Source: an optimization exercise on an open RTL-to-GDS flow (aim: small area, a short achievable clock period and few clock cycles per item). Production flows keep margins and buffers that such runs may drop.
At most, simulation tests tie the RTL to the original design; equivalence was not proved.
Some runs may be left out. An edit can pass the tests and still lose a function that they never use.
The RTL of runs 2 to 5, 7 and 10 was laid out without a check of its function.

**flow/config.mk**
```make
export PLATFORM = sky130hd
export DESIGN_NAME = divider
export DESIGN_NICKNAME = divider
export VERILOG_FILES = /design/flow/design.v
export SDC_FILE = /design/flow/constraint.sdc
export NUM_CORES = 4
export LEC_CHECK = 0
export CAP_MARGIN = 20
export CORE_MARGIN = 2
export CORE_UTILIZATION = 45
export PLACE_DENSITY = 0.6
export SLEW_MARGIN = 20
```
**flow/constraint.sdc**
```tcl
create_clock -name core_clock -period 5.5 [get_ports {i_sclk}]
set_input_delay 1.1000 -clock core_clock [delete_from_list [all_inputs] [get_ports {i_sclk}]]
set_output_delay 1.1000 -clock core_clock [all_outputs]
set_load 0.01 [all_outputs]
```
**flow/design.v**
```verilog
`timescale 10ns / 100ps
module divider #
(
    parameter   DIVIDEND_BITDEPTH   = (8'd16                                      )  ,        
    parameter   DIVISOR_BITDEPTH    = (8'd16                                      )   ,
    parameter   DIVIDER_DIV         = (8'd2)        ,        
    parameter   DIVIDER_COUNT       = ((8'd16                                      ) / (8'd2)  )      ,        
    parameter   DIVIDER_REMAIN      = ((8'd16                                      ) % (8'd2)  )              
)(
    input                           i_rstn          ,
    input                           i_sclk          ,
    input                           i_input_valid   ,
    input   [DIVIDEND_BITDEPTH-1:0] i_dividend      ,
    input   [ DIVISOR_BITDEPTH-1:0] i_divisor       ,
    output                          o_output_valid  ,
    output  [DIVIDEND_BITDEPTH-1:0] o_quotient      ,
    output  [DIVIDEND_BITDEPTH-1:0] o_remainder     
);
    reg     [DIVIDER_COUNT-1:0]     r_input_valid_d;
    wire    w_vld_upd   =   i_input_valid || (|r_input_valid_d);
    always @(posedge i_sclk or negedge i_rstn) 
         if (!i_rstn)   r_input_valid_d <= {DIVIDER_COUNT{1'd0}};
    else if (w_vld_upd) r_input_valid_d <= {r_input_valid_d[DIVIDER_COUNT-2:0], i_input_valid};
    wire    [DIVIDEND_BITDEPTH:0]       w_dividend[0:DIVIDEND_BITDEPTH-1]   ;    
    wire    [DIVISOR_BITDEPTH-1:0]      w_divisor[0:DIVIDEND_BITDEPTH-1]    ;    
    wire    [DIVIDEND_BITDEPTH-1:0]     w_quotient                          ;
    wire    [DIVIDEND_BITDEPTH:0]       w_remainder[0:DIVIDEND_BITDEPTH-1]  ;    
    reg     [DIVIDEND_BITDEPTH:0]       r_dividend[0:DIVIDER_COUNT-1]       ;
    reg     [DIVISOR_BITDEPTH-1:0]      r_divisor[0:DIVIDER_COUNT-1]        ;
    reg     [DIVIDEND_BITDEPTH-1:0]     r_quotient[0:DIVIDER_COUNT-1]       ;
    reg     [DIVIDEND_BITDEPTH:0]       r_remainder[0:DIVIDER_COUNT-1]      ;
    wire    [DIVIDER_COUNT-1:0]         w_div_upd   ;
        assign w_dividend[0]  =   {{(DIVIDEND_BITDEPTH){1'd0}} , i_dividend[DIVIDEND_BITDEPTH-1]}               ; 
        assign w_divisor[0]   =   {{(DIVIDEND_BITDEPTH-DIVISOR_BITDEPTH){1'd0}}, i_divisor}                     ;
        assign w_quotient[1]  =   w_dividend[0] < w_divisor[0] ? 1'd0 : 1'd1                                    ;
        assign w_remainder[0] =   w_quotient[1] ? w_dividend[0] - w_divisor[0] : w_dividend[0]                  ;
        assign w_dividend[1]  =  {w_remainder[0], i_dividend[DIVIDEND_BITDEPTH-2]}                              ;    
        assign w_divisor[1]   =   {{(DIVIDEND_BITDEPTH-DIVISOR_BITDEPTH){1'd0}}, i_divisor}                     ;
        assign w_quotient[0]  =   w_dividend[1] < w_divisor[1] ? 1'd0 : 1'd1                                    ;
        assign w_remainder[1] =   w_quotient[0] ? w_dividend[1] - w_divisor[1] : w_dividend[1]                  ;
    always  @(posedge i_sclk or negedge i_rstn)
        if (!i_rstn) begin
            r_dividend[0]   <=  {(DIVIDEND_BITDEPTH+1){1'd0}}     ;
            r_divisor[0]    <=  {(DIVISOR_BITDEPTH){1'd0}}      ;
            r_quotient[0]   <=  {(DIVIDEND_BITDEPTH){1'd0}}     ;
            r_remainder[0]  <=  {(DIVIDEND_BITDEPTH+1){1'd0}}     ;
        end
    else if(i_input_valid)   begin
            r_dividend[0]   <=  {1'd0, i_dividend[DIVIDEND_BITDEPTH-1-DIVIDER_DIV:0] , {DIVIDER_DIV{1'd0}}}  ;
            r_divisor[0]    <=  w_divisor[0]                                                                 ;
            r_quotient[0]   <=  {{(DIVIDEND_BITDEPTH-DIVIDER_DIV){1'd0}}, w_quotient[DIVIDER_DIV-1:0]}       ;
            r_remainder[0]  <=  w_remainder[DIVIDER_DIV-1]                                                   ;
        end
    genvar i;
    generate for ( i = 0 ; i < DIVIDER_COUNT - 1 ; i=i+1) begin : loop_for_divider
        assign  w_div_upd[i] = r_input_valid_d[i]      ;
        assign w_dividend[(i+1)*DIVIDER_DIV]    = {r_remainder[i], r_dividend[i][DIVIDEND_BITDEPTH-1]}                                                          ;    
        assign w_divisor[(i+1)*DIVIDER_DIV]     = {{(DIVIDEND_BITDEPTH-DIVISOR_BITDEPTH){1'd0}}, r_divisor[i]}                                                  ;
        assign w_quotient[(i+1)*DIVIDER_DIV+1]  = w_dividend[(i+1)*DIVIDER_DIV] < w_divisor[(i+1)*DIVIDER_DIV] ? 1'd0 : 1'd1                                    ;
        assign w_remainder[(i+1)*DIVIDER_DIV]   = w_quotient[(i+1)*DIVIDER_DIV+1] ? w_dividend[(i+1)*DIVIDER_DIV] - w_divisor[(i+1)*DIVIDER_DIV]: 
                                                                                    w_dividend[(i+1)*DIVIDER_DIV]                                               ;
        assign w_dividend[(i+1)*DIVIDER_DIV+1]  = {w_remainder[(i+1)*DIVIDER_DIV], r_dividend[i][DIVIDEND_BITDEPTH-2]}                   ;    
        assign w_divisor[(i+1)*DIVIDER_DIV+1]   = {{(DIVIDEND_BITDEPTH-DIVISOR_BITDEPTH){1'd0}}, r_divisor[i]}                                                  ;
        assign w_quotient[(i+1)*DIVIDER_DIV]    = w_dividend[(i+1)*DIVIDER_DIV+1] < w_divisor[(i+1)*DIVIDER_DIV+1] ? 1'd0 : 1'd1                                ;
        assign w_remainder[(i+1)*DIVIDER_DIV+1] = w_quotient[(i+1)*DIVIDER_DIV] ? w_dividend[(i+1)*DIVIDER_DIV+1] - w_divisor[(i+1)*DIVIDER_DIV+1]: 
                                                                                  w_dividend[(i+1)*DIVIDER_DIV+1]                                               ;
        always  @(posedge i_sclk or negedge i_rstn)
        if (!i_rstn) begin
            r_dividend[i+1]   <=  {(DIVIDEND_BITDEPTH){1'd0}}       ;
            r_divisor[i+1]    <=  {(DIVIDEND_BITDEPTH){1'd0}}       ;
            r_quotient[i+1]   <=  {(DIVIDEND_BITDEPTH){1'd0}}       ;
            r_remainder[i+1]  <=  {(DIVIDEND_BITDEPTH){1'd0}}       ;
        end
        else if(w_div_upd[i])   begin
            r_dividend[i+1]   <=  {r_dividend[i][DIVIDEND_BITDEPTH:0] , {DIVIDER_DIV{1'd0}} }                                                                                          ; 
            r_divisor[i+1]    <=  r_divisor[i]                                                                                                                                           ;
            r_quotient[i+1]   <=  {{(DIVIDEND_BITDEPTH-(i+2)*DIVIDER_DIV){1'd0}}, r_quotient[i][(i+1)*DIVIDER_DIV-1:0], w_quotient[(i+1)*DIVIDER_DIV+DIVIDER_DIV-1:(i+1)*DIVIDER_DIV]}   ;
            r_remainder[i+1]  <=  w_remainder[(i+1)*DIVIDER_DIV+(DIVIDER_DIV-1)]                                                                                                         ;
        end
    end
    endgenerate
    assign          o_output_valid  =   r_input_valid_d[DIVIDER_COUNT-1] ;
    assign          o_quotient      =   r_quotient[DIVIDER_COUNT-1]      ;
    assign          o_remainder     =   r_remainder[DIVIDER_COUNT-1]     ;
endmodule
```
**flow/run.sh**
```bash
#!/bin/bash
# synth_recipe.tcl (not shown) runs the flow's synth.tcl, then flattens the netlist and writes it again
# the make line also repeats each setting of config.mk as NAME=value (left out here)
make -C /OpenROAD-flow-scripts/flow DESIGN_CONFIG=/design/flow/config.mk WORK_HOME=/design/flow/orfs CLKGATE_MAP_FILE= SYNTH_SCRIPT=/design/flow/synth_recipe.tcl finish
```
==> flow_summary.toml, run 1 <==
[synth]
synth_top_cell_by_area = "dfrtp_1"
yosys-top-cells-count = "dfrtp_1, nand2_1, o21ai_0, ha_1, nor2_1"
synthCells = 2954
synth_most_common_cell = "dfrtp_1"
synth_edf_count = 0
synth_seq_cells = 376
synth_area_leaders = "dfrtp_1, ha_1, mux2_2, o21ai_0, a21oi_1"
synth_ff_type = "dfrtp_1"
synth-warning-count = 5
synth_area_per_cell_um2 = 9.06
yosysUniqueCellTypes = 86

[detailed_routing]
vias_per_cell = 5.66
drc = 0
drt_iter0_markers = 1213
ant_nets = 0
drt_pass1_iterations = 6

[clocking]
cts_hold_buf = 0
clockBufferDepth = 3
cts_tree = "yes"
post_cts_buffers = 0
ctsResizeCount = 0
clock-sinks = 376
clk_pin_slew_ns = 0.06
htreeDepth = 2
cts_buffers = 44

[critical_path]
worst_path_largest_cell_delay_ns = 0.44
worst-endpoint-required_ns = 6.02
crit_type = "reg -> reg"
critPathLaunchType = "register"
crit_arrival_ns = 5.72

[timing]
setup_slack_ns = 0.297
fmax_mhz = 192
rsz0062_at_grt = "false"
worst_hold_slack_ns = 0.476
slew_viol_final = 0

[place]
post_dp_cell_area_mm2 = 0.0285
hpwl_um = 51500
place.gp.congestion = 0.886
dp_slack_ns = 0.0286
dp_cells = 3742

[die]
initial_utilization_pct = 45.5
core_mm2 = 0.0589
die_x_um = 248

[global_routing]
first_global_vias = 21600
grt.total_usage_pct = 22.3
grt_max_degree = 120

[flow_run]
maxCapViolations = 0

[outcome]
status = "complete, no violations"

[finish]
design_area_mm2 = 0.0302
final_cell_mix = "dfrtp_1, nand2_1, o21ai_0"
drive_gt1_share_pct = 11.6
Testbench counts for the RTL of run 1, summed over its fixed seeds: cycles 16,064, items 16,000.
[run 1: final timing paths]
check / start / endpoint / slack [ns] / depth (start not counted)
max in group asynchronous: i_rstn / r_divisor[1][1]$_DFFE_PN0P_ / 3.73 / 2
hold reg to reg: r_dividend[5][12]$_DFFE_PN0P_ / r_dividend[6][14]$_DFFE_PN0P_ / 0.48 / 2
setup / recovery: r_divisor[1][1]$_DFFE_PN0P_ / r_remainder[2][0]$_DFFE_PN0P_ / 0.30 / 19
hold / removal: i_rstn / r_divisor[4][15]$_DFFE_PN0P_ / 0.48 / 1
min in group core_clock: r_dividend[5][12]$_DFFE_PN0P_ / r_dividend[6][14]$_DFFE_PN0P_ / 0.48 / 2
setup reg to reg: r_divisor[1][1]$_DFFE_PN0P_ / r_remainder[2][0]$_DFFE_PN0P_ / 0.30 / 19
[run 1: state kept, by name, indices dropped and copies added (netlist names)]
register / count
r_quotient: 72
r_dividend: 56
r_divisor: 112
r_remainder: 128
r_input_valid_d: 8
[run 1: worst max-delay path, delay by kind of cell (launching register included)]
| family | cells | cell delay [ns] |
|---|---|---|
| AND/OR/NAND/NOR | 3 | 0.62 |
| AO/OA/AOI/OAI | 10 | 2.57 |
| adder cells (fa/ha/maj) | 2 | 0.55 |
| buffers and inverters | 2 | 0.29 |
| multiplexers | 2 | 0.67 |
| flip-flops | 1 | 0.44 |
[run 1: metal layers]
metal	global-route usage (%)	up-vias	share of wire, %
met5	0	-	0.038
met4	5.76	4	2.2
met3	2.56	101	3.0
met2	39.2	315	50
met1	29.0	10600	45
li1	-	10700	-
[run 1: cell type report]
cell class                      instances  area (µm²)  share of cell area, %
Clock buffer                           58        1240                   4.12
Clock inverter                         24         372                   1.23
Inverter                              204         766                   2.54
Multi-Input combinational cell       2270       16200                   53.8
Sequential cell                       376        9420                   31.2
Tap cell                              773         967                   3.20
Timing Repair Buffer                  121        1180                   3.90
[run 1: cell families after synthesis]
family	after synthesis	share of synthesized area, %
AOI/OAI and AO/OA	830	19.6
other	1	0.0140
adders and majority gates	257	12.4
and+or+nand+nor	786	13.5
xor gates and xnor gates	157	5.14
muxes	233	9.58
buffers and inverters	314	4.60
DFF	376	35.1
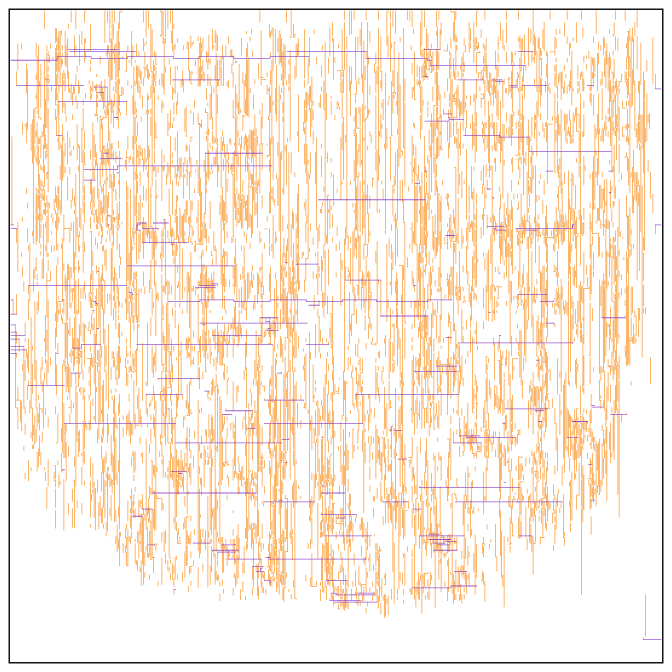
Figure 1: run 1, wiring by layer.
Two of the layers only.
orange -> M2  # wire length 33.6 mm
purple -> M3  # wire length 2010 µm

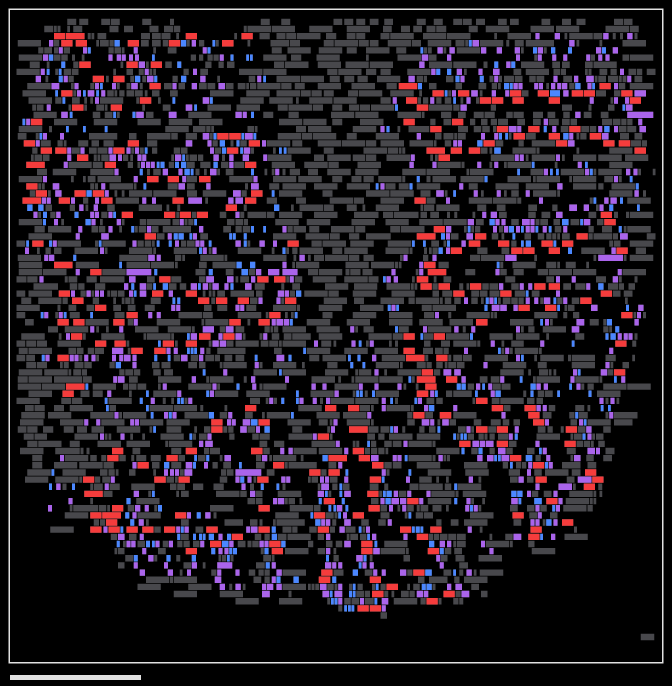
Figure 2: run 1, logic cells by family.
Bar = 50 µm.
red -> fa/ha/maj cells  # cells 257, most used ha_1, where widely spread
blue -> nand cells  # cells 378, most used nand2_1, where widely spread
purple -> aoi and oai cells  # cells 657, most used o21ai_0, where widely spread

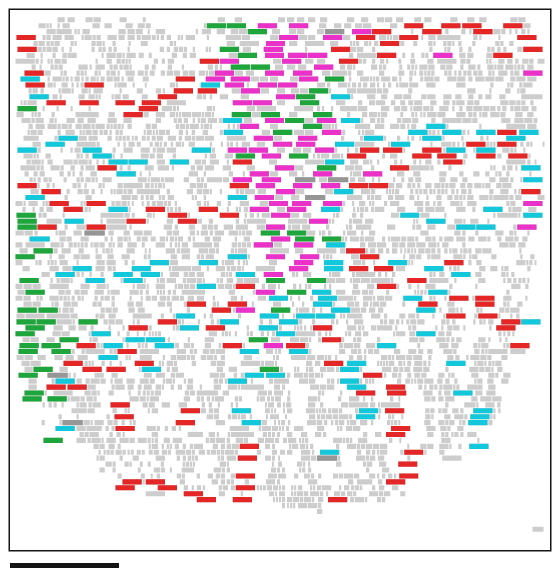
Figure 3: run 1, sequential cells grouped by signal name.
Bar = 50 µm. Other sequential cells in the stronger grey, the rest of the logic in the fainter grey.
green -> r_dividend  # flops 56
cyan -> r_divisor  # flops 112
magenta -> r_quotient  # flops 72
red -> r_remainder  # flops 128, where widely spread
not coloured = 8

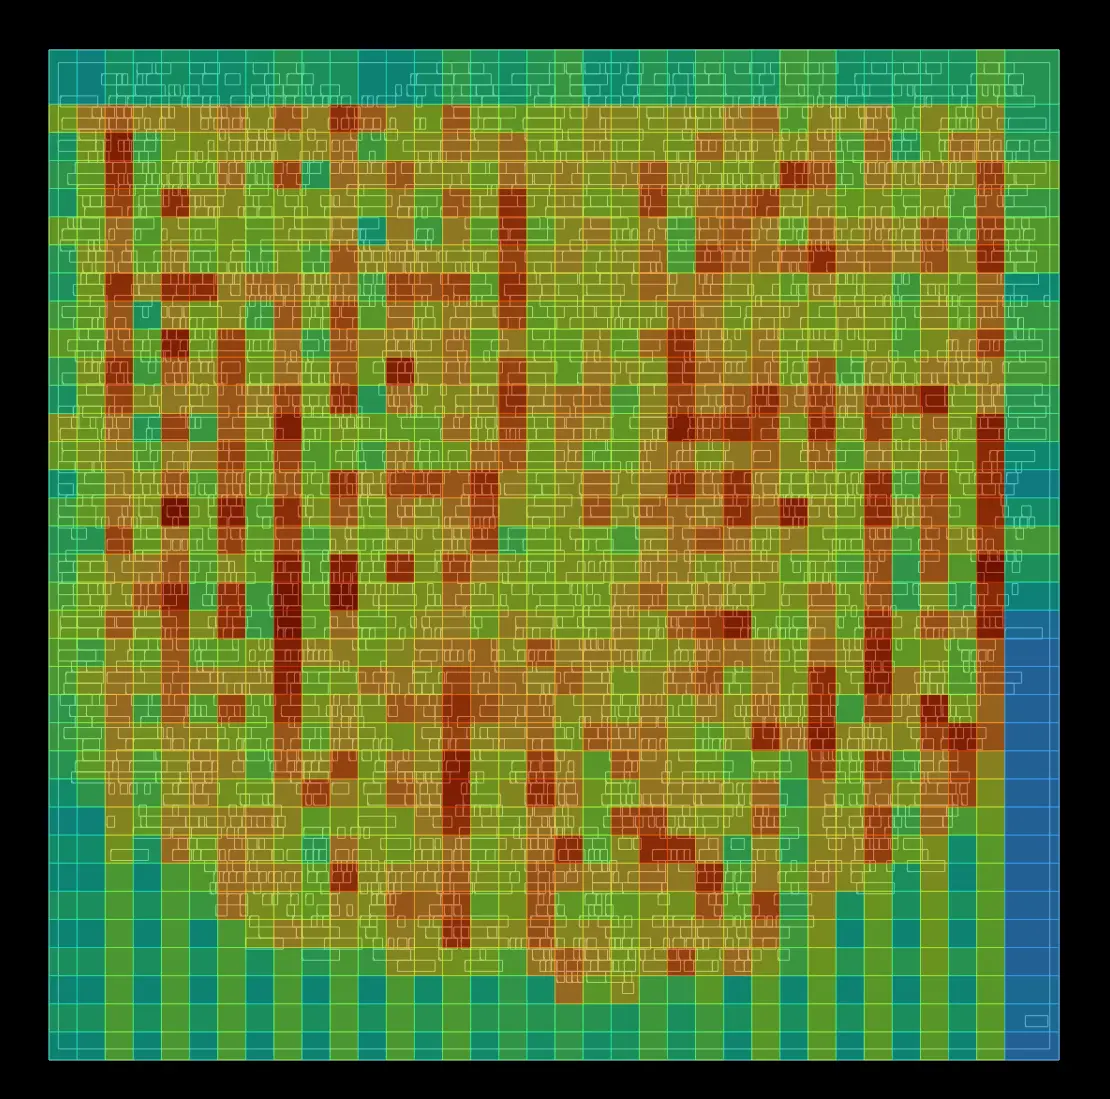
Figure 4: run 1, congestion heat map.
GR Util met1: 29.0%
grt met2 use: 39.2%
met3 GRT Util: 2.56%
Final Core Density: 51.2%
WL/cell: 17.7 µm

Figure 5. Port wiring (run 1).
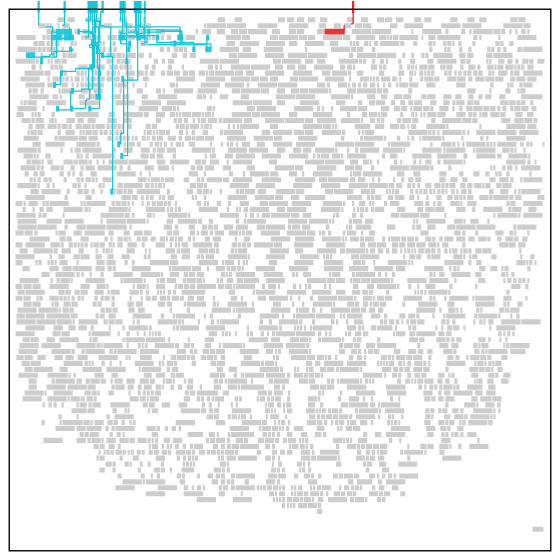

## Run 2: what changed since run 1
==> flow/design.v (replaced) <==
`timescale 10ns / 100ps
module divider #
(
    parameter   [16:0] REGMASK = (17'b1_1010_1010_1010_1000)
)(
    input           i_rstn          ,
    input           i_sclk          ,
    input           i_input_valid   ,
    input   [15:0]  i_dividend      ,
    input   [15:0]  i_divisor       ,
    output          o_output_valid  ,
    output  [15:0]  o_quotient      ,
    output  [15:0]  o_remainder
);
    wire    [15:0]  w_rem [0:16];
    wire    [15:0]  w_aq  [0:16];    
    wire    [15:0]  w_dvs [0:16];
    wire    [16:0]  w_vld;
    wire    [15:0]  s_rem [0:16];
    wire    [15:0]  s_aq  [0:16];
    wire    [15:0]  s_dvs [0:16];
    wire    [16:0]  s_vld;
    assign w_rem[0] = 16'd0;
    assign w_aq[0]  = i_dividend;
    assign w_dvs[0] = i_divisor;
    assign w_vld[0] = i_input_valid;
    genvar k;
    generate for (k = 0; k <= 16; k = k + 1) begin : stage
        if (k >= 1) begin : row
            wire    [k-1:0] x  = (k == 1) ? s_aq[k-1][15] : {s_rem[k-1][k-2 >= 0 ? k-2 : 0:0], s_aq[k-1][15]};
            wire    [k-1:0] bl = s_dvs[k-1][k-1:0];
            wire    [k:0]   d  = {1'b0, x} - {1'b0, bl};
            wire            hz = (k == 16) ? 1'b1 : ~|(s_dvs[k-1] >> k);
            wire            q  = hz & ~d[k];
            wire    [k-1:0] r  = q ? d[k-1:0] : x;
            assign w_rem[k] = {{(16-k){1'b0}}, r};
            assign w_aq[k]  = {s_aq[k-1][14:0], q};
            assign w_dvs[k] = s_dvs[k-1];
            assign w_vld[k] = s_vld[k-1];
        end
        if (REGMASK[k]) begin : pipe
            reg         r_vld;
            reg [15:0]  r_aq;
            always @(posedge i_sclk or negedge i_rstn)
                if (!i_rstn) r_vld <= 1'b0;
                else         r_vld <= w_vld[k];
            always @(posedge i_sclk)
                r_aq <= w_aq[k];
            assign s_vld[k] = r_vld;
            assign s_aq[k]  = r_aq;
            if (k >= 1) begin : rem
                reg [k-1:0] r_rem;
                always @(posedge i_sclk)
                    r_rem <= w_rem[k][k-1:0];
                assign s_rem[k] = {{(16-k){1'b0}}, r_rem};
            end else begin : norem
                assign s_rem[k] = 16'd0;
            end
            if (k < 16) begin : dvs
                reg [15:0] r_dvs;
                always @(posedge i_sclk)
                    r_dvs <= w_dvs[k];
                assign s_dvs[k] = r_dvs;
            end else begin : nodvs
                assign s_dvs[k] = 16'd0;
            end
        end else begin : thru
            assign s_vld[k] = w_vld[k];
            assign s_aq[k]  = w_aq[k];
            assign s_rem[k] = w_rem[k];
            assign s_dvs[k] = w_dvs[k];
        end
    end
    endgenerate
    assign o_output_valid = s_vld[16];
    assign o_quotient     = s_aq[16];
    assign o_remainder    = s_rem[16];
endmodule
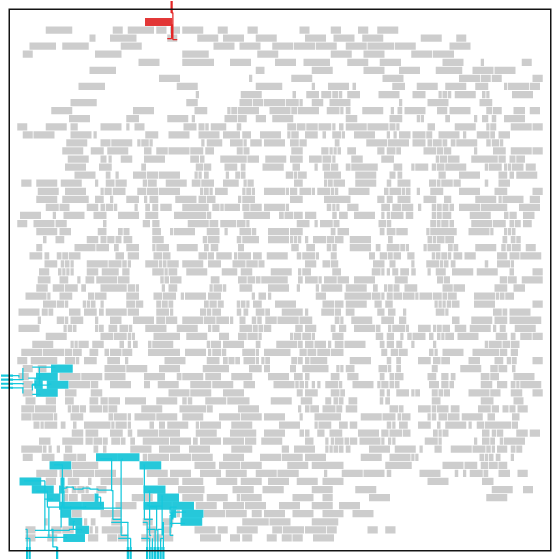
Figure 6: run 2, port wiring.
cyan -> i_divisor  # bits 16, direction input, edge 12 south, 4 west, end cells 29, buffers 16, wire 463 µm
red -> o_output_valid  # bits 1, direction output, edge north, end cells 1, buffers 1, wire 17.7 µm

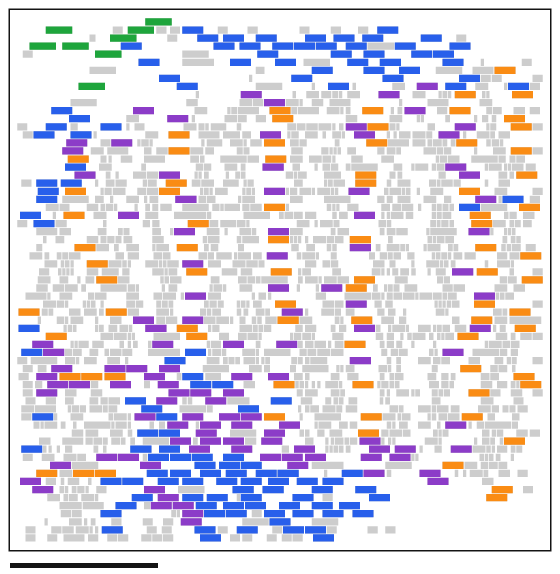
Figure 7: run 2, sequential cells grouped by signal name.
Bar = 50 µm. Other cells in grey.
purple -> stage.pipe.dvs.r_dvs  # flops 112, where widely spread
orange -> stage.pipe.rem.r_rem  # flops 79
blue -> stage.pipe.r_aq  # flops 128
green -> stage.pipe.r_vld  # flops 8, where north-west

==> flow_summary.toml, run 2 <==
[detailed_routing]
drt_iter0_markers = 431
wl_met2_um = 13400
vias_per_cell = 5.10
wl_per_cell_um = 13.8
drc = 0

[clocking]
htreeDepth = 2

[global_routing]
first_global_vias = 9651
use_met3_pct = 2.59
use_met2_pct = 30.1

[outcome]
status = "complete, no violations"

[timing]
rsz0062_at_grt = "false"

[synth]
synth_seq_cells = 327
synth_top_cell_by_area = "dfxtp_1"
synth_area_leaders = "dfxtp_1, ha_1, mux2_2, inv_1, xnor2_1"

[finish]
largest_reg_flops = 128
multiInputGateArea_mm2 = 0.00709
final_cell_mix = "dfxtp_1, inv_1, ha_1"

[place]
post_dp_cell_area_mm2 = 0.0154
dp_cells = 1812

[flow_run]
maxCapViolations = 0

[critical_path]
crit_type = "reg -> reg"
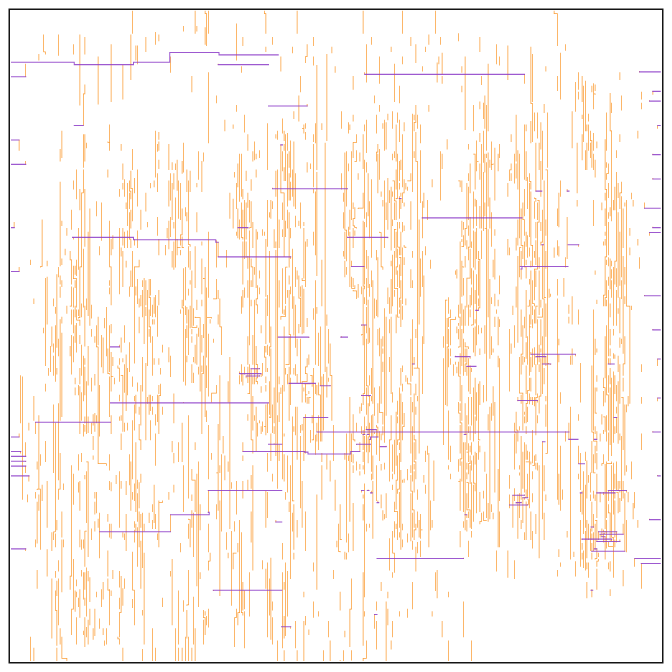
Figure 8: run 2, wiring by layer.
Two of the layers only.
orange -> M2  # wire length 13400 µm
purple -> M3  # wire length 817 µm

==> run 2: cell count changes after synthesis, sizes merged, moves of 107 or more <==
| cell | before | now |
|---|---|---|
| dfrtp | 376 | 8 |
| dfxtp | 0 | 319 |
| nand2 | 269 | 41 |
| o21ai | 263 | 70 |
| nor2 | 221 | 73 |
| a21oi | 203 | 60 |
| ha | 242 | 135 |
==> run 2: area by class of cell <==
| cell class | count | area share [%] |
|---|---|---|
| inverter | 143 | 3.22 |
| clock buffer | 40 | 5.49 |
| sequential | 327 | 39.5 |
| multi-input combinational | 866 | 42.5 |
| timing repair buffer | 74 | 4.34 |
| tap | 402 | 3.02 |
| clock inverter | 24 | 1.90 |
==> run 2: worst paths after layout <==
kind	start	to	slack, ns	cells past startpoint
setup / recovery	stage[13].pipe.dvs.r_dvs[0]$_DFF_P_	stage[15].pipe.rem.r_rem[4]$_DFF_P_	0.58	18
hold / removal	stage[7].pipe.r_aq[7]$_DFF_P_	stage[9].pipe.r_aq[9]$_DFF_P_	0.32	0
setup reg to reg	stage[13].pipe.dvs.r_dvs[0]$_DFF_P_	stage[15].pipe.rem.r_rem[4]$_DFF_P_	0.58	18
hold reg to reg	stage[7].pipe.r_aq[7]$_DFF_P_	stage[9].pipe.r_aq[9]$_DFF_P_	0.32	0
max in group asynchronous	i_rstn	stage[9].pipe.r_vld$_DFF_PN0_	4.37	1
min in group asynchronous	i_rstn	stage[16].pipe.r_vld$_DFF_PN0_	0.87	1
==> run 2: kinds of logic after synthesis <==
family	Yosys count	share of synthesized area (%)
multiplexers	115	9.10
AO/OA/AOI/OAI	267	12.5
XOR/XNOR	81	4.96
adder cells (fa/ha/maj)	150	13.9
buffers and inverters	155	4.31
flip-flops	327	46.1
AND/OR/NAND/NOR	253	9.13
==> run 2: worst register-to-register path, delay by kind of cell (launching register included) <==
kind | cells | cell delay [ns]
AOI/OAI and AO/OA | 9 | 2.36
adders and majority gates | 3 | 0.84
and+or+nand+nor | 3 | 0.68
muxes | 1 | 0.41
DFF | 1 | 0.35
buffers and inverters | 2 | 0.15
Figure 9. Clock routing (run 2).
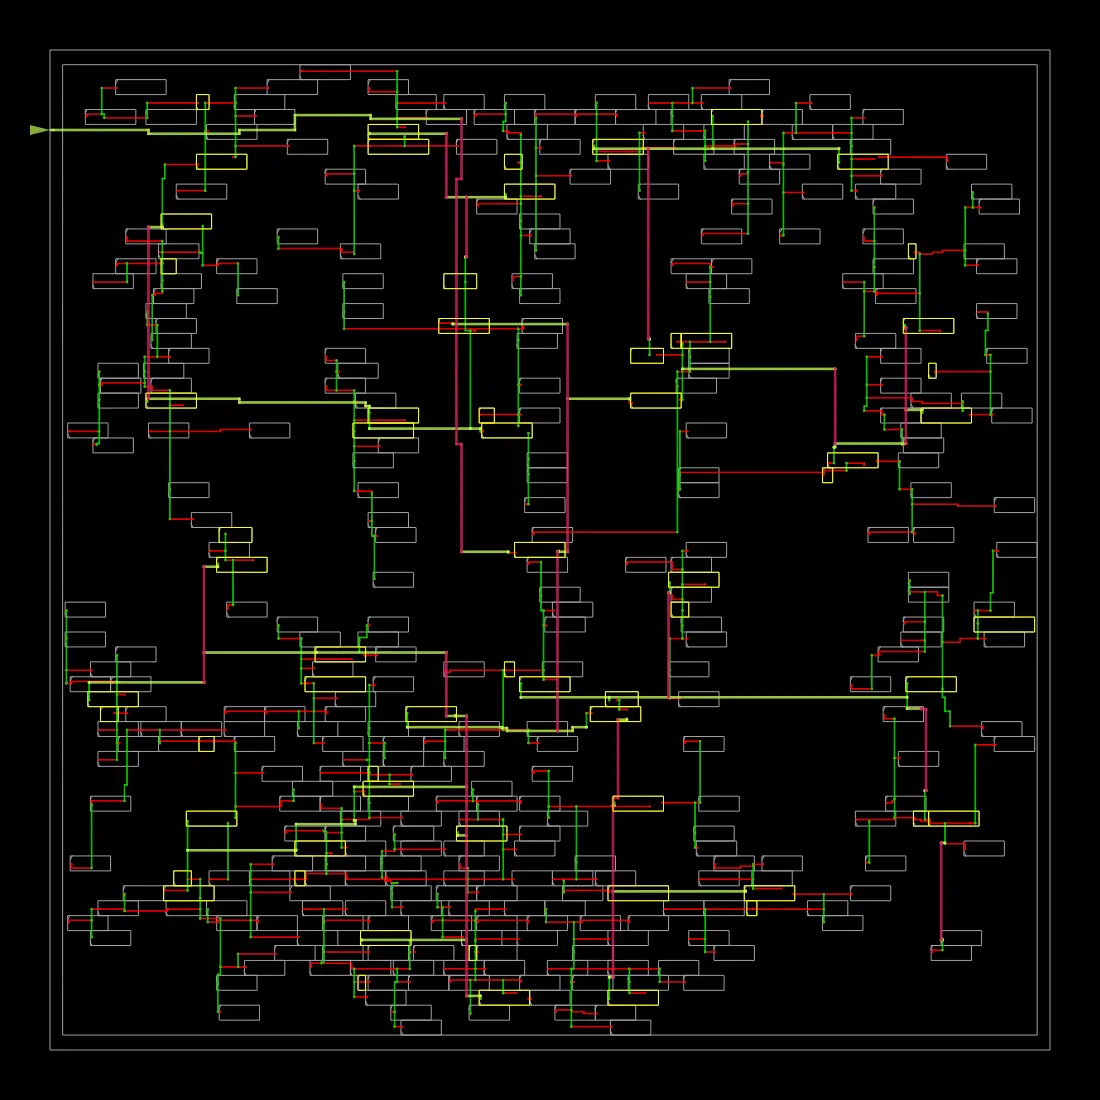

## Run 3: what changed since run 2
--- a/flow/config.mk
+++ b/flow/config.mk
@@ -7,2 +7,3 @@
 export LEC_CHECK = 0
+export ABC_CLOCK_PERIOD_IN_PS = 2000
 export CAP_MARGIN = 20
@@ -11,2 +12,3 @@
 export PLACE_DENSITY = 0.6
+export SETUP_SLACK_MARGIN = 3.3
 export SLEW_MARGIN = 20
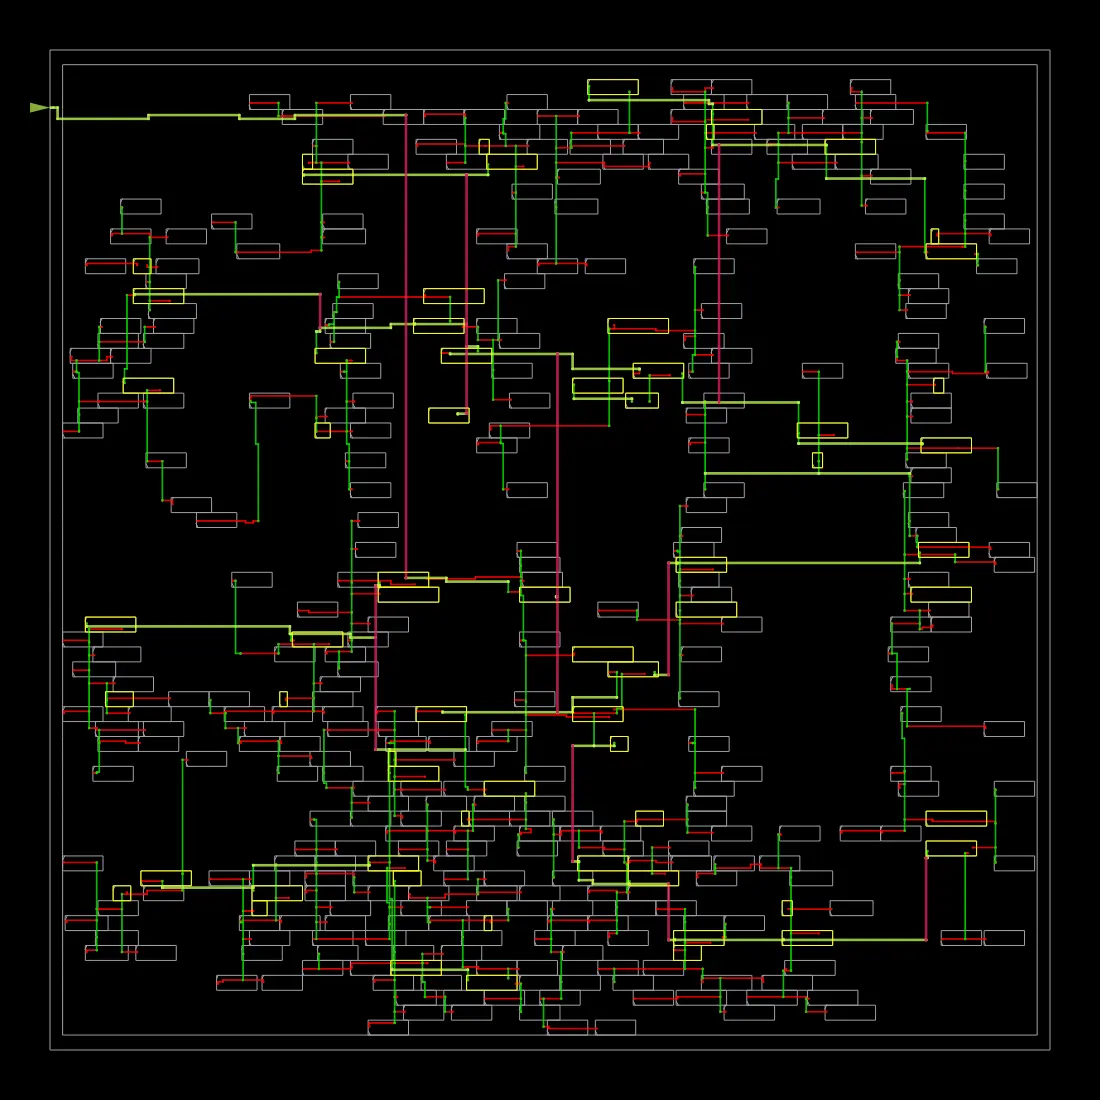
Figure 10: run 3, clock routing.
Seq Cell Count: 327
Skew-Pair Late Insertion Delay: 0.52 ns
CTS Sinks: 327

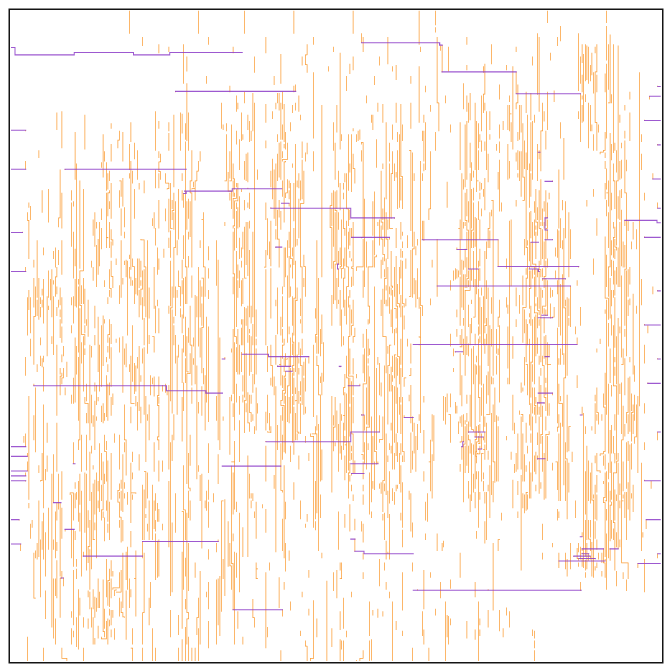
Figure 11: run 3, wiring by layer.
Two of the layers only.
purple -> M3  # wire length 854 µm
orange -> M2  # wire length 15800 µm

==> flow_summary.toml, run 3 <==
[critical_path]
r2r_start = "stage[13].pipe.r_aq[15]$_DFF_P_"
worst_path_largest_cell_delay_ns = 0.33
r2r-end = "stage[15].pipe.rem.r_rem[14]$_DFF_P_"
crit_buf_inv = 5
ff2ff_path_depth = 21
rrSetupSlack_ns = 1.33
crit_type = "reg -> reg"

[finish]
multiInputGateArea_mm2 = 0.00842
clk_share_pct = 6.71
clkbuf_count = 46
nMultiInputCombCells = 868
largest_class = "multi-input gates"
inv_count = 144
largest_reg_flops = 128
sh_seq_area_pct = 34.4
multi_input_area_share_pct = 43.7
final_cell_mix = "dfxtp_1, inv_1, ha_1"
nNonClkBuffers = 207
layout.nonclk_buf_share_pct = 9.68

[global_routing]
grt_max_degree = 15
first_global_vias = 10400

[hold_path]
hold_path_depth = 0
worstHoldPathType = "reg -> reg"
holdCritStartpoint = "stage[5].pipe.r_aq[12]$_DFF_P_"
hold_end = "stage[7].pipe.r_aq[14]$_DFF_P_"

[detailed_routing]
wl_per_cell_um = 14.5
drc = 0
vias_per_cell = 5.02
drt_iter0_markers = 374
finalWirelength_um = 29200

[synth]
synth_top_cell_by_area = "dfxtp_1"
synth_edf_count = 0
synth-warning-count = 1
synth_area_leaders = "dfxtp_1, ha_1, mux2_2, inv_1, xnor2_1"
synth_seq_cells = 327

[clocking]
clk_pin_slew_ns = 0.06
cts_buffers = 36
htreeDepth = 2

[die]
initial_utilization_pct = 45.5
tapCellCount = 402
die_h_um = 182

[timing]
setup_viol = 0
worstMarginPinSlew_ns = 0.488
rsz0062_at_grt = "true"

[flow_run]
maxCapViolations = 0

[outcome]
status = "complete, no violations"
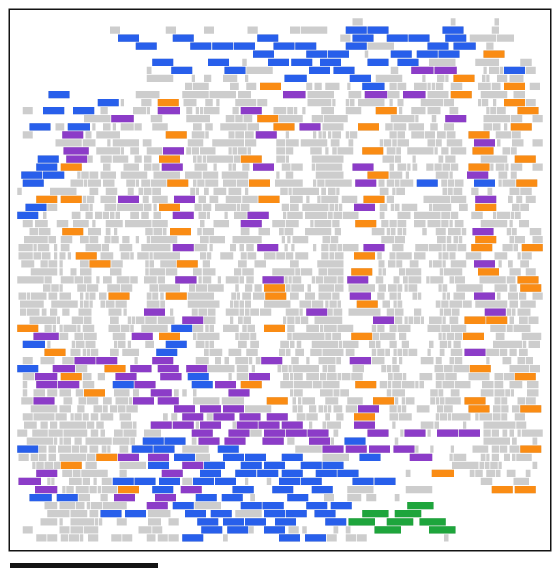
Figure 12: run 3, sequential cells grouped by signal name.
Bar = 50 µm. Other cells in grey.
purple -> stage.pipe.dvs.r_dvs  # flops 112
green -> stage.pipe.r_vld  # flops 8, where south-east
orange -> stage.pipe.rem.r_rem  # flops 79
blue -> stage.pipe.r_aq  # flops 128, where widely spread

run 3: cell count changes in the layout (fill, tap and decap cells not counted), sizes merged:
cell           change
clkdlybuf4s50     -40
buf              +136
dlygate4sd2        +1
clkinvlp           -1
clkinv             -4
inv                -1
a21boi             +1
clkdlybuf4s15     +18
dlymetal6s2s       +2
bufinv             +2
a21o               +1
clkbuf            +22
run 3: repair_timing:
| action | CTS | global route |
|---|---|---|
| gates resized for setup | 202 | 120 |
| pin swaps | 73 | 72 |
| cloned | 4 | 1 |
| hold endpoints to repair | 0 | 0 |
| setup endpoints to repair | 124 | 113 |
| hold buffers | 0 | 0 |
| buffers inserted | 93 | 39 |
run 3: layer usage:
layer	global-route usage (%)	vias to the layer above	share of wire, %
met4	5.29	0	2.1
met5	0	-	0
li1	-	5180	-
met2	34.3	137	54
met3	2.93	45	2.9
met1	18.6	4743	41
run 3: logic make-up after synthesis:
family                   Yosys count  synth area share (%)
flip-flops                       327                  46.1
adder cells (fa/ha/maj)          150                  13.9
XOR/XNOR                          81                  4.96
AND/OR/NAND/NOR                  253                  9.13
buffers and inverters            155                  4.31
multiplexers                     115                  9.10
AO/OA/AOI/OAI                    267                  12.5
run 3: how the worst max path moves through the flow:
stage,from,end,slack (ns),depth (start not counted)
finish,stage[13].pipe.r_aq[15]$_DFF_P_,stage[15].pipe.rem.r_rem[14]$_DFF_P_,1.33,21
global route,stage[13].pipe.r_aq[15]$_DFF_P_,stage[15].pipe.rem.r_rem[14]$_DFF_P_,1.20,21
CTS,stage[13].pipe.r_aq[15]$_DFF_P_,stage[15].pipe.rem.r_rem[4]$_DFF_P_,1.33,20
detailed placement,i_divisor[6],stage[3].pipe.rem.r_rem[2]$_DFF_P_,0.52,16
global placement,i_divisor[6],stage[3].pipe.rem.r_rem[2]$_DFF_P_,0.60,16
floorplan,i_divisor[6],stage[3].pipe.rem.r_rem[2]$_DFF_P_,1.19,15
run 3: through the flow:
| stage | instance area (µm²) | instances | setup slack (ns) |
|---|---|---|---|
| after global placement | 15900 | 1811 | 0.597 |
| after floorplan | 14800 | 1348 | 1.19 |
| after global routing | 19300 | 2013 | 1.20 |
| final | 19300 | 2013 | 1.33 |
| after CTS | 18600 | 1973 | 1.33 |
| after detailed placement | 15900 | 1811 | 0.518 |
Figure 13. Congestion heat map (run 3).
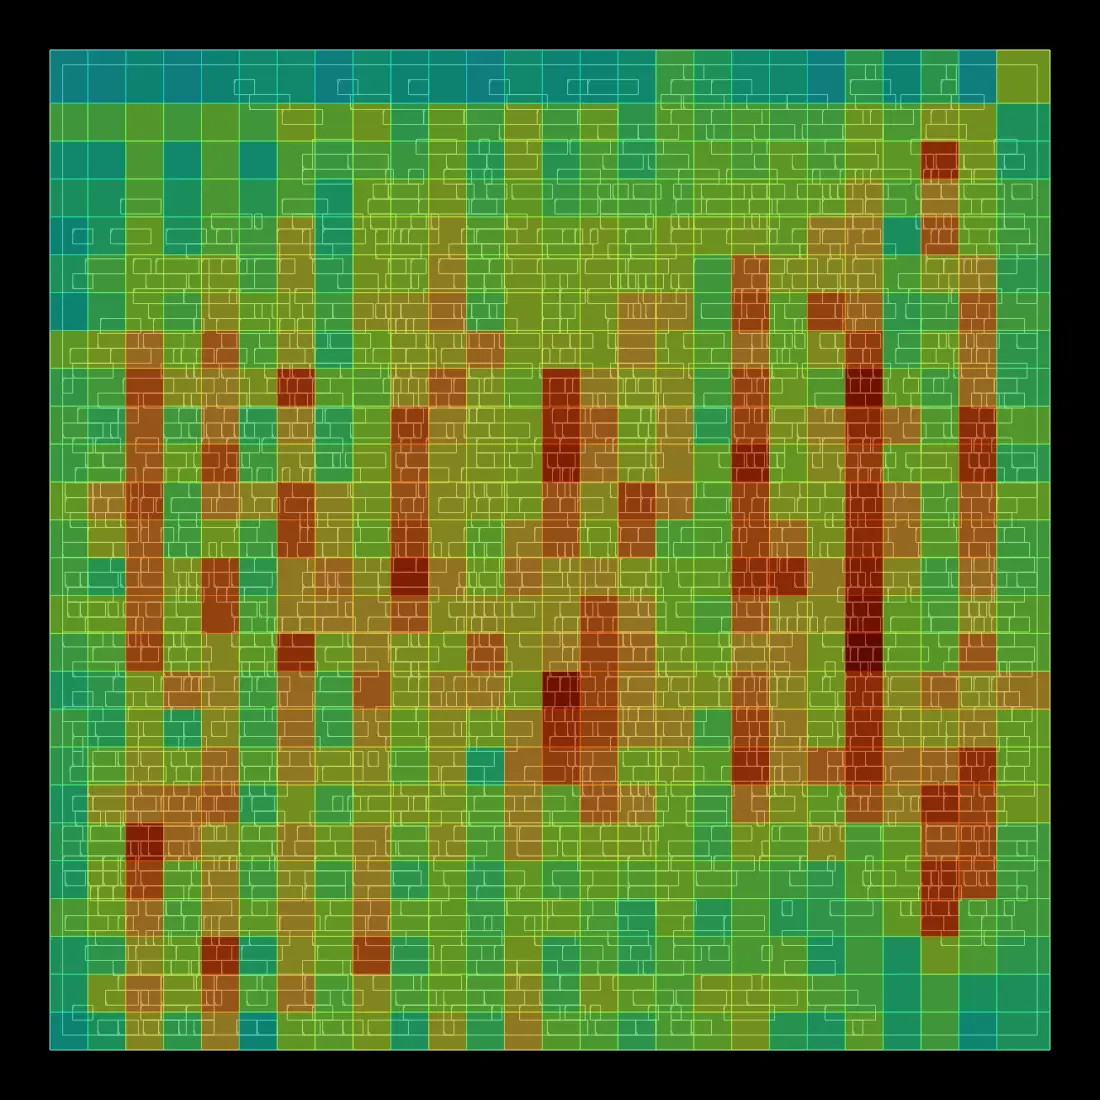

## Run 4: what changed since run 3
--- a/flow/design.v
+++ b/flow/design.v
@@ -3,3 +3,3 @@
 (
-    parameter   [16:0] REGMASK = (17'b1_1010_1010_1010_1000)
+    parameter   [16:0] REGMASK = (17'b1_1111_1111_1111_1000)
 )(
--- a/flow/config.mk
+++ b/flow/config.mk
@@ -7,3 +7,3 @@
 export LEC_CHECK = 0
-export ABC_CLOCK_PERIOD_IN_PS = 2000
+export ABC_CLOCK_PERIOD_IN_PS = 2200
 export CAP_MARGIN = 20
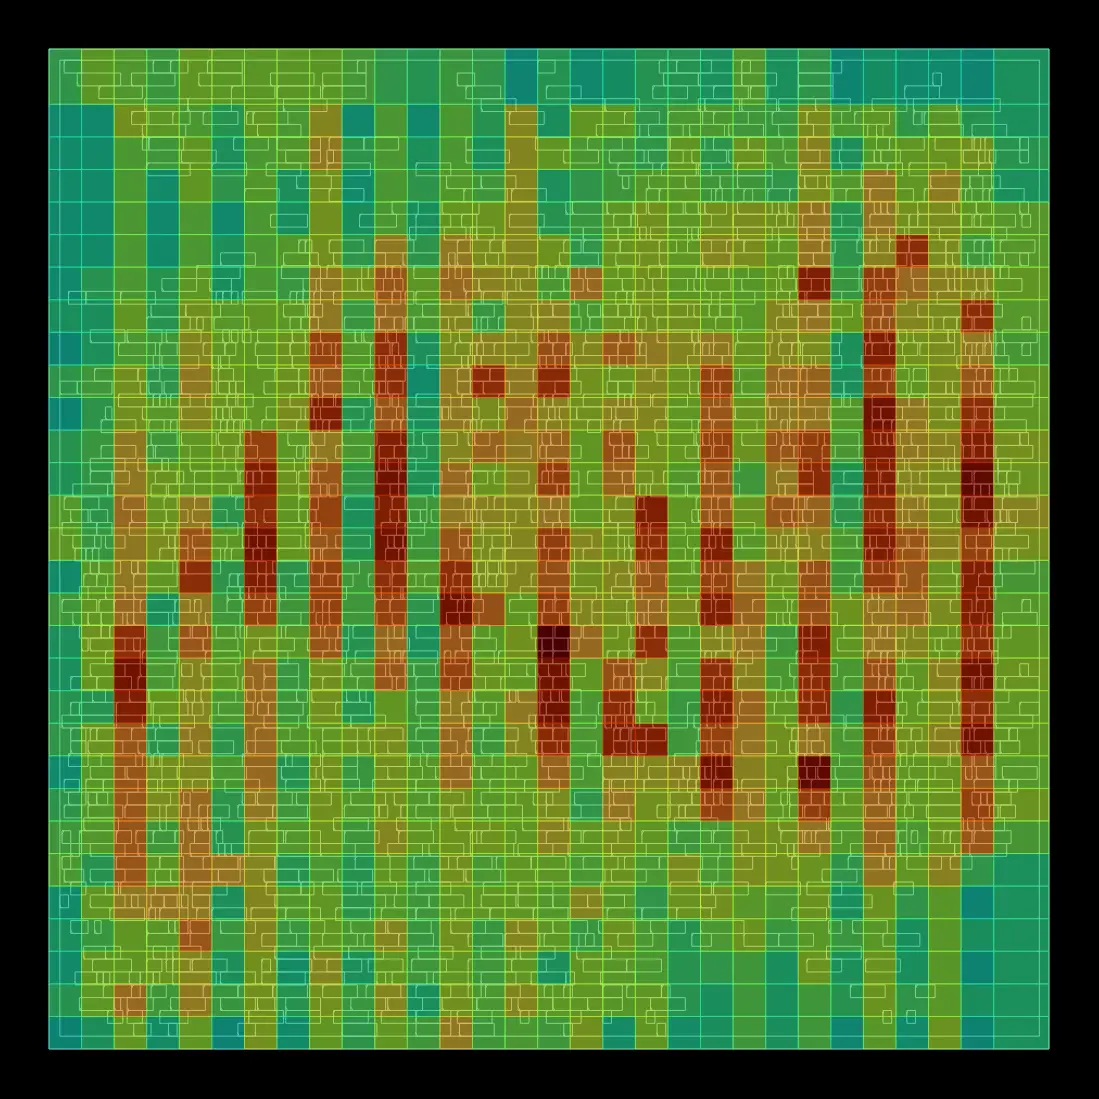
Figure 14: run 4, congestion heat map.
WL/cell: 13.4 µm
Final Core Density: 57.9%
GR Util met1: 13.9%

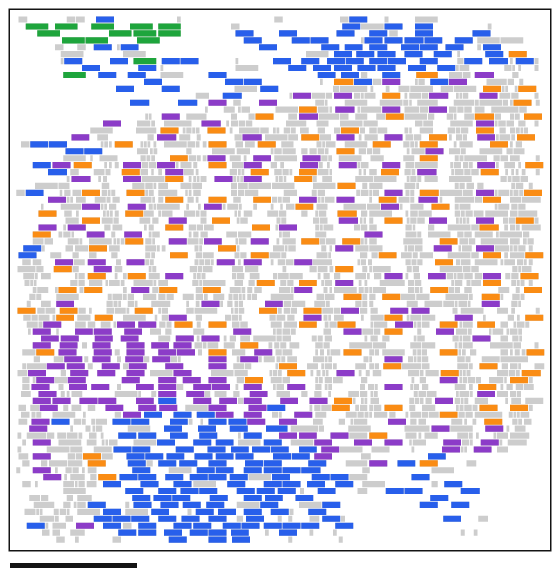
Figure 15: run 4, sequential cells grouped by signal name.
Bar = 50 µm. Other cells in grey.
green -> stage.pipe.r_vld  # flops 14, where north-west
orange -> stage.pipe.rem.r_rem  # flops 133
purple -> stage.pipe.dvs.r_dvs  # flops 208
blue -> stage.pipe.r_aq  # flops 224

==> flow_summary.toml, run 4 <==
[critical_path]
ff2ff_path_depth = 12
crit_type = "in -> reg"
slowest_stage = "dlygate4sd2_1"
r2r-end = "stage[14].pipe.rem.r_rem[6]$_DFF_P_"
rrSetupSlack_ns = 2.79
r2r_start = "stage[13].pipe.r_aq[15]$_DFF_P_"
worst_path_largest_cell_delay_ns = 0.31
worst-endpoint-required_ns = 6.03

[synth]
synth-warning-count = 1
synth_seq_cells = 579
synth_top_cell_by_area = "dfxtp_1"
synth_ff_type = "dfxtp_1"
synth_edf_count = 0
synth_area_leaders = "dfxtp_1, ha_1, inv_1, mux2_2, o21ai_0"

[detailed_routing]
wl_met2_um = 18600
top_layer_used = "met4"
drt_iter0_markers = 338
drc = 0
vias_per_cell = 4.80
wl_met3_um = 1310
wl_met1_um = 12300
finalWirelength_um = 33900

[timing]
post-route-period-util_pct = 59.6
rsz0062_at_grt = "true"
setup_viol = 0
max_slew_margin_pct = 56.8
worstMarginPinSlew_ns = 0.649

[clocking]
clk_pin_slew_ns = 0.06
clkLatencyLatePin_ns = 0.61
clock-sinks = 579
cts_buffers = 56
htreeDepth = 2

[global_routing]
grt_max_degree = 17
use_met3_pct = 3.38
busiest_layer = "met2"
first_global_vias = 12300
use_met2_pct = 29.8

[hold_path]
hold_end = "stage[6].pipe.r_aq[9]$_DFF_P_"
worstHoldPathType = "reg -> reg"

[finish]
final_cell_mix = "dfxtp_1, inv_1, ha_1"
instances_no_fill = 2539
reg_top3 = "stage.pipe.r_aq: 224 flops, stage.pipe.dvs.r_dvs: 208 flops, stage.pipe.rem.r_rem: 133 flops"
largest_reg_flops = 224
multiInputGateArea_mm2 = 0.00825
top_register = "stage.pipe.r_aq"

[flow_run]
maxCapViolations = 0

[place]
dp_cells = 2329
place.gp.congestion = 0.811

[die]
row_count = 76
initial_utilization_pct = 45.3
die_h_um = 212

[outcome]
status = "complete, no violations"
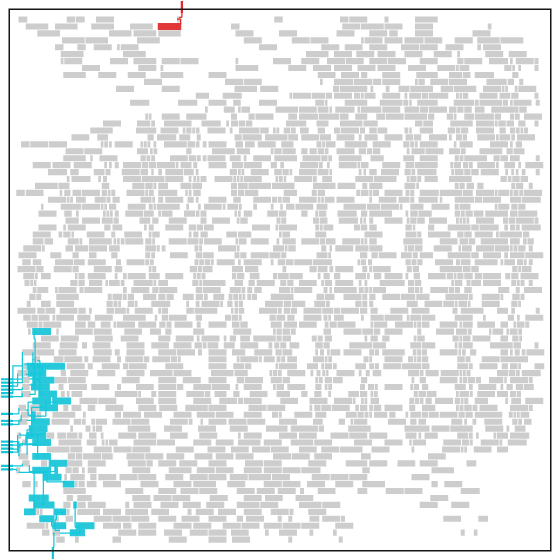
Figure 16: run 4, port wiring.
red -> o_output_valid  # bits 1, direction output, edge north, end cells 1, buffers 1, wire 7.00 µm
cyan -> i_divisor  # bits 16, direction input, edge 15 west, 1 south, end cells 33, buffers 17, wire 399 µm

[run 4: timing repair]
item | CTS | global route
pin swaps | 65 | 87
hold buffers | 0 | 0
cloned | 8 | 2
buffers inserted | 64 | 31
endpoints found under the setup margin | 173 | 133
resized for setup | 334 | 166
[run 4: cell families after synthesis]
logic type / share of synthesized area [%]
fa+ha+maj: 10.2
buf+inv: 3.96
simple gates: 7.43
mux: 4.85
flops: 60.0
xor+xnor: 3.61
compound gates: 9.91
[run 4: layout make-up]
| cell class | instances | share of cell area [%] |
|---|---|---|
| timing repair buffer | 174 | 6.12 |
| tap | 585 | 2.95 |
| sequential | 579 | 47.1 |
| inverter | 185 | 2.81 |
| clock inverter | 34 | 1.70 |
| multi-input combinational | 911 | 33.2 |
| clock buffer | 71 | 6.04 |
[run 4: worst max-delay path: cells and delay by family]
kind                       cells  cell delay (ns)
and+or+nand+nor                6             0.99
AOI/OAI and AO/OA              6             0.83
adders and majority gates      2             0.58
buffers and inverters          1             0.31
[run 4: how the worst max path moves through the flow]
stage / depth (start not counted) / end / from
5_1_grt: 16 / stage[3].pipe.rem.r_rem[2]$_DFF_P_ / i_divisor[5]
2_1_floorplan: 14 / stage[3].pipe.rem.r_rem[0]$_DFF_P_ / i_divisor[10]
4_1_cts: 15 / stage[3].pipe.rem.r_rem[0]$_DFF_P_ / i_divisor[5]
3_5_place_dp: 15 / stage[3].pipe.rem.r_rem[0]$_DFF_P_ / i_divisor[4]
6_report: 15 / stage[3].pipe.rem.r_rem[2]$_DFF_P_ / i_divisor[1]
3_3_place_gp: 15 / stage[3].pipe.rem.r_rem[1]$_DFF_P_ / i_divisor[10]
[run 4: stage by stage]
step / instance area (µm²) / worst slack (ns) / hold slack (ns)
floorplan: 19600 / 1.75 / 0.310
global placement: 21000 / 0.955 / 0.310
detailed placement: 21000 / 0.844 / 0.312
CTS: 24000 / 2.28 / 0.314
global route: 24800 / 2.11 / 0.326
finish: 24800 / 2.22 / 0.310
Figure 17. Clock routing (run 4).
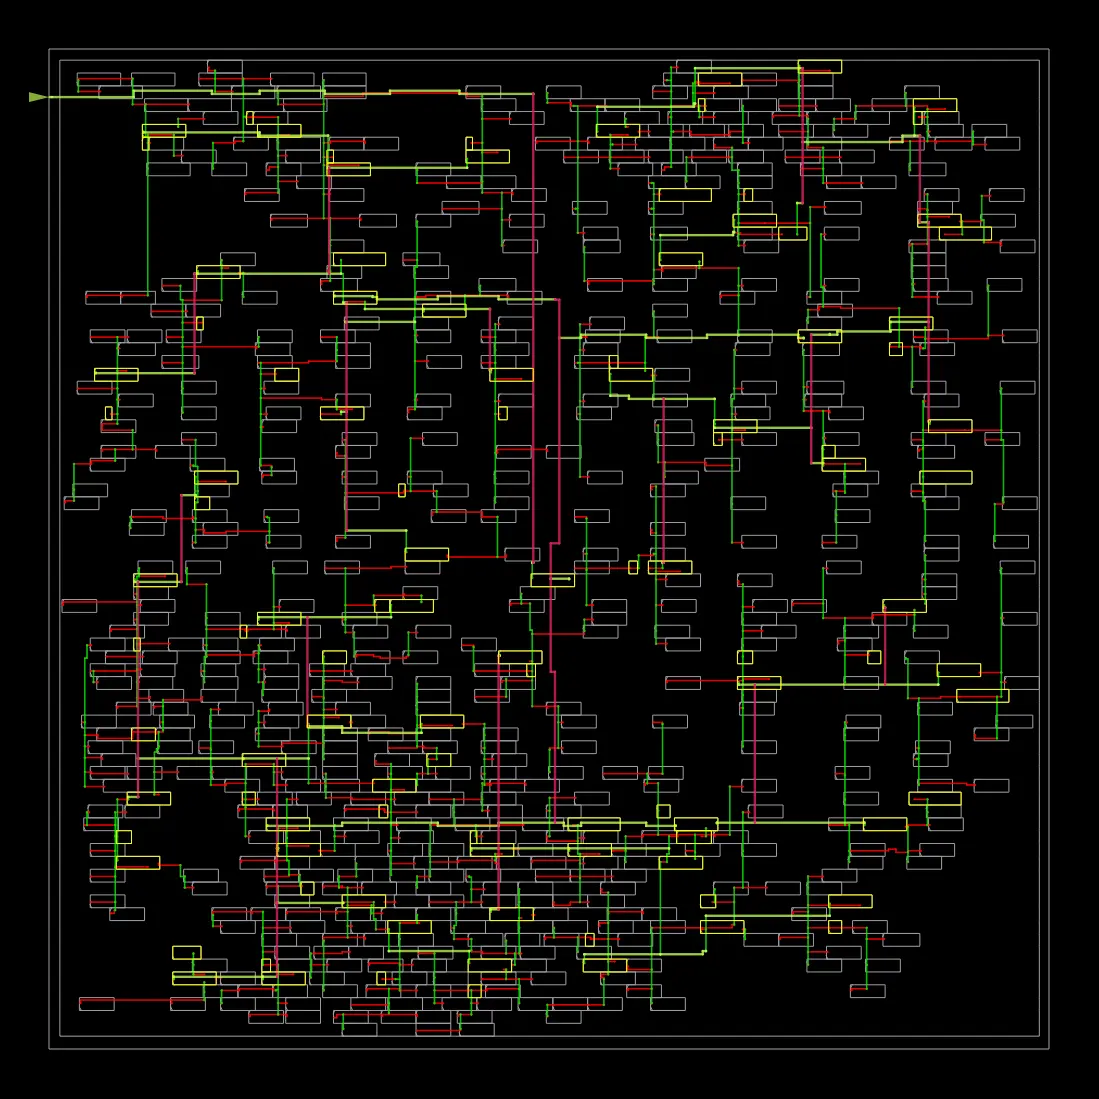

## Run 5: what changed since run 4
--- a/flow/config.mk
+++ b/flow/config.mk
@@ -7,3 +7,2 @@
 export LEC_CHECK = 0
-export ABC_CLOCK_PERIOD_IN_PS = 2200
 export CAP_MARGIN = 20
@@ -12,3 +11,2 @@
 export PLACE_DENSITY = 0.6
-export SETUP_SLACK_MARGIN = 3.3
 export SLEW_MARGIN = 20
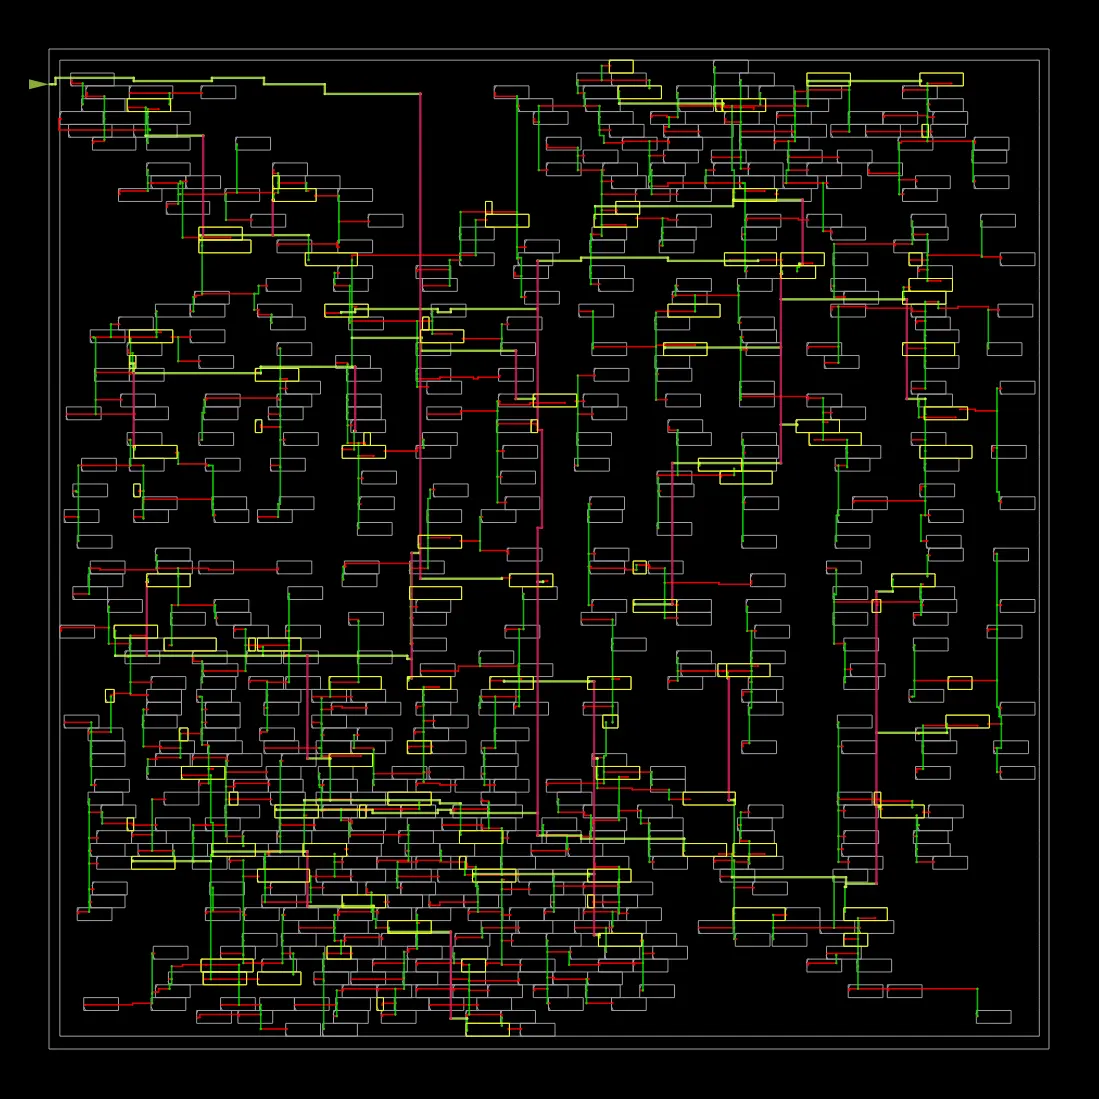
Figure 18: run 5, clock routing.
clock skew: 0.0385 ns
Skew-Pair Late Insertion Delay: 0.62 ns
CTS Buf Count: 57
CTS Sinks: 579

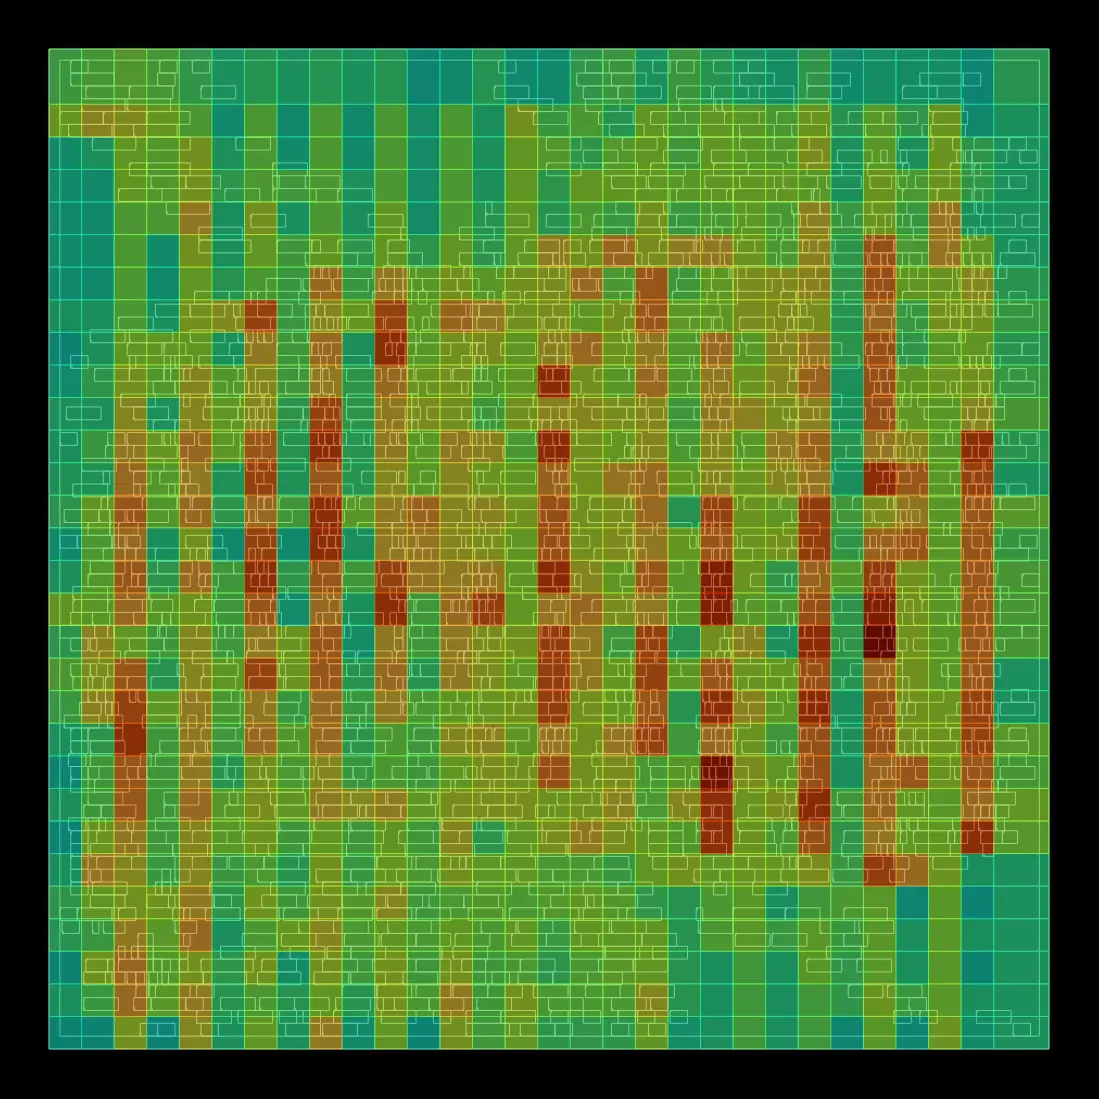
Figure 19: run 5, congestion heat map.
Total Routing Usage GR: 13.4%
grt met2 use: 26.9%
GR peak layer: met2
WL/cell: 12.0 µm

==> flow_summary.toml, run 5 <==
[detailed_routing]
drc = 0
vias_per_cell = 4.69
drt_iter0_markers = 355

[die]
row_count = 76

[critical_path]
worst_path_largest_cell_delay_ns = 0.46
ff2ff_path_depth = 8
worst-endpoint-required_ns = 6.05

[synth]
synthXorXnorAreaFrac_pct = 3.61
synth_top_cell_by_area = "dfxtp_1"
synth_seq_cells = 579

[timing]
setup_viol = 0
worstMarginPinSlew_ns = 0.906

[finish]
reg_top3 = "stage.pipe.r_aq: 224 flops, stage.pipe.dvs.r_dvs: 208 flops, stage.pipe.rem.r_rem: 133 flops"
largest_reg_flops = 224
design_area_mm2 = 0.0229
top_register = "stage.pipe.r_aq"

[global_routing]
use_met3_pct = 3.14

[outcome]
status = "complete, no violations"

[clocking]
ctsResizeCount = 0
post_cts_buffers = 0
cts_hold_buf = 0

[place]
place.gp.congestion = 0.789
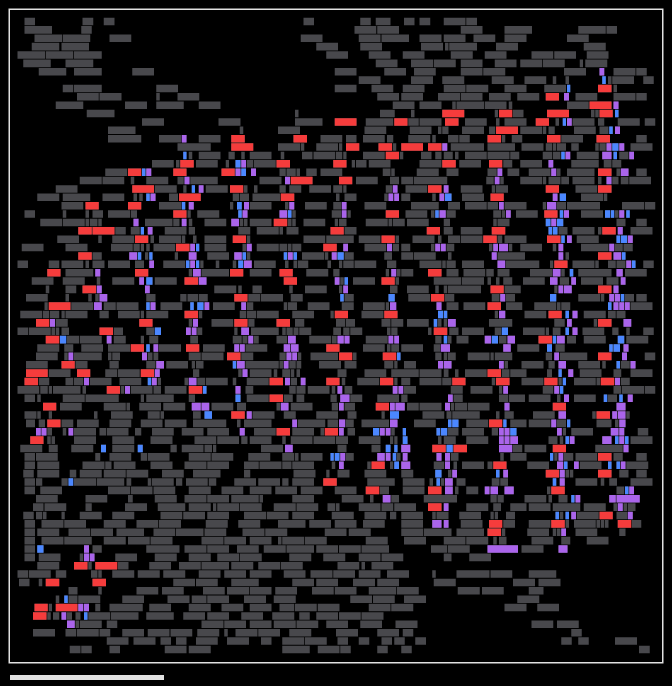
Figure 20: run 5, logic cells by family.
Bar = 50 µm.
blue -> nand cells  # cells 123, most used nand2_1
purple -> aoi and oai cells  # cells 252, most used o21ai_0
red -> fa/ha/maj cells  # cells 150, most used ha_1

-- run 5: changes by cell type in the layout (fill, tap and decap cells not counted), sizes merged --
cell,previous run,this run
dlygate4sd2,5,0
clkinvlp,8,2
buf,147,8
bufinv,6,13
a2111o,3,2
clkdlybuf4s15,4,0
clkinv,17,11
inv,188,186
a31oi,15,12
clkbuf,72,78
clkdlybuf4s50,17,67
-- run 5: worst max-delay path, delay by kind of cell --
kind	cells	cell delay, ns
buf+inv	2	0.51
mux	1	0.23
fa+ha+maj	2	0.74
compound gates	4	0.83
simple gates	6	1.48
-- run 5: final timing paths --
| kind | startpoint | to | slack (ns) |
|---|---|---|---|
| worst max-delay path | i_divisor[4] | stage[3].pipe.rem.r_rem[0]$_DFF_P_ | 1.16 |
| max in group asynchronous | i_rstn | stage[14].pipe.r_vld$_DFF_PN0_ | 4.25 |
| worst min-delay path | stage[4].pipe.r_aq[8]$_DFF_P_ | stage[5].pipe.r_aq[9]$_DFF_P_ | 0.29 |
| worst min register to register | stage[4].pipe.r_aq[8]$_DFF_P_ | stage[5].pipe.r_aq[9]$_DFF_P_ | 0.29 |
| min in group asynchronous | i_rstn | stage[12].pipe.r_vld$_DFF_PN0_ | 0.88 |
| worst max register to register | stage[14].pipe.dvs.r_dvs[1]$_DFF_P_ | stage[15].pipe.rem.r_rem[3]$_DFF_P_ | 2.25 |
-- run 5: layout make-up --
type | instances | share of cell area, %
clock buffer | 78 | 6.87
clock inverter | 27 | 2.31
inverter | 185 | 3.03
multi-input combinational | 907 | 30.6
sequential | 579 | 50.8
tap | 585 | 3.19
timing repair buffer | 75 | 3.18
-- run 5: cell families (layout without fill, tap and decap cells) --
family / count (synthesis) / after routing
xor gates and xnor gates: 80 / 80
muxes: 84 / 84
DFF: 579 / 579
AOI/OAI and AO/OA: 309 / 309
buffers and inverters: 201 / 365
and+or+nand+nor: 284 / 284
adders and majority gates: 150 / 150
Figure 21. Wiring by layer (run 5).
Two of the layers only.
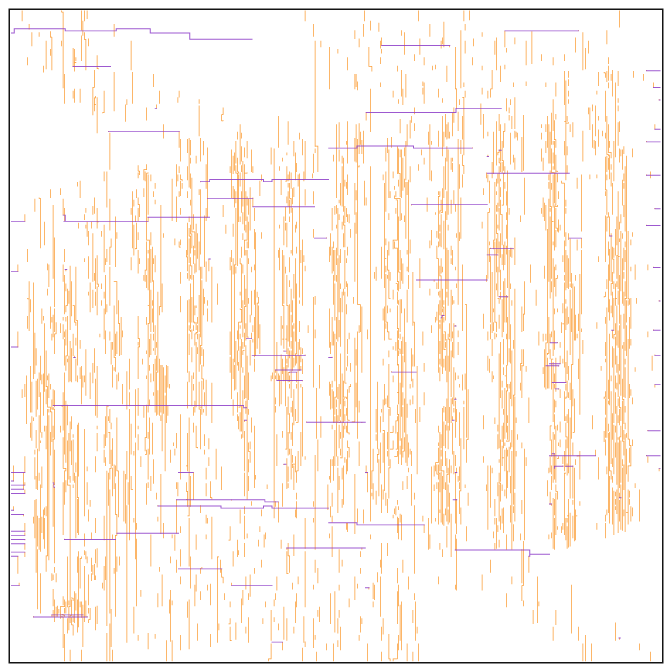

## Run 6: what changed since run 5
--- a/flow/design.v
+++ b/flow/design.v
@@ -3,3 +3,3 @@
 (
-    parameter   [16:0] REGMASK = (17'b1_1111_1111_1111_1000)
+    parameter   [16:0] REGMASK = (17'b1_1111_1111_1111_1110)
 )(
--- a/flow/config.mk
+++ b/flow/config.mk
@@ -7,2 +7,3 @@
 export LEC_CHECK = 0
+export ABC_CLOCK_PERIOD_IN_PS = 2600
 export CAP_MARGIN = 20
@@ -11,2 +12,3 @@
 export PLACE_DENSITY = 0.6
+export SETUP_SLACK_MARGIN = 2.9
 export SLEW_MARGIN = 20
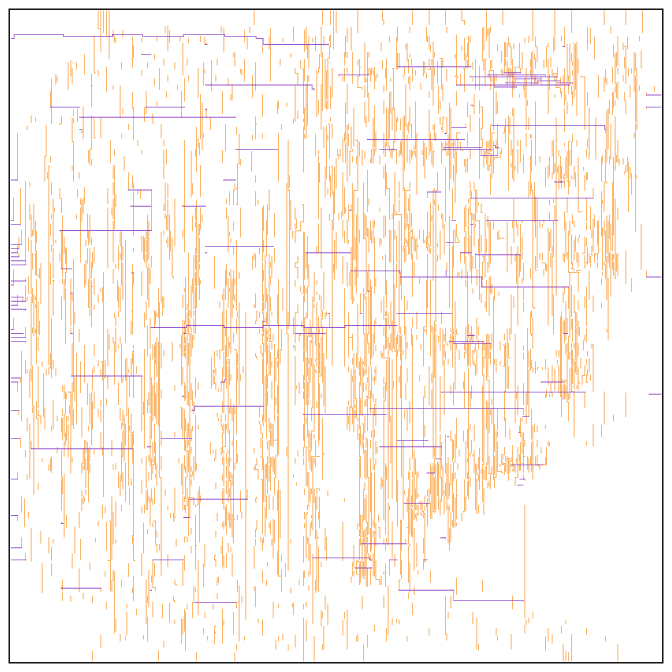
Figure 22: run 6, wiring by layer.
Two of the layers only.
purple -> M3  # wire length 1500 µm
orange -> M2  # wire length 18200 µm

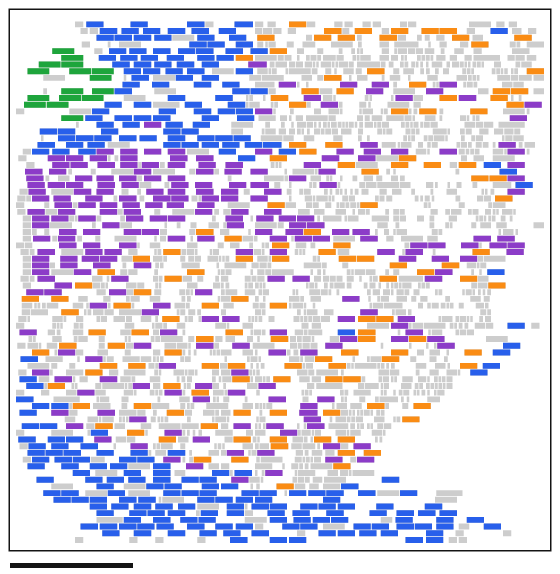
Figure 23: run 6, sequential cells grouped by signal name.
Bar = 50 µm. Other cells in grey.
orange -> stage.pipe.rem.r_rem  # flops 136, where widely spread
green -> stage.pipe.r_vld  # flops 16, where north-west
purple -> stage.pipe.dvs.r_dvs  # flops 240
blue -> stage.pipe.r_aq  # flops 256

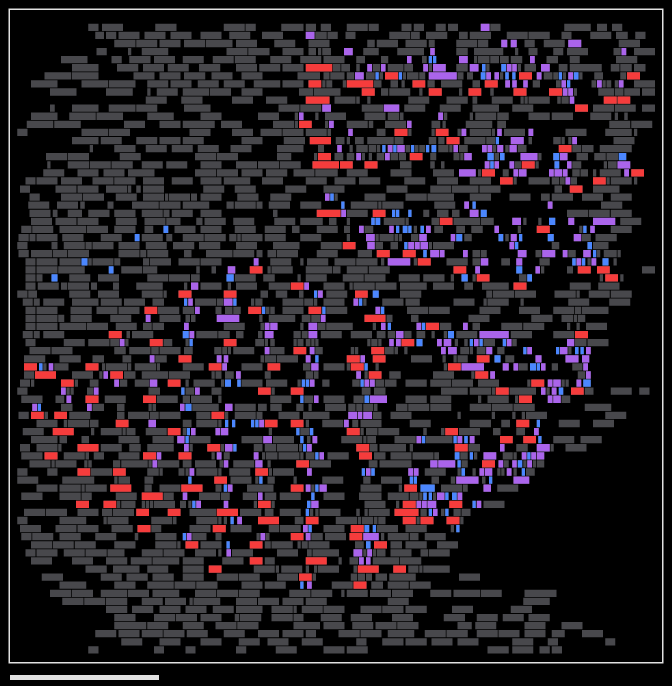
Figure 24: run 6, logic cells by family.
Bar = 50 µm.
purple -> aoi and oai cells  # cells 268, most used o21ai_0
blue -> nand cells  # cells 153, most used nand2_1
red -> fa/ha/maj cells  # cells 150, most used ha_1, where widely spread

==> flow_summary.toml, run 6 <==
[clocking]
clock-sinks = 648
clkLatencyLatePin_ns = 0.61
cts_buffers = 66
ctsResizeCount = 55
cts_hold_buf = 0

[critical_path]
ff2ff_path_depth = 10
worst-endpoint-required_ns = 5.99

[die]
row_count = 78

[detailed_routing]
drt_iter0_markers = 399
vias_per_cell = 4.78
drc = 0

[finish]
top_register = "stage.pipe.r_aq"

[timing]
worstMarginPinSlew_ns = 0.660
skew_ns = 0.0179

[place]
place.gp.congestion = 0.851

[synth]
synth_seq_cells = 648

[outcome]
status = "complete, no violations"
Testbench counts for the RTL of run 6, summed over its fixed seeds: cycles 16,128, items 16,000.
[run 6: critical path, stage by stage (launching register included)]
cell	delay, ns
dfxtp_2	0.32
inv_2	0.06
ha_4	0.13
fa_2	0.23
nor2b_4	0.05
o31a_1	0.34
o311ai_4	0.31
a31oi_2	0.16
a311o_2	0.45
buf_12	0.16
mux2_4	0.29
[run 6: worst paths after layout]
kind | start | endpoint | slack (ns)
hold / removal | stage[4].pipe.r_aq[14]$_DFF_P_ | stage[5].pipe.r_aq[15]$_DFF_P_ | 0.31
setup reg to reg | stage[15].pipe.r_aq[15]$_DFF_P_ | stage[16].pipe.rem.r_rem[4]$_DFF_P_ | 2.88
hold reg to reg | stage[4].pipe.r_aq[14]$_DFF_P_ | stage[5].pipe.r_aq[15]$_DFF_P_ | 0.31
max in group asynchronous | i_rstn | stage[7].pipe.r_vld$_DFF_PN0_ | 4.17
min in group asynchronous | i_rstn | stage[15].pipe.r_vld$_DFF_PN0_ | 0.90
setup / recovery | stage[15].pipe.r_aq[15]$_DFF_P_ | stage[16].pipe.rem.r_rem[4]$_DFF_P_ | 2.88
[run 6: area by class of cell]
cell class | instances | area share (%)
Clock buffer | 91 | 7.62
Clock inverter | 26 | 1.63
Inverter | 190 | 2.83
Multi-Input combinational cell | 958 | 29.2
Sequential cell | 648 | 51.7
Tap cell | 600 | 2.97
Timing Repair Buffer | 103 | 4.09
[run 6: logic make-up after synthesis]
group | after synthesis | share of synthesized area, %
muxes | 55 | 2.96
DFF | 648 | 62.5
and+or+nand+nor | 341 | 7.72
adders and majority gates | 150 | 9.53
xor gates and xnor gates | 74 | 3.11
buffers and inverters | 209 | 3.96
AOI/OAI and AO/OA | 336 | 10.2
[run 6: metrics by stage]
| step | setup WS, ns | hold slack, ns | utilization (%) |
|---|---|---|---|
| global placement | 2.44 | 0.310 | 48.7 |
| detailed placement | 2.42 | 0.312 | 48.7 |
| CTS | 2.83 | 0.317 | 54.7 |
| finish | 2.88 | 0.313 | 55.5 |
| global route | 2.80 | 0.322 | 55.5 |
| floorplan | 3.01 | 0.310 | - |
[run 6: per-layer routing]
metal  global-route usage [%]  routed length (µm)  up-vias
met5                        0                   0        -
met4                     6.96                1000        0
met3                     3.49                1500       77
met2                     27.3               18200      183
met1                     17.2               15100     5795
li1                         -                   -     6439
Figure 25. Congestion heat map (run 6).
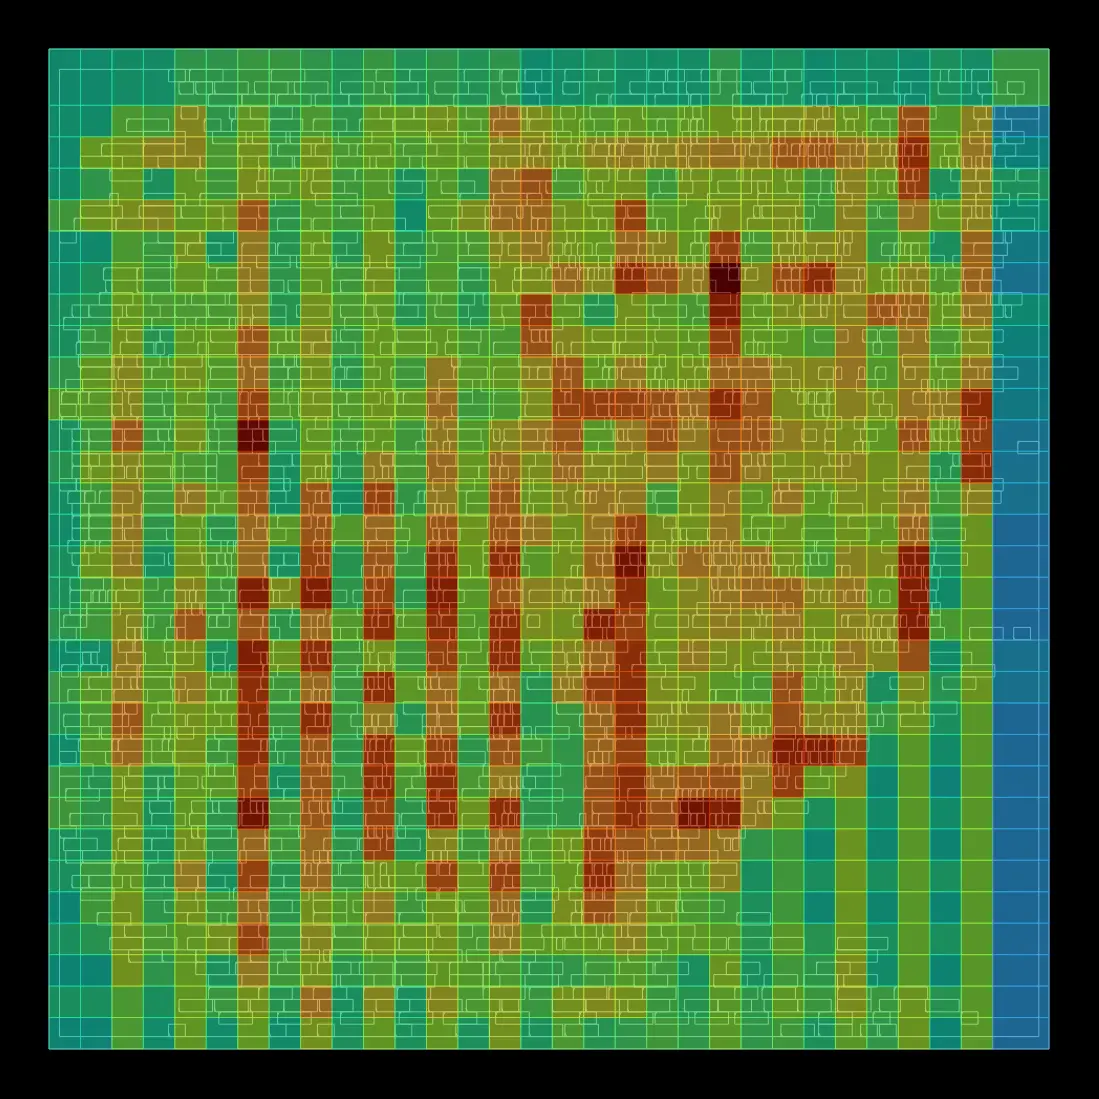

## Run 7: what changed since run 6
--- a/flow/design.v
+++ b/flow/design.v
@@ -3,3 +3,3 @@
 (
-    parameter   [16:0] REGMASK = (17'b1_1111_1111_1111_1110)
+    parameter   [16:0] REGMASK = (17'b1_1111_1111_1010_1010)
 )(
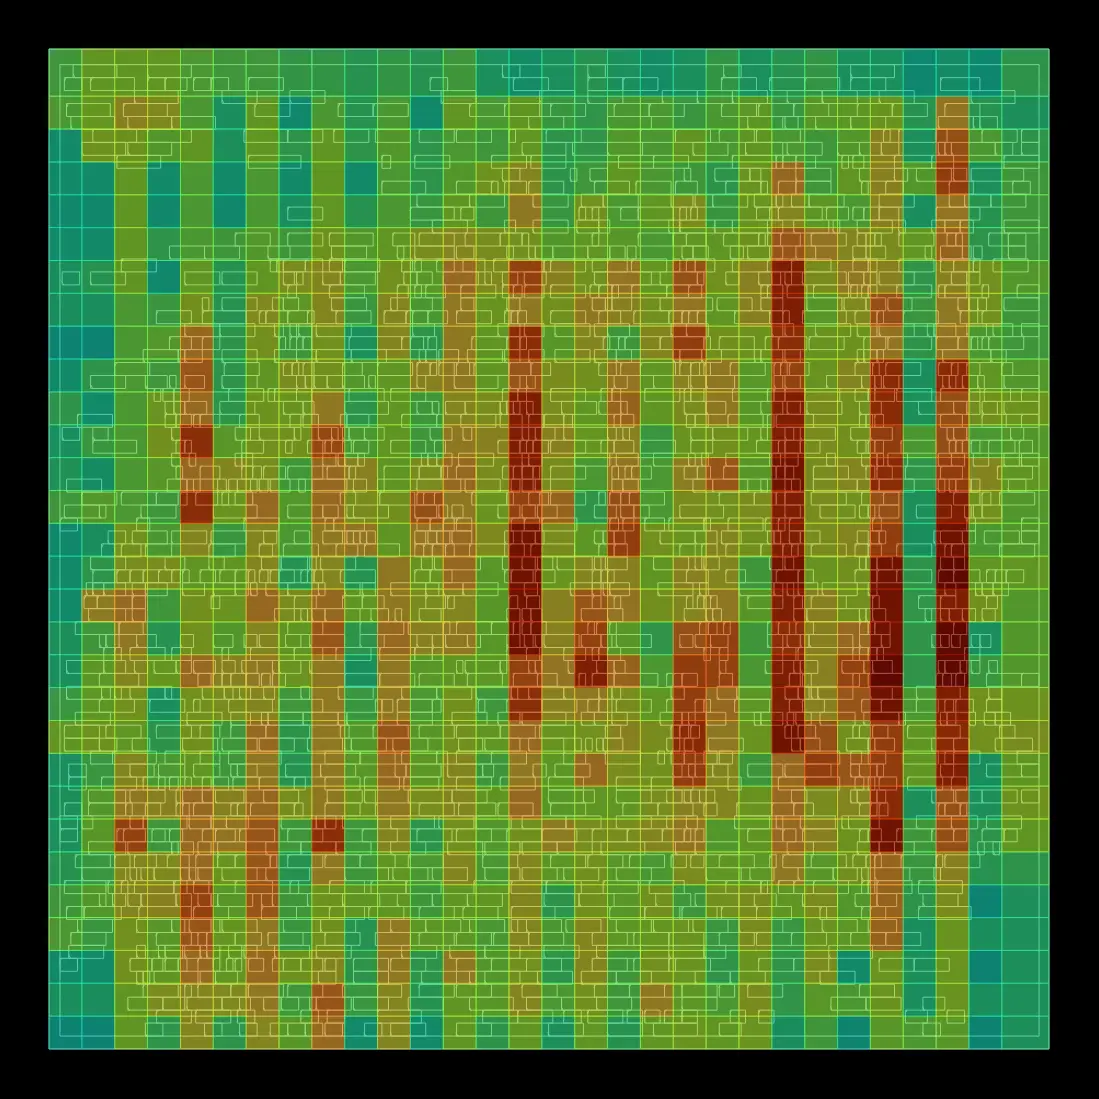
Figure 26: run 7, congestion heat map.
Final Core Density: 55.7%
met3 GRT Util: 3.34%
grt met2 use: 30.5%

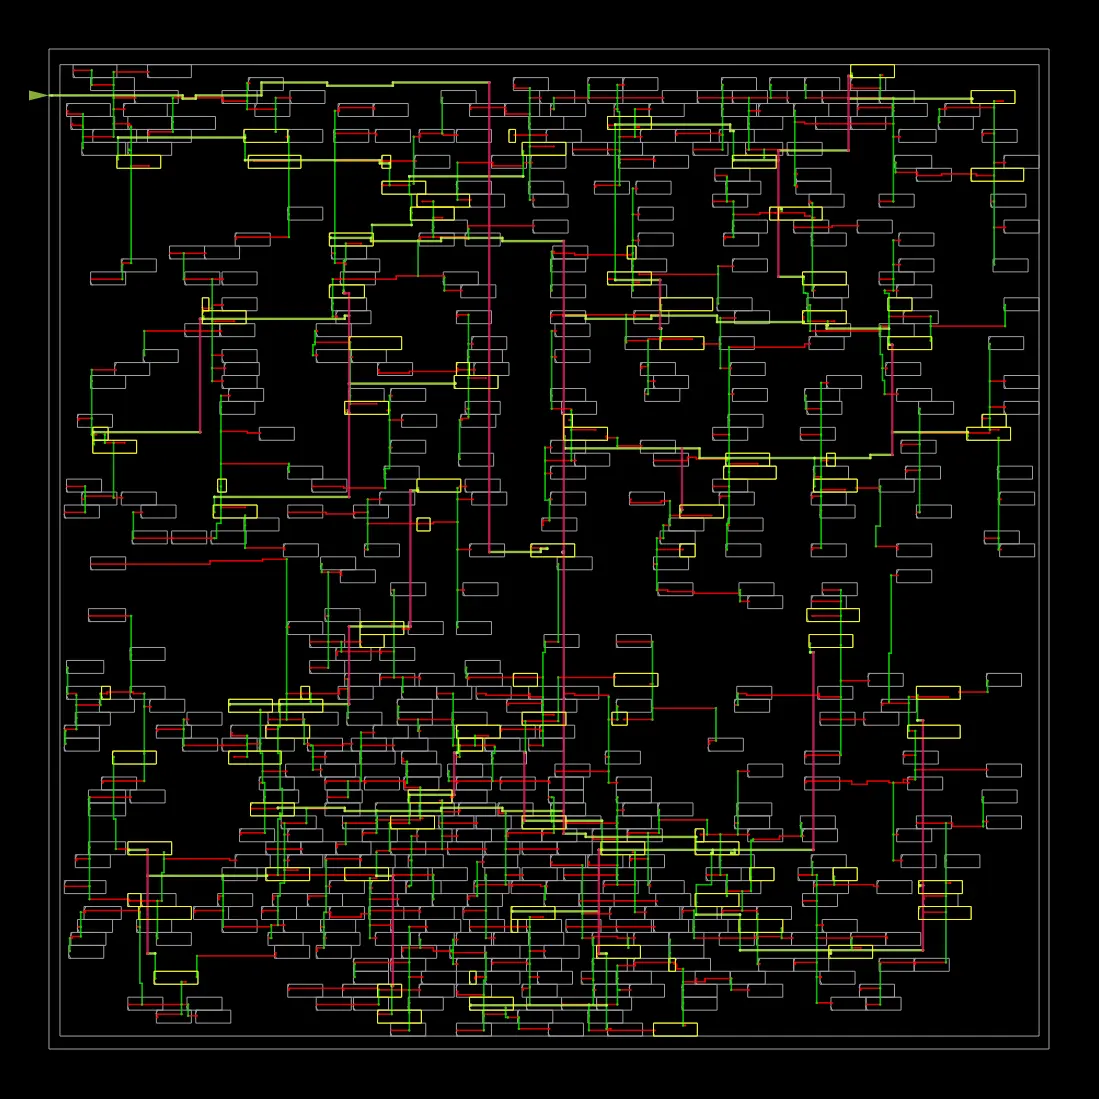
Figure 27: run 7, clock routing.
CTS Buf Count: 55
Skew-Pair Late Insertion Delay: 0.59 ns
Seq Cell Count: 537

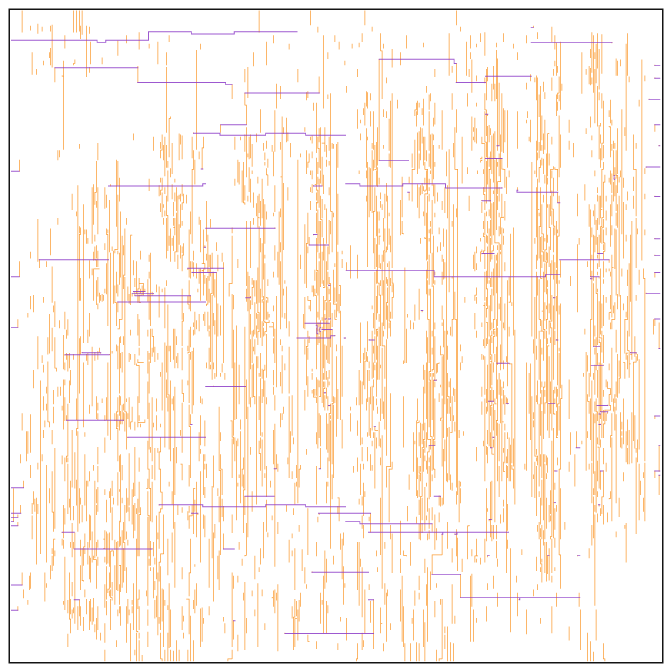
Figure 28: run 7, wiring by layer.
Two of the layers only.
purple -> M3  # wire length 1160 µm
orange -> M2  # wire length 18700 µm

==> flow_summary.toml, run 7 <==
[finish]
instances_no_fill = 2406
nNetsFinal = 2012
reg_top3 = "stage.pipe.r_aq: 208 flops, stage.pipe.dvs.r_dvs: 192 flops, stage.pipe.rem.r_rem: 124 flops"
top_register = "stage.pipe.r_aq"
syn2layout_area_growth_pct = 22.2
final_common_cell = "dfxtp_1"

[place]
place.gp.congestion = 0.838
dp_cells = 2251
port_buffers = 67
hpwl_um = 24400

[timing]
worstMarginPinSlew_ns = 0.597
fmax_mhz = 284
skew_ns = 0.0114
rsz0062_at_grt = "true"
post-route-period-util_pct = 64.0
tns_ns = 0
final_hold_viol_count = 0

[detailed_routing]
top_layer_used = "met4"
finalWirelength_um = 34400
wl_met1_um = 13300
vias_per_cell = 4.91
wl_met2_um = 18700
drc = 0
dr_total_vias = 11800
drt_iter0_markers = 393
wl_met3_um = 1160

[synth]
yosysSeqAreaShare_pct = 56.6
yosysTopAreaCellShare_pct = 54.9
netlist_area_mm2 = 0.0191
synthCells = 1664
synth_seq_cells = 537
synth-warning-count = 1
async_reset_ff_share_pct = 2.42
synth_area_leaders = "dfxtp_1, ha_1, mux2_2, inv_1, xnor2_1"

[clocking]
clock-sinks = 537
cts_hold_buf = 0
cts_root_buf = "clkbuf_16"

[global_routing]
busiest_layer = "met2"
first_global_vias = 12100
use_met1_pct = 16.0
grt_max_degree = 16

[die]
core_mm2 = 0.0419
row_count = 75

[critical_path]
crit_type = "reg -> reg"
worst-endpoint-required_ns = 5.98
critPathLaunchType = "register"

[outcome]
status = "complete, no violations"
==> run 7: logic make-up after synthesis <==
logic type	synth area share, %
muxes	7.59
AOI/OAI and AO/OA	11.2
adders and majority gates	10.4
xor gates and xnor gates	3.12
and+or+nand+nor	7.02
DFF	56.6
buffers and inverters	4.02
==> run 7: final timing paths <==
path                                           startpoint                            endpoint  slack [ns]  cells past startpoint
min in group asynchronous                          i_rstn       stage[3].pipe.r_vld$_DFF_PN0_        0.86                      1
max in group asynchronous                          i_rstn      stage[14].pipe.r_vld$_DFF_PN0_        4.29                      1
min reg2reg                stage[8].pipe.r_aq[11]$_DFF_P_      stage[9].pipe.r_aq[12]$_DFF_P_        0.32                      0
max reg2reg                stage[5].pipe.r_aq[15]$_DFF_P_  stage[7].pipe.rem.r_rem[2]$_DFF_P_        1.98                     16
max                        stage[5].pipe.r_aq[15]$_DFF_P_  stage[7].pipe.rem.r_rem[2]$_DFF_P_        1.98                     16
min                        stage[8].pipe.r_aq[11]$_DFF_P_      stage[9].pipe.r_aq[12]$_DFF_P_        0.32                      0
==> run 7: per-stage QoR <==
stage	utilization, %	hold WS (ns)	cell area [µm²]	worst slack, ns
6_report	55.7	0.319	23300	1.98
5_1_grt	55.7	0.318	23300	1.85
4_1_cts	54.7	0.315	23000	1.95
3_5_place_dp	48.7	0.312	20400	1.80
3_3_place_gp	48.7	0.310	20400	1.81
2_1_floorplan	-	0.310	19200	2.07
==> run 7: area by class of cell <==
type	count	area [µm²]
Tap cell	539	674
Timing Repair Buffer	125	1180
Inverter	176	672
Sequential cell	537	10800
Multi-Input combinational cell	931	7980
Fill cell	3551	18600
Clock buffer	69	1550
Clock inverter	28	448
Timing Repair inverter	1	6.26
==> run 7: critical path, stage by stage, from the launching register on <==
cell	delay [ns]
dfxtp_2	0.31
inv_2	0.06
ha_4	0.13
inv_2	0.03
fa_2	0.36
a211oi_2	0.25
o21bai_1	0.10
a21oi_2	0.19
nor3_4	0.07
mux2i_2	0.21
ha_1	0.25
nor2b_1	0.13
o21a_1	0.18
o21a_1	0.20
o31a_1	0.29
o31a_4	0.34
mux2_4	0.31
==> run 7: repair_timing <==
item | 4_1_cts | 5_1_grt
cloned | 0 | 2
gates resized for setup | 57 | 63
pin swaps | 23 | 33
endpoints found under the setup margin | 107 | 112
buffers inserted | 39 | 17
Figure 29. Sequential cells grouped by signal name (run 7).
Bar = 50 µm. Other cells in grey.
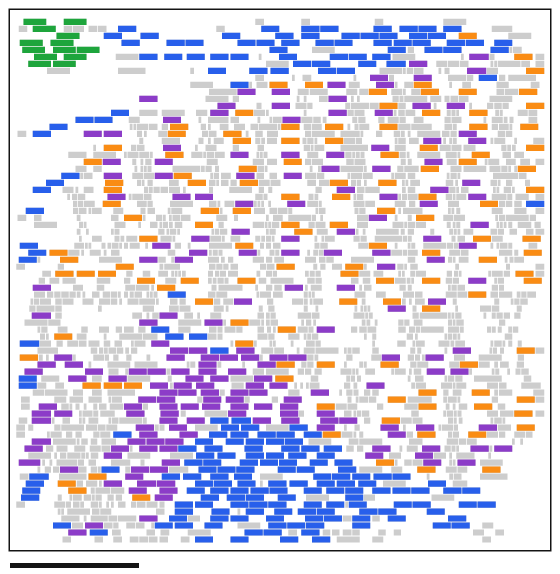

## Run 8: what changed since run 7
--- a/flow/design.v
+++ b/flow/design.v
@@ -3,3 +3,3 @@
 (
-    parameter   [16:0] REGMASK = (17'b1_1111_1111_1010_1010)
+    parameter   [16:0] REGMASK = (17'b1_1111_1111_1111_1110)
 )(
--- a/flow/config.mk
+++ b/flow/config.mk
@@ -7,3 +7,3 @@
 export LEC_CHECK = 0
-export ABC_CLOCK_PERIOD_IN_PS = 2600
+export ABC_CLOCK_PERIOD_IN_PS = 1000
 export CAP_MARGIN = 20
@@ -12,3 +12,3 @@
 export PLACE_DENSITY = 0.6
-export SETUP_SLACK_MARGIN = 2.9
+export SETUP_SLACK_MARGIN = 3.0
 export SLEW_MARGIN = 20
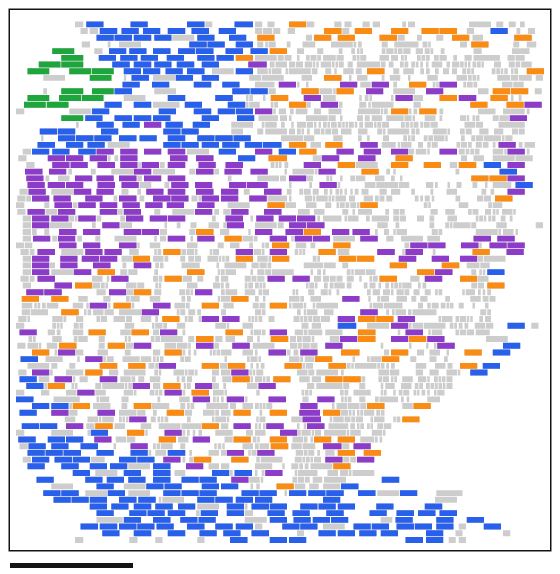
Figure 30: run 8, sequential cells grouped by signal name.
Bar = 50 µm. Other cells in grey.
blue -> stage.pipe.r_aq  # flops 256
orange -> stage.pipe.rem.r_rem  # flops 136, where widely spread
green -> stage.pipe.r_vld  # flops 16, where north-west
purple -> stage.pipe.dvs.r_dvs  # flops 240

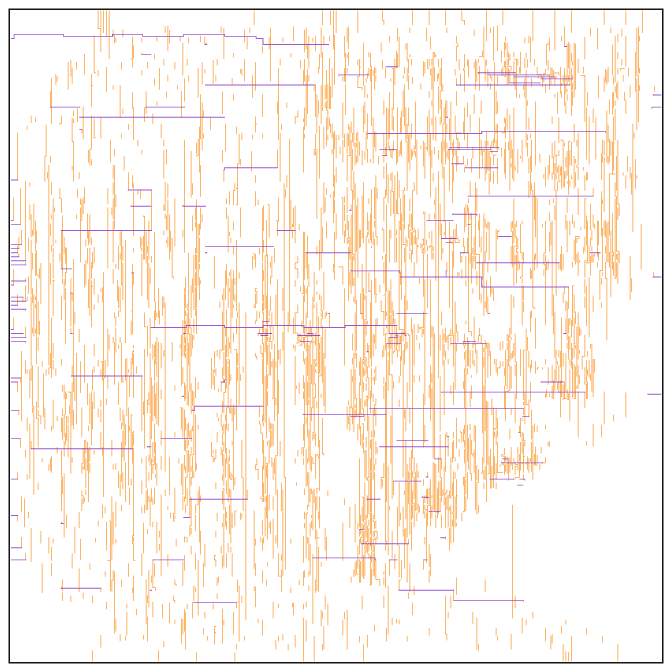
Figure 31: run 8, wiring by layer.
Two of the layers only.
orange -> M2  # wire length 18500 µm
purple -> M3  # wire length 1500 µm

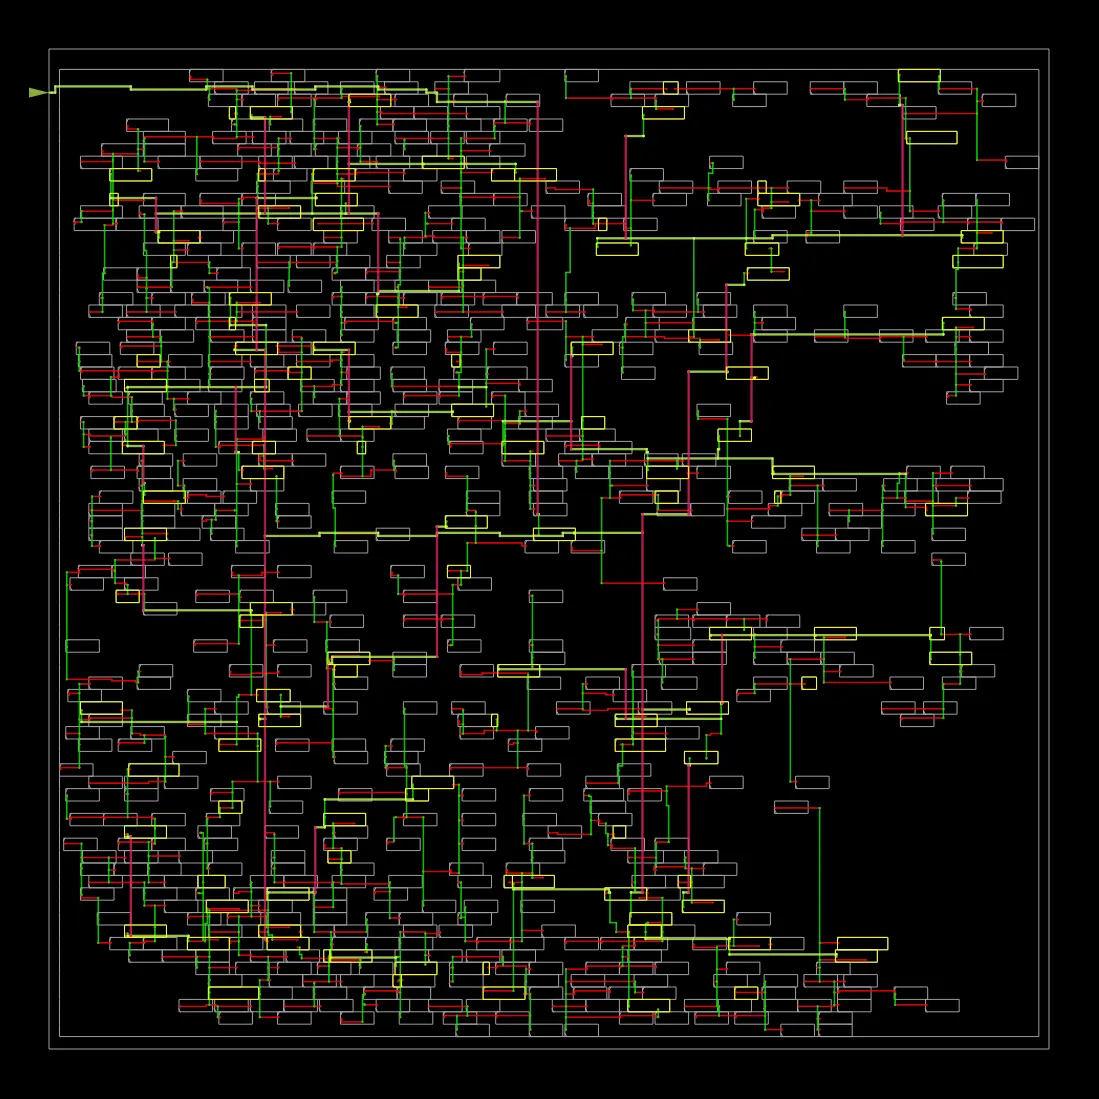
Figure 32: run 8, clock routing.
CTS Buf Count: 66
CTS Sinks: 648
clock buffer count: 91

==> flow_summary.toml, run 8 <==
[place]
hpwl_um = 24800
port_buffers = 67

[global_routing]
grt_max_degree = 23
use_met3_pct = 3.51
first_global_vias = 12500
use_met1_pct = 17.7

[critical_path]
crit_type = "reg -> reg"
r2r_start = "stage[15].pipe.r_aq[15]$_DFF_P_"
critPathLaunchType = "register"
worst-endpoint-required_ns = 5.99
cp-startpoint = "stage[15].pipe.r_aq[15]$_DFF_P_"

[finish]
final_common_cell = "dfxtp_1"
top_register = "stage.pipe.r_aq"
reg_top3 = "stage.pipe.r_aq: 256 flops, stage.pipe.dvs.r_dvs: 240 flops, stage.pipe.rem.r_rem: 136 flops"
register_area_mm2 = 0.0131

[clocking]
clkLatencyLatePin_ns = 0.61
cts_hold_buf = 0

[detailed_routing]
vias_per_cell = 4.80
wl_met2_um = 18500
finalWirelength_um = 36600
wl_met1_um = 15500
wl_met3_um = 1500
drc = 0
top_layer_used = "met4"

[die]
core_mm2 = 0.0456
row_count = 78

[synth]
async_reset_ff_share_pct = 2.47
yosysTopAreaCellShare_pct = 60.6
synth_top_family_by_area = "compound AO/OA/AOI/OAI gates"
yosys.area_share.simple_pct = 7.72
synth-warning-count = 1
synthCells = 1813
synth_compound_area_share_pct = 10.2
synthAdderAreaFrac_pct = 9.53
netlist_area_mm2 = 0.0209
synth_seq_cells = 648
synthXorXnorAreaFrac_pct = 3.11

[timing]
fmax_mhz = 385
tns_ns = 0
worstMarginPinSlew_ns = 0.694
final_hold_viol_count = 0
worst_hold_slack_ns = 0.314
rsz0062_at_grt = "true"
post-route-period-util_pct = 47.2

[outcome]
status = "complete, no violations"
Testbench counts for the RTL of run 8, summed over its fixed seeds: cycles 16,128, items 16,000.
-- run 8: worst paths after layout --
| check | endpoint | slack, ns | cells after the start |
|---|---|---|---|
| max | stage[16].pipe.rem.r_rem[4]$_DFF_P_ | 2.91 | 10 |
| min in group asynchronous | stage[15].pipe.r_vld$_DFF_PN0_ | 0.90 | 1 |
| min reg2reg | stage[5].pipe.r_aq[15]$_DFF_P_ | 0.31 | 0 |
| max reg2reg | stage[16].pipe.rem.r_rem[4]$_DFF_P_ | 2.91 | 10 |
| min | stage[5].pipe.r_aq[15]$_DFF_P_ | 0.31 | 0 |
| max in group asynchronous | stage[7].pipe.r_vld$_DFF_PN0_ | 4.17 | 1 |
-- run 8: what timing repair did --
action,CTS,global route
pin swaps,25,36
gates cloned,5,4
setup buffers,20,18
endpoints found under the setup margin,145,94
resized for setup,110,88
-- run 8: cell families (layout without fill, tap and decap cells) --
group / after synthesis / in the layout
xor gates and xnor gates: 74 / 74
DFF: 648 / 648
adders and majority gates: 150 / 150
AOI/OAI and AO/OA: 336 / 338
buffers and inverters: 209 / 424
muxes: 55 / 55
and+or+nand+nor: 341 / 341
-- run 8: area by class of cell --
type                       instances  area share [%]
sequential                       648            51.2
multi-input combinational        958            29.4
clock buffer                      91            7.54
timing repair buffer             117            4.48
tap                              600            2.94
inverter                         190            2.81
clock inverter                    26            1.61
-- run 8: per-stage QoR --
step / worst slack (ns) / area, µm² / cells / util [%]
2_1_floorplan: 3.01 / 20900 / 1813 / -
3_3_place_gp: 2.44 / 22200 / 2466 / 48.7
3_5_place_dp: 2.42 / 22200 / 2466 / 48.7
6_report: 2.91 / 25500 / 2630 / 56.0
5_1_grt: 2.82 / 25500 / 2630 / 56.0
4_1_cts: 2.88 / 25000 / 2608 / 54.9
-- run 8: worst max-delay path, stage by stage (launching register included) --
cell      delay [ns]
dfxtp_2         0.32
inv_2           0.06
ha_4            0.13
fa_2            0.23
nor2b_4         0.05
o31a_1          0.34
o311ai_4        0.31
a31oi_2         0.16
a311o_2         0.44
buf_12          0.16
mux2_4          0.29
Figure 33. Port wiring (run 8).
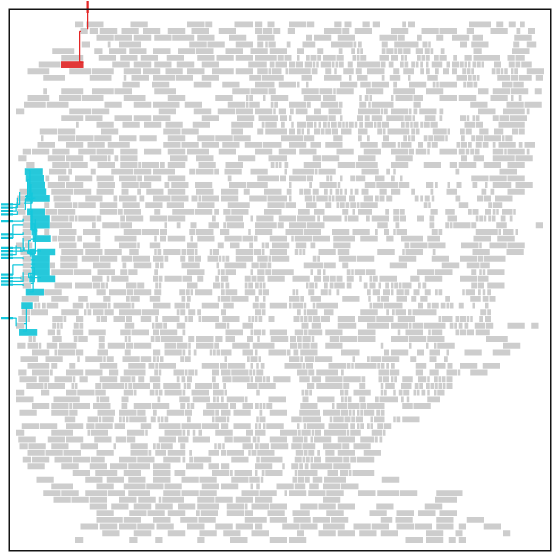

## Run 9: what changed since run 8
--- a/flow/config.mk
+++ b/flow/config.mk
@@ -11,2 +11,3 @@
 export CORE_UTILIZATION = 45
+export CTS_BUF_LIST = sky130_fd_sc_hd__clkbuf_4 sky130_fd_sc_hd__clkbuf_8
 export PLACE_DENSITY = 0.6
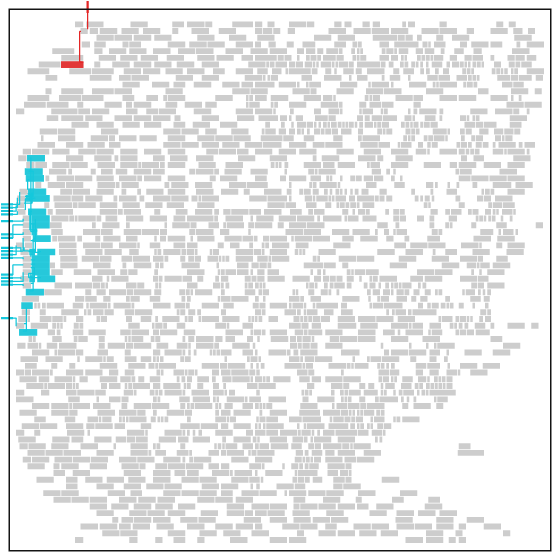
Figure 34: run 9, port wiring.
cyan -> i_divisor  # bits 16, direction input, edge west, end cells 21, buffers 16, wire 266 µm
red -> o_output_valid  # bits 1, direction output, edge north, end cells 1, buffers 1, wire 21.9 µm

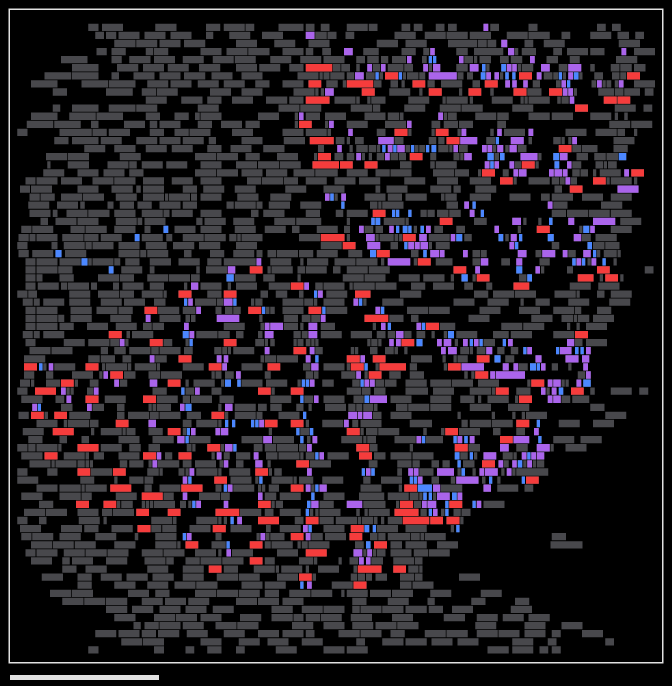
Figure 35: run 9, logic cells by family.
Bar = 50 µm.
red -> fa/ha/maj cells  # cells 150, most used ha_1, where widely spread
purple -> aoi and oai cells  # cells 268, most used o21ai_0
blue -> nand cells  # cells 153, most used nand2_1

==> flow_summary.toml, run 9 <==
[synth]
async_reset_ff_share_pct = 2.47
synth_seq_cells = 648
synth_compound_area_share_pct = 10.2
synth-warning-count = 1
synthCells = 1813
yosysTopAreaCellShare_pct = 60.6
synthXorXnorAreaFrac_pct = 3.11
yosys.area_share.simple_pct = 7.72

[timing]
worst_hold_slack_ns = 0.309
rsz0062_at_grt = "true"
fmax_mhz = 385
post-route-period-util_pct = 47.3
worstMarginPinSlew_ns = 0.654

[clocking]
clock-sinks = 648
cts_hold_buf = 0
clkLatencyLatePin_ns = 0.68
cts_buffers = 96

[finish]
top_register = "stage.pipe.r_aq"
reg_top3 = "stage.pipe.r_aq: 256 flops, stage.pipe.dvs.r_dvs: 240 flops, stage.pipe.rem.r_rem: 136 flops"
design_area_mm2 = 0.0252
final_common_cell = "dfxtp_1"
finish.utilization_pct = 55.2
instances_no_fill = 2674

[hold_path]
hold_path_depth = 0
hold_end = "stage[16].pipe.r_aq[9]$_DFF_P_"

[global_routing]
grt_max_degree = 23
first_global_vias = 12800

[critical_path]
worst-endpoint-required_ns = 6.07
ff2ff_path_depth = 10
crit_type = "reg -> reg"
critPathLaunchType = "register"
r2r_start = "stage[15].pipe.r_aq[15]$_DFF_P_"
rrSetupSlack_ns = 2.90

[place]
post_dp_cell_area_mm2 = 0.0222
port_buffers = 67
dp_cells = 2466
hpwl_um = 24800

[detailed_routing]
drc = 0
finalWirelength_um = 36400
drt_iter0_markers = 431

[die]
core_mm2 = 0.0456

[outcome]
status = "complete, no violations"
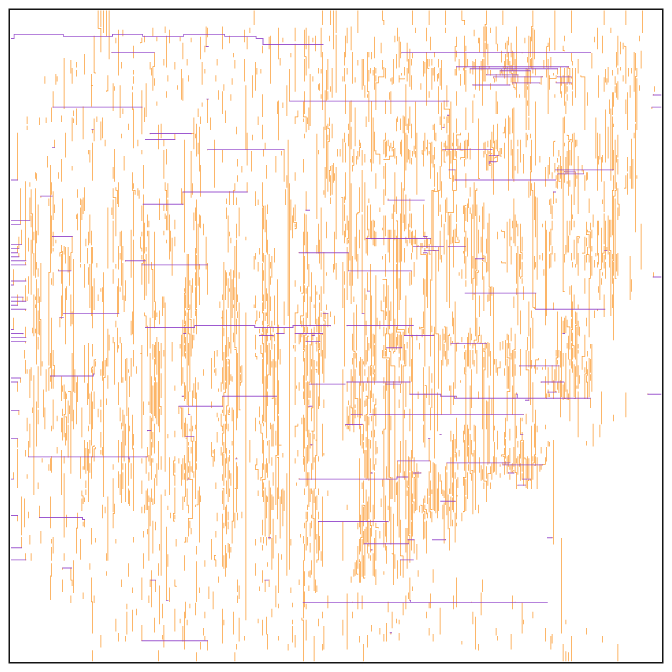
Figure 36: run 9, wiring by layer.
Two of the layers only.
purple -> M3  # wire length 1600 µm
orange -> M2  # wire length 18300 µm

[run 9: cell counts after synthesis]
Identical to the previous run, type by type.
[run 9: cell type report]
class | count | share of cell area (%)
Clock buffer | 144 | 7.18
Clock inverter | 19 | 0.940
Inverter | 190 | 2.84
Multi-Input combinational cell | 958 | 29.7
Sequential cell | 648 | 51.9
Tap cell | 600 | 2.98
Timing Repair Buffer | 115 | 4.46
[run 9: repair_timing]
action	CTS	global route
resized for setup	123	68
endpoints found under the setup margin	141	95
pin swaps	23	28
gates cloned	6	2
buffers inserted	21	16
[run 9: critical path: stages, from the launching register on]
cell and delay [ns]:
dfxtp_4 0.34, inv_2 0.06, ha_4 0.13, fa_2 0.24, nor2b_4 0.05, o31a_1 0.33
o311ai_4 0.31, a31oi_2 0.15, a311o_2 0.42, buf_12 0.16, mux2_4 0.29
[run 9: per-layer routing]
| metal | track usage (%) | up-vias | wire length [µm] |
|---|---|---|---|
| li1 | - | 6514 | - |
| met1 | 17.7 | 5891 | 15300 |
| met2 | 27.1 | 227 | 18300 |
| met3 | 3.78 | 85 | 1600 |
| met4 | 7.95 | 2 | 1180 |
| met5 | 0 | - | 13 |
[run 9: logic make-up (layout without fill, tap and decap cells)]
group,after synthesis,after routing
compound gates,336,338
xor+xnor,74,74
fa+ha+maj,150,150
buf+inv,209,468
flops,648,648
mux,55,55
simple gates,341,341
[run 9: worst max path at each step]
stage / end / cells after the start
floorplan: stage[14].pipe.rem.r_rem[6]$_DFF_P_ / 10
global placement: stage[14].pipe.rem.r_rem[6]$_DFF_P_ / 10
detailed placement: stage[14].pipe.rem.r_rem[6]$_DFF_P_ / 10
CTS: stage[16].pipe.rem.r_rem[4]$_DFF_P_ / 10
global route: stage[16].pipe.rem.r_rem[4]$_DFF_P_ / 10
finish: stage[16].pipe.rem.r_rem[4]$_DFF_P_ / 10
Figure 37. Sequential cells grouped by signal name (run 9).
Bar = 50 µm. Other cells in grey.
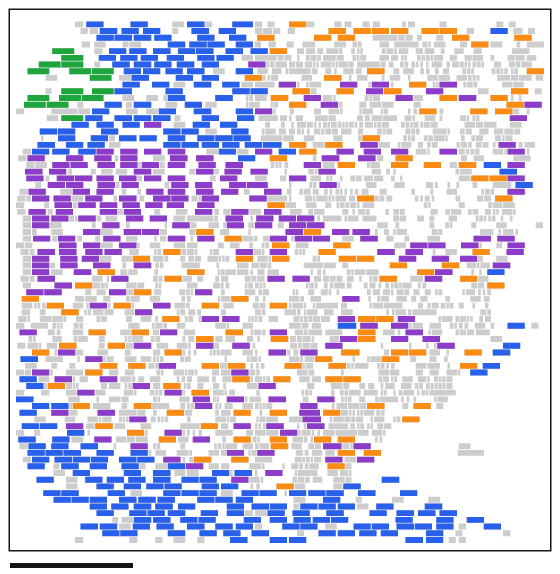

## Run 10: what changed since run 9
--- a/flow/design.v
+++ b/flow/design.v
@@ -3,3 +3,3 @@
 (
-    parameter   [16:0] REGMASK = (17'b1_1111_1111_1111_1110)
+    parameter   [16:0] REGMASK = (17'b1_1010_1010_1010_1010)
 )(
--- a/flow/config.mk
+++ b/flow/config.mk
@@ -11,3 +11,2 @@
 export CORE_UTILIZATION = 45
-export CTS_BUF_LIST = sky130_fd_sc_hd__clkbuf_4 sky130_fd_sc_hd__clkbuf_8
 export PLACE_DENSITY = 0.6
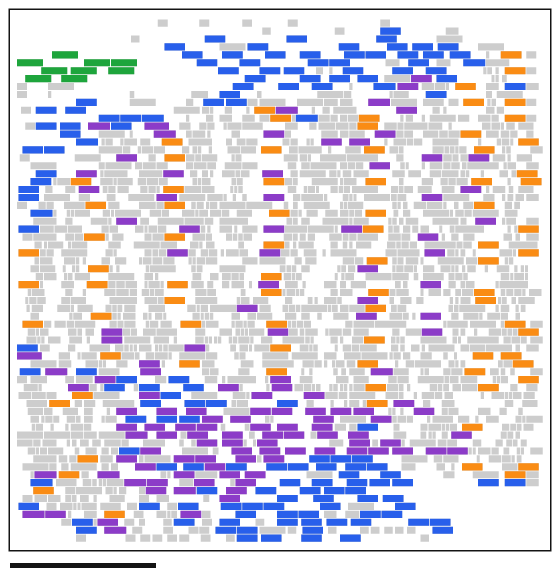
Figure 38: run 10, sequential cells grouped by signal name.
Bar = 50 µm. Other cells in grey.
green -> stage.pipe.r_vld  # flops 9, where north-west
purple -> stage.pipe.dvs.r_dvs  # flops 128
orange -> stage.pipe.rem.r_rem  # flops 80
blue -> stage.pipe.r_aq  # flops 144, where widely spread

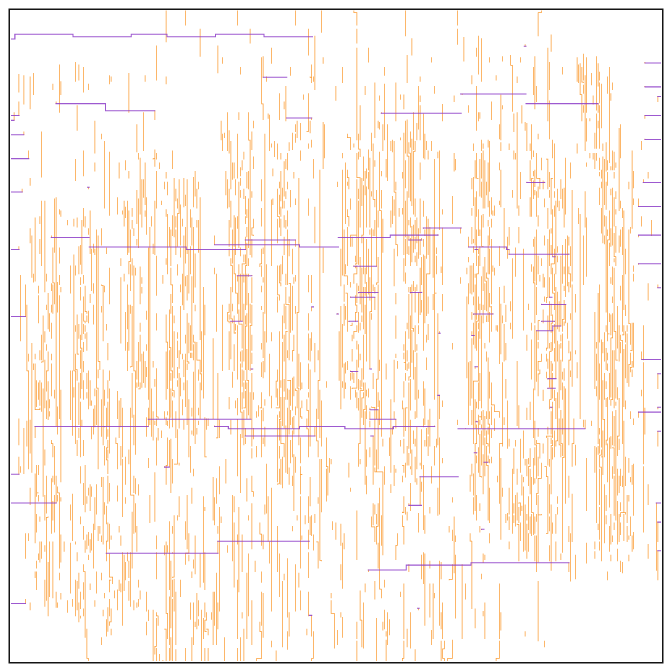
Figure 39: run 10, wiring by layer.
Two of the layers only.
purple -> M3  # wire length 875 µm
orange -> M2  # wire length 15100 µm

==> flow_summary.toml, run 10 <==
[place]
hpwl_um = 19900
port_buffers = 67
dp_cells = 1883

[global_routing]
use_met3_pct = 3.09

[timing]
rsz0062_at_grt = "true"
fmax_mhz = 248
worst_hold_slack_ns = 0.321
worstMarginPinSlew_ns = 0.496
post-route-period-util_pct = 73.2

[synth]
yosysTopAreaCellShare_pct = 47.6
synthCells = 1379

[clocking]
cts_buffers = 39
cts_hold_buf = 0
clock-sinks = 361
clkLatencyLatePin_ns = 0.54

[detailed_routing]
wl_met2_um = 15100
wl_met3_um = 875
top_layer_used = "met4"
drt_iter0_markers = 233
drc = 0
wl_met1_um = 12200

[outcome]
status = "complete, no violations"

[critical_path]
critPathLaunchType = "register"
worst-endpoint-required_ns = 5.91

[finish]
finish.utilization_pct = 61.3
final_common_cell = "dfxtp_1"

[hold_path]
hold_path_depth = 0
hold_end = "stage[15].pipe.r_aq[3]$_DFF_P_"
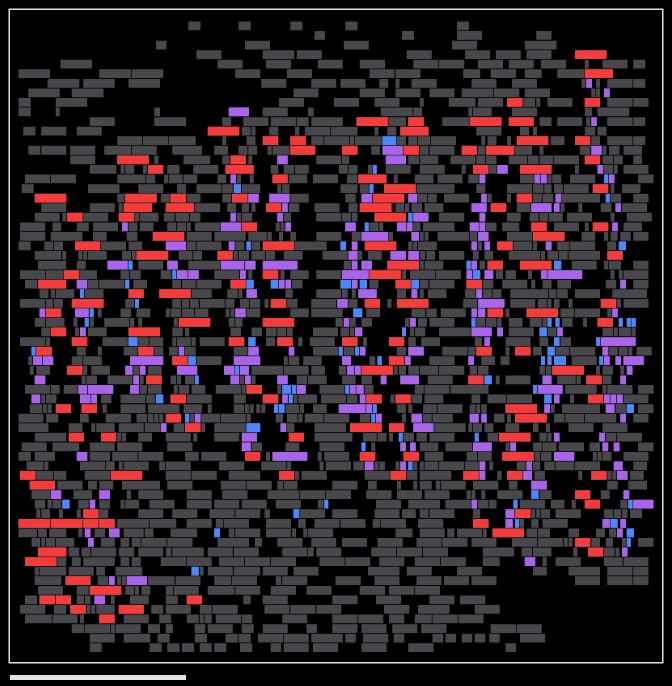
Figure 40: run 10, logic cells by family.
Bar = 50 µm.
purple -> aoi and oai cells  # cells 196, most used a21oi_1
red -> fa/ha/maj cells  # cells 150, most used ha_1
blue -> nand cells  # cells 82, most used nand2_1

## run 10: cell types whose count changed after synthesis, moves of 15 or more
| cell | delta |
|---|---|
| o21ai_0 | -56 |
| inv_1 | -56 |
| nand3_1 | -15 |
| nand2_1 | -63 |
| mux2_2 | +37 |
| dfxtp_1 | -280 |
## run 10: how the worst max path moves through the flow
stage                                                      end  cells past startpoint
final                     stage[15].pipe.rem.r_rem[10]$_DFF_P_                     20
after global routing       stage[15].pipe.rem.r_rem[9]$_DFF_P_                     19
after CTS                 stage[15].pipe.rem.r_rem[12]$_DFF_P_                     16
after detailed placement  stage[15].pipe.rem.r_rem[12]$_DFF_P_                     14
after global placement     stage[15].pipe.rem.r_rem[2]$_DFF_P_                     16
after floorplan           stage[15].pipe.rem.r_rem[12]$_DFF_P_                     21
## run 10: area by class of cell
class	instances	area, µm²	area share, %
clock buffer	48	1080	5.43
inverter	134	503	2.53
tap	442	553	2.78
multi-input combinational	872	8310	41.8
timing repair buffer	185	1780	8.95
clock inverter	23	354	1.78
sequential	361	7300	36.7
## run 10: what timing repair did
action / in CTS / in global routing
pin swaps: 60 / 32
hold endpoints to repair: 0 / 0
gates resized for setup: 154 / 85
gates cloned: 4 / 1
setup buffers: 80 / 26
setup endpoints to repair: 98 / 101
## run 10: cells by family (layout without fill, tap and decap cells)
group                    count (synthesis)  count (layout)  share of synthesized area (%)
flip-flops                             361             361                           49.1
adder cells (fa/ha/maj)                150             150                           13.4
AO/OA/AOI/OAI                          262             262                           11.7
XOR/XNOR                                84              84                           4.97
buffers and inverters                  146             390                           3.80
multiplexers                           106             106                           8.00
AND/OR/NAND/NOR                        270             270                           8.97
## run 10: worst max-delay path, stage by stage, from the launching register on
cell and delay, ns:
dfxtp_2 0.31, inv_2 0.07, ha_4 0.13, inv_2 0.03, fa_2 0.35, a211oi_2 0.25, o21ai_2 0.13, a31oi_4 0.20
a21oi_4 0.10, buf_12 0.17, mux2_4 0.31, ha_4 0.29, o21a_1 0.12, o31a_1 0.19, o21ai_4 0.09, a211oi_4 0.26
nor2_2 0.06, a311o_1 0.28, buf_6 0.14, buf_12 0.14, mux2_4 0.29

-- re-timing with driven ports --
How much do the figures lean on ideal ports? The routed layouts below were timed once more, with nothing changed but the port constraints.
Step 1: set_driving_cell puts a clkbuf_16 on i_sclk and a buf_2 on each other input, an assumption about the parent block.
Step 2 times the ports against the registers' clock, not the clock port: input delays grow and output delays shrink by t, the midpoint of the rising clock arrivals with the driver on.
a / b / c = ideal ports / drivers / drivers and shift; a / b = the first two.
run	shift t [ns]	setup WS [ns]	slew at the worst register clock pin (ns)	worst slew at a driven data input, ns
run 1	0.645	0.297 / 0.297 / 0.167	0.06 / 0.06	0.05
run 2	0.566	0.579 / 0.579 / 0.264	0.07 / 0.07	0.03
run 3	0.567	1.327 / 1.327 / 1.057	0.06 / 0.06	0.04
run 4	0.652	2.220 / 2.247 / 1.595	0.07 / 0.07	0.06
run 5	0.652	1.157 / 1.190 / 0.538	0.06 / 0.06	0.04
run 6	0.653	2.878 / 2.878 / 2.878	0.06 / 0.06	0.04
run 7	0.641	1.982 / 1.982 / 1.982	0.06 / 0.06	0.04
run 8	0.651	2.906 / 2.906 / 2.906	0.06 / 0.06	0.04
run 9	0.716	2.900 / 2.900 / 2.900	0.07 / 0.07	0.04
run 10	0.579	1.472 / 1.472 / 1.472	0.07 / 0.07	0.04
After both steps every run listed still meets setup and hold. For run 4, which loses most, drivers alone change the setup slack by +0.027 ns; drivers and shift together by -0.625 ns.
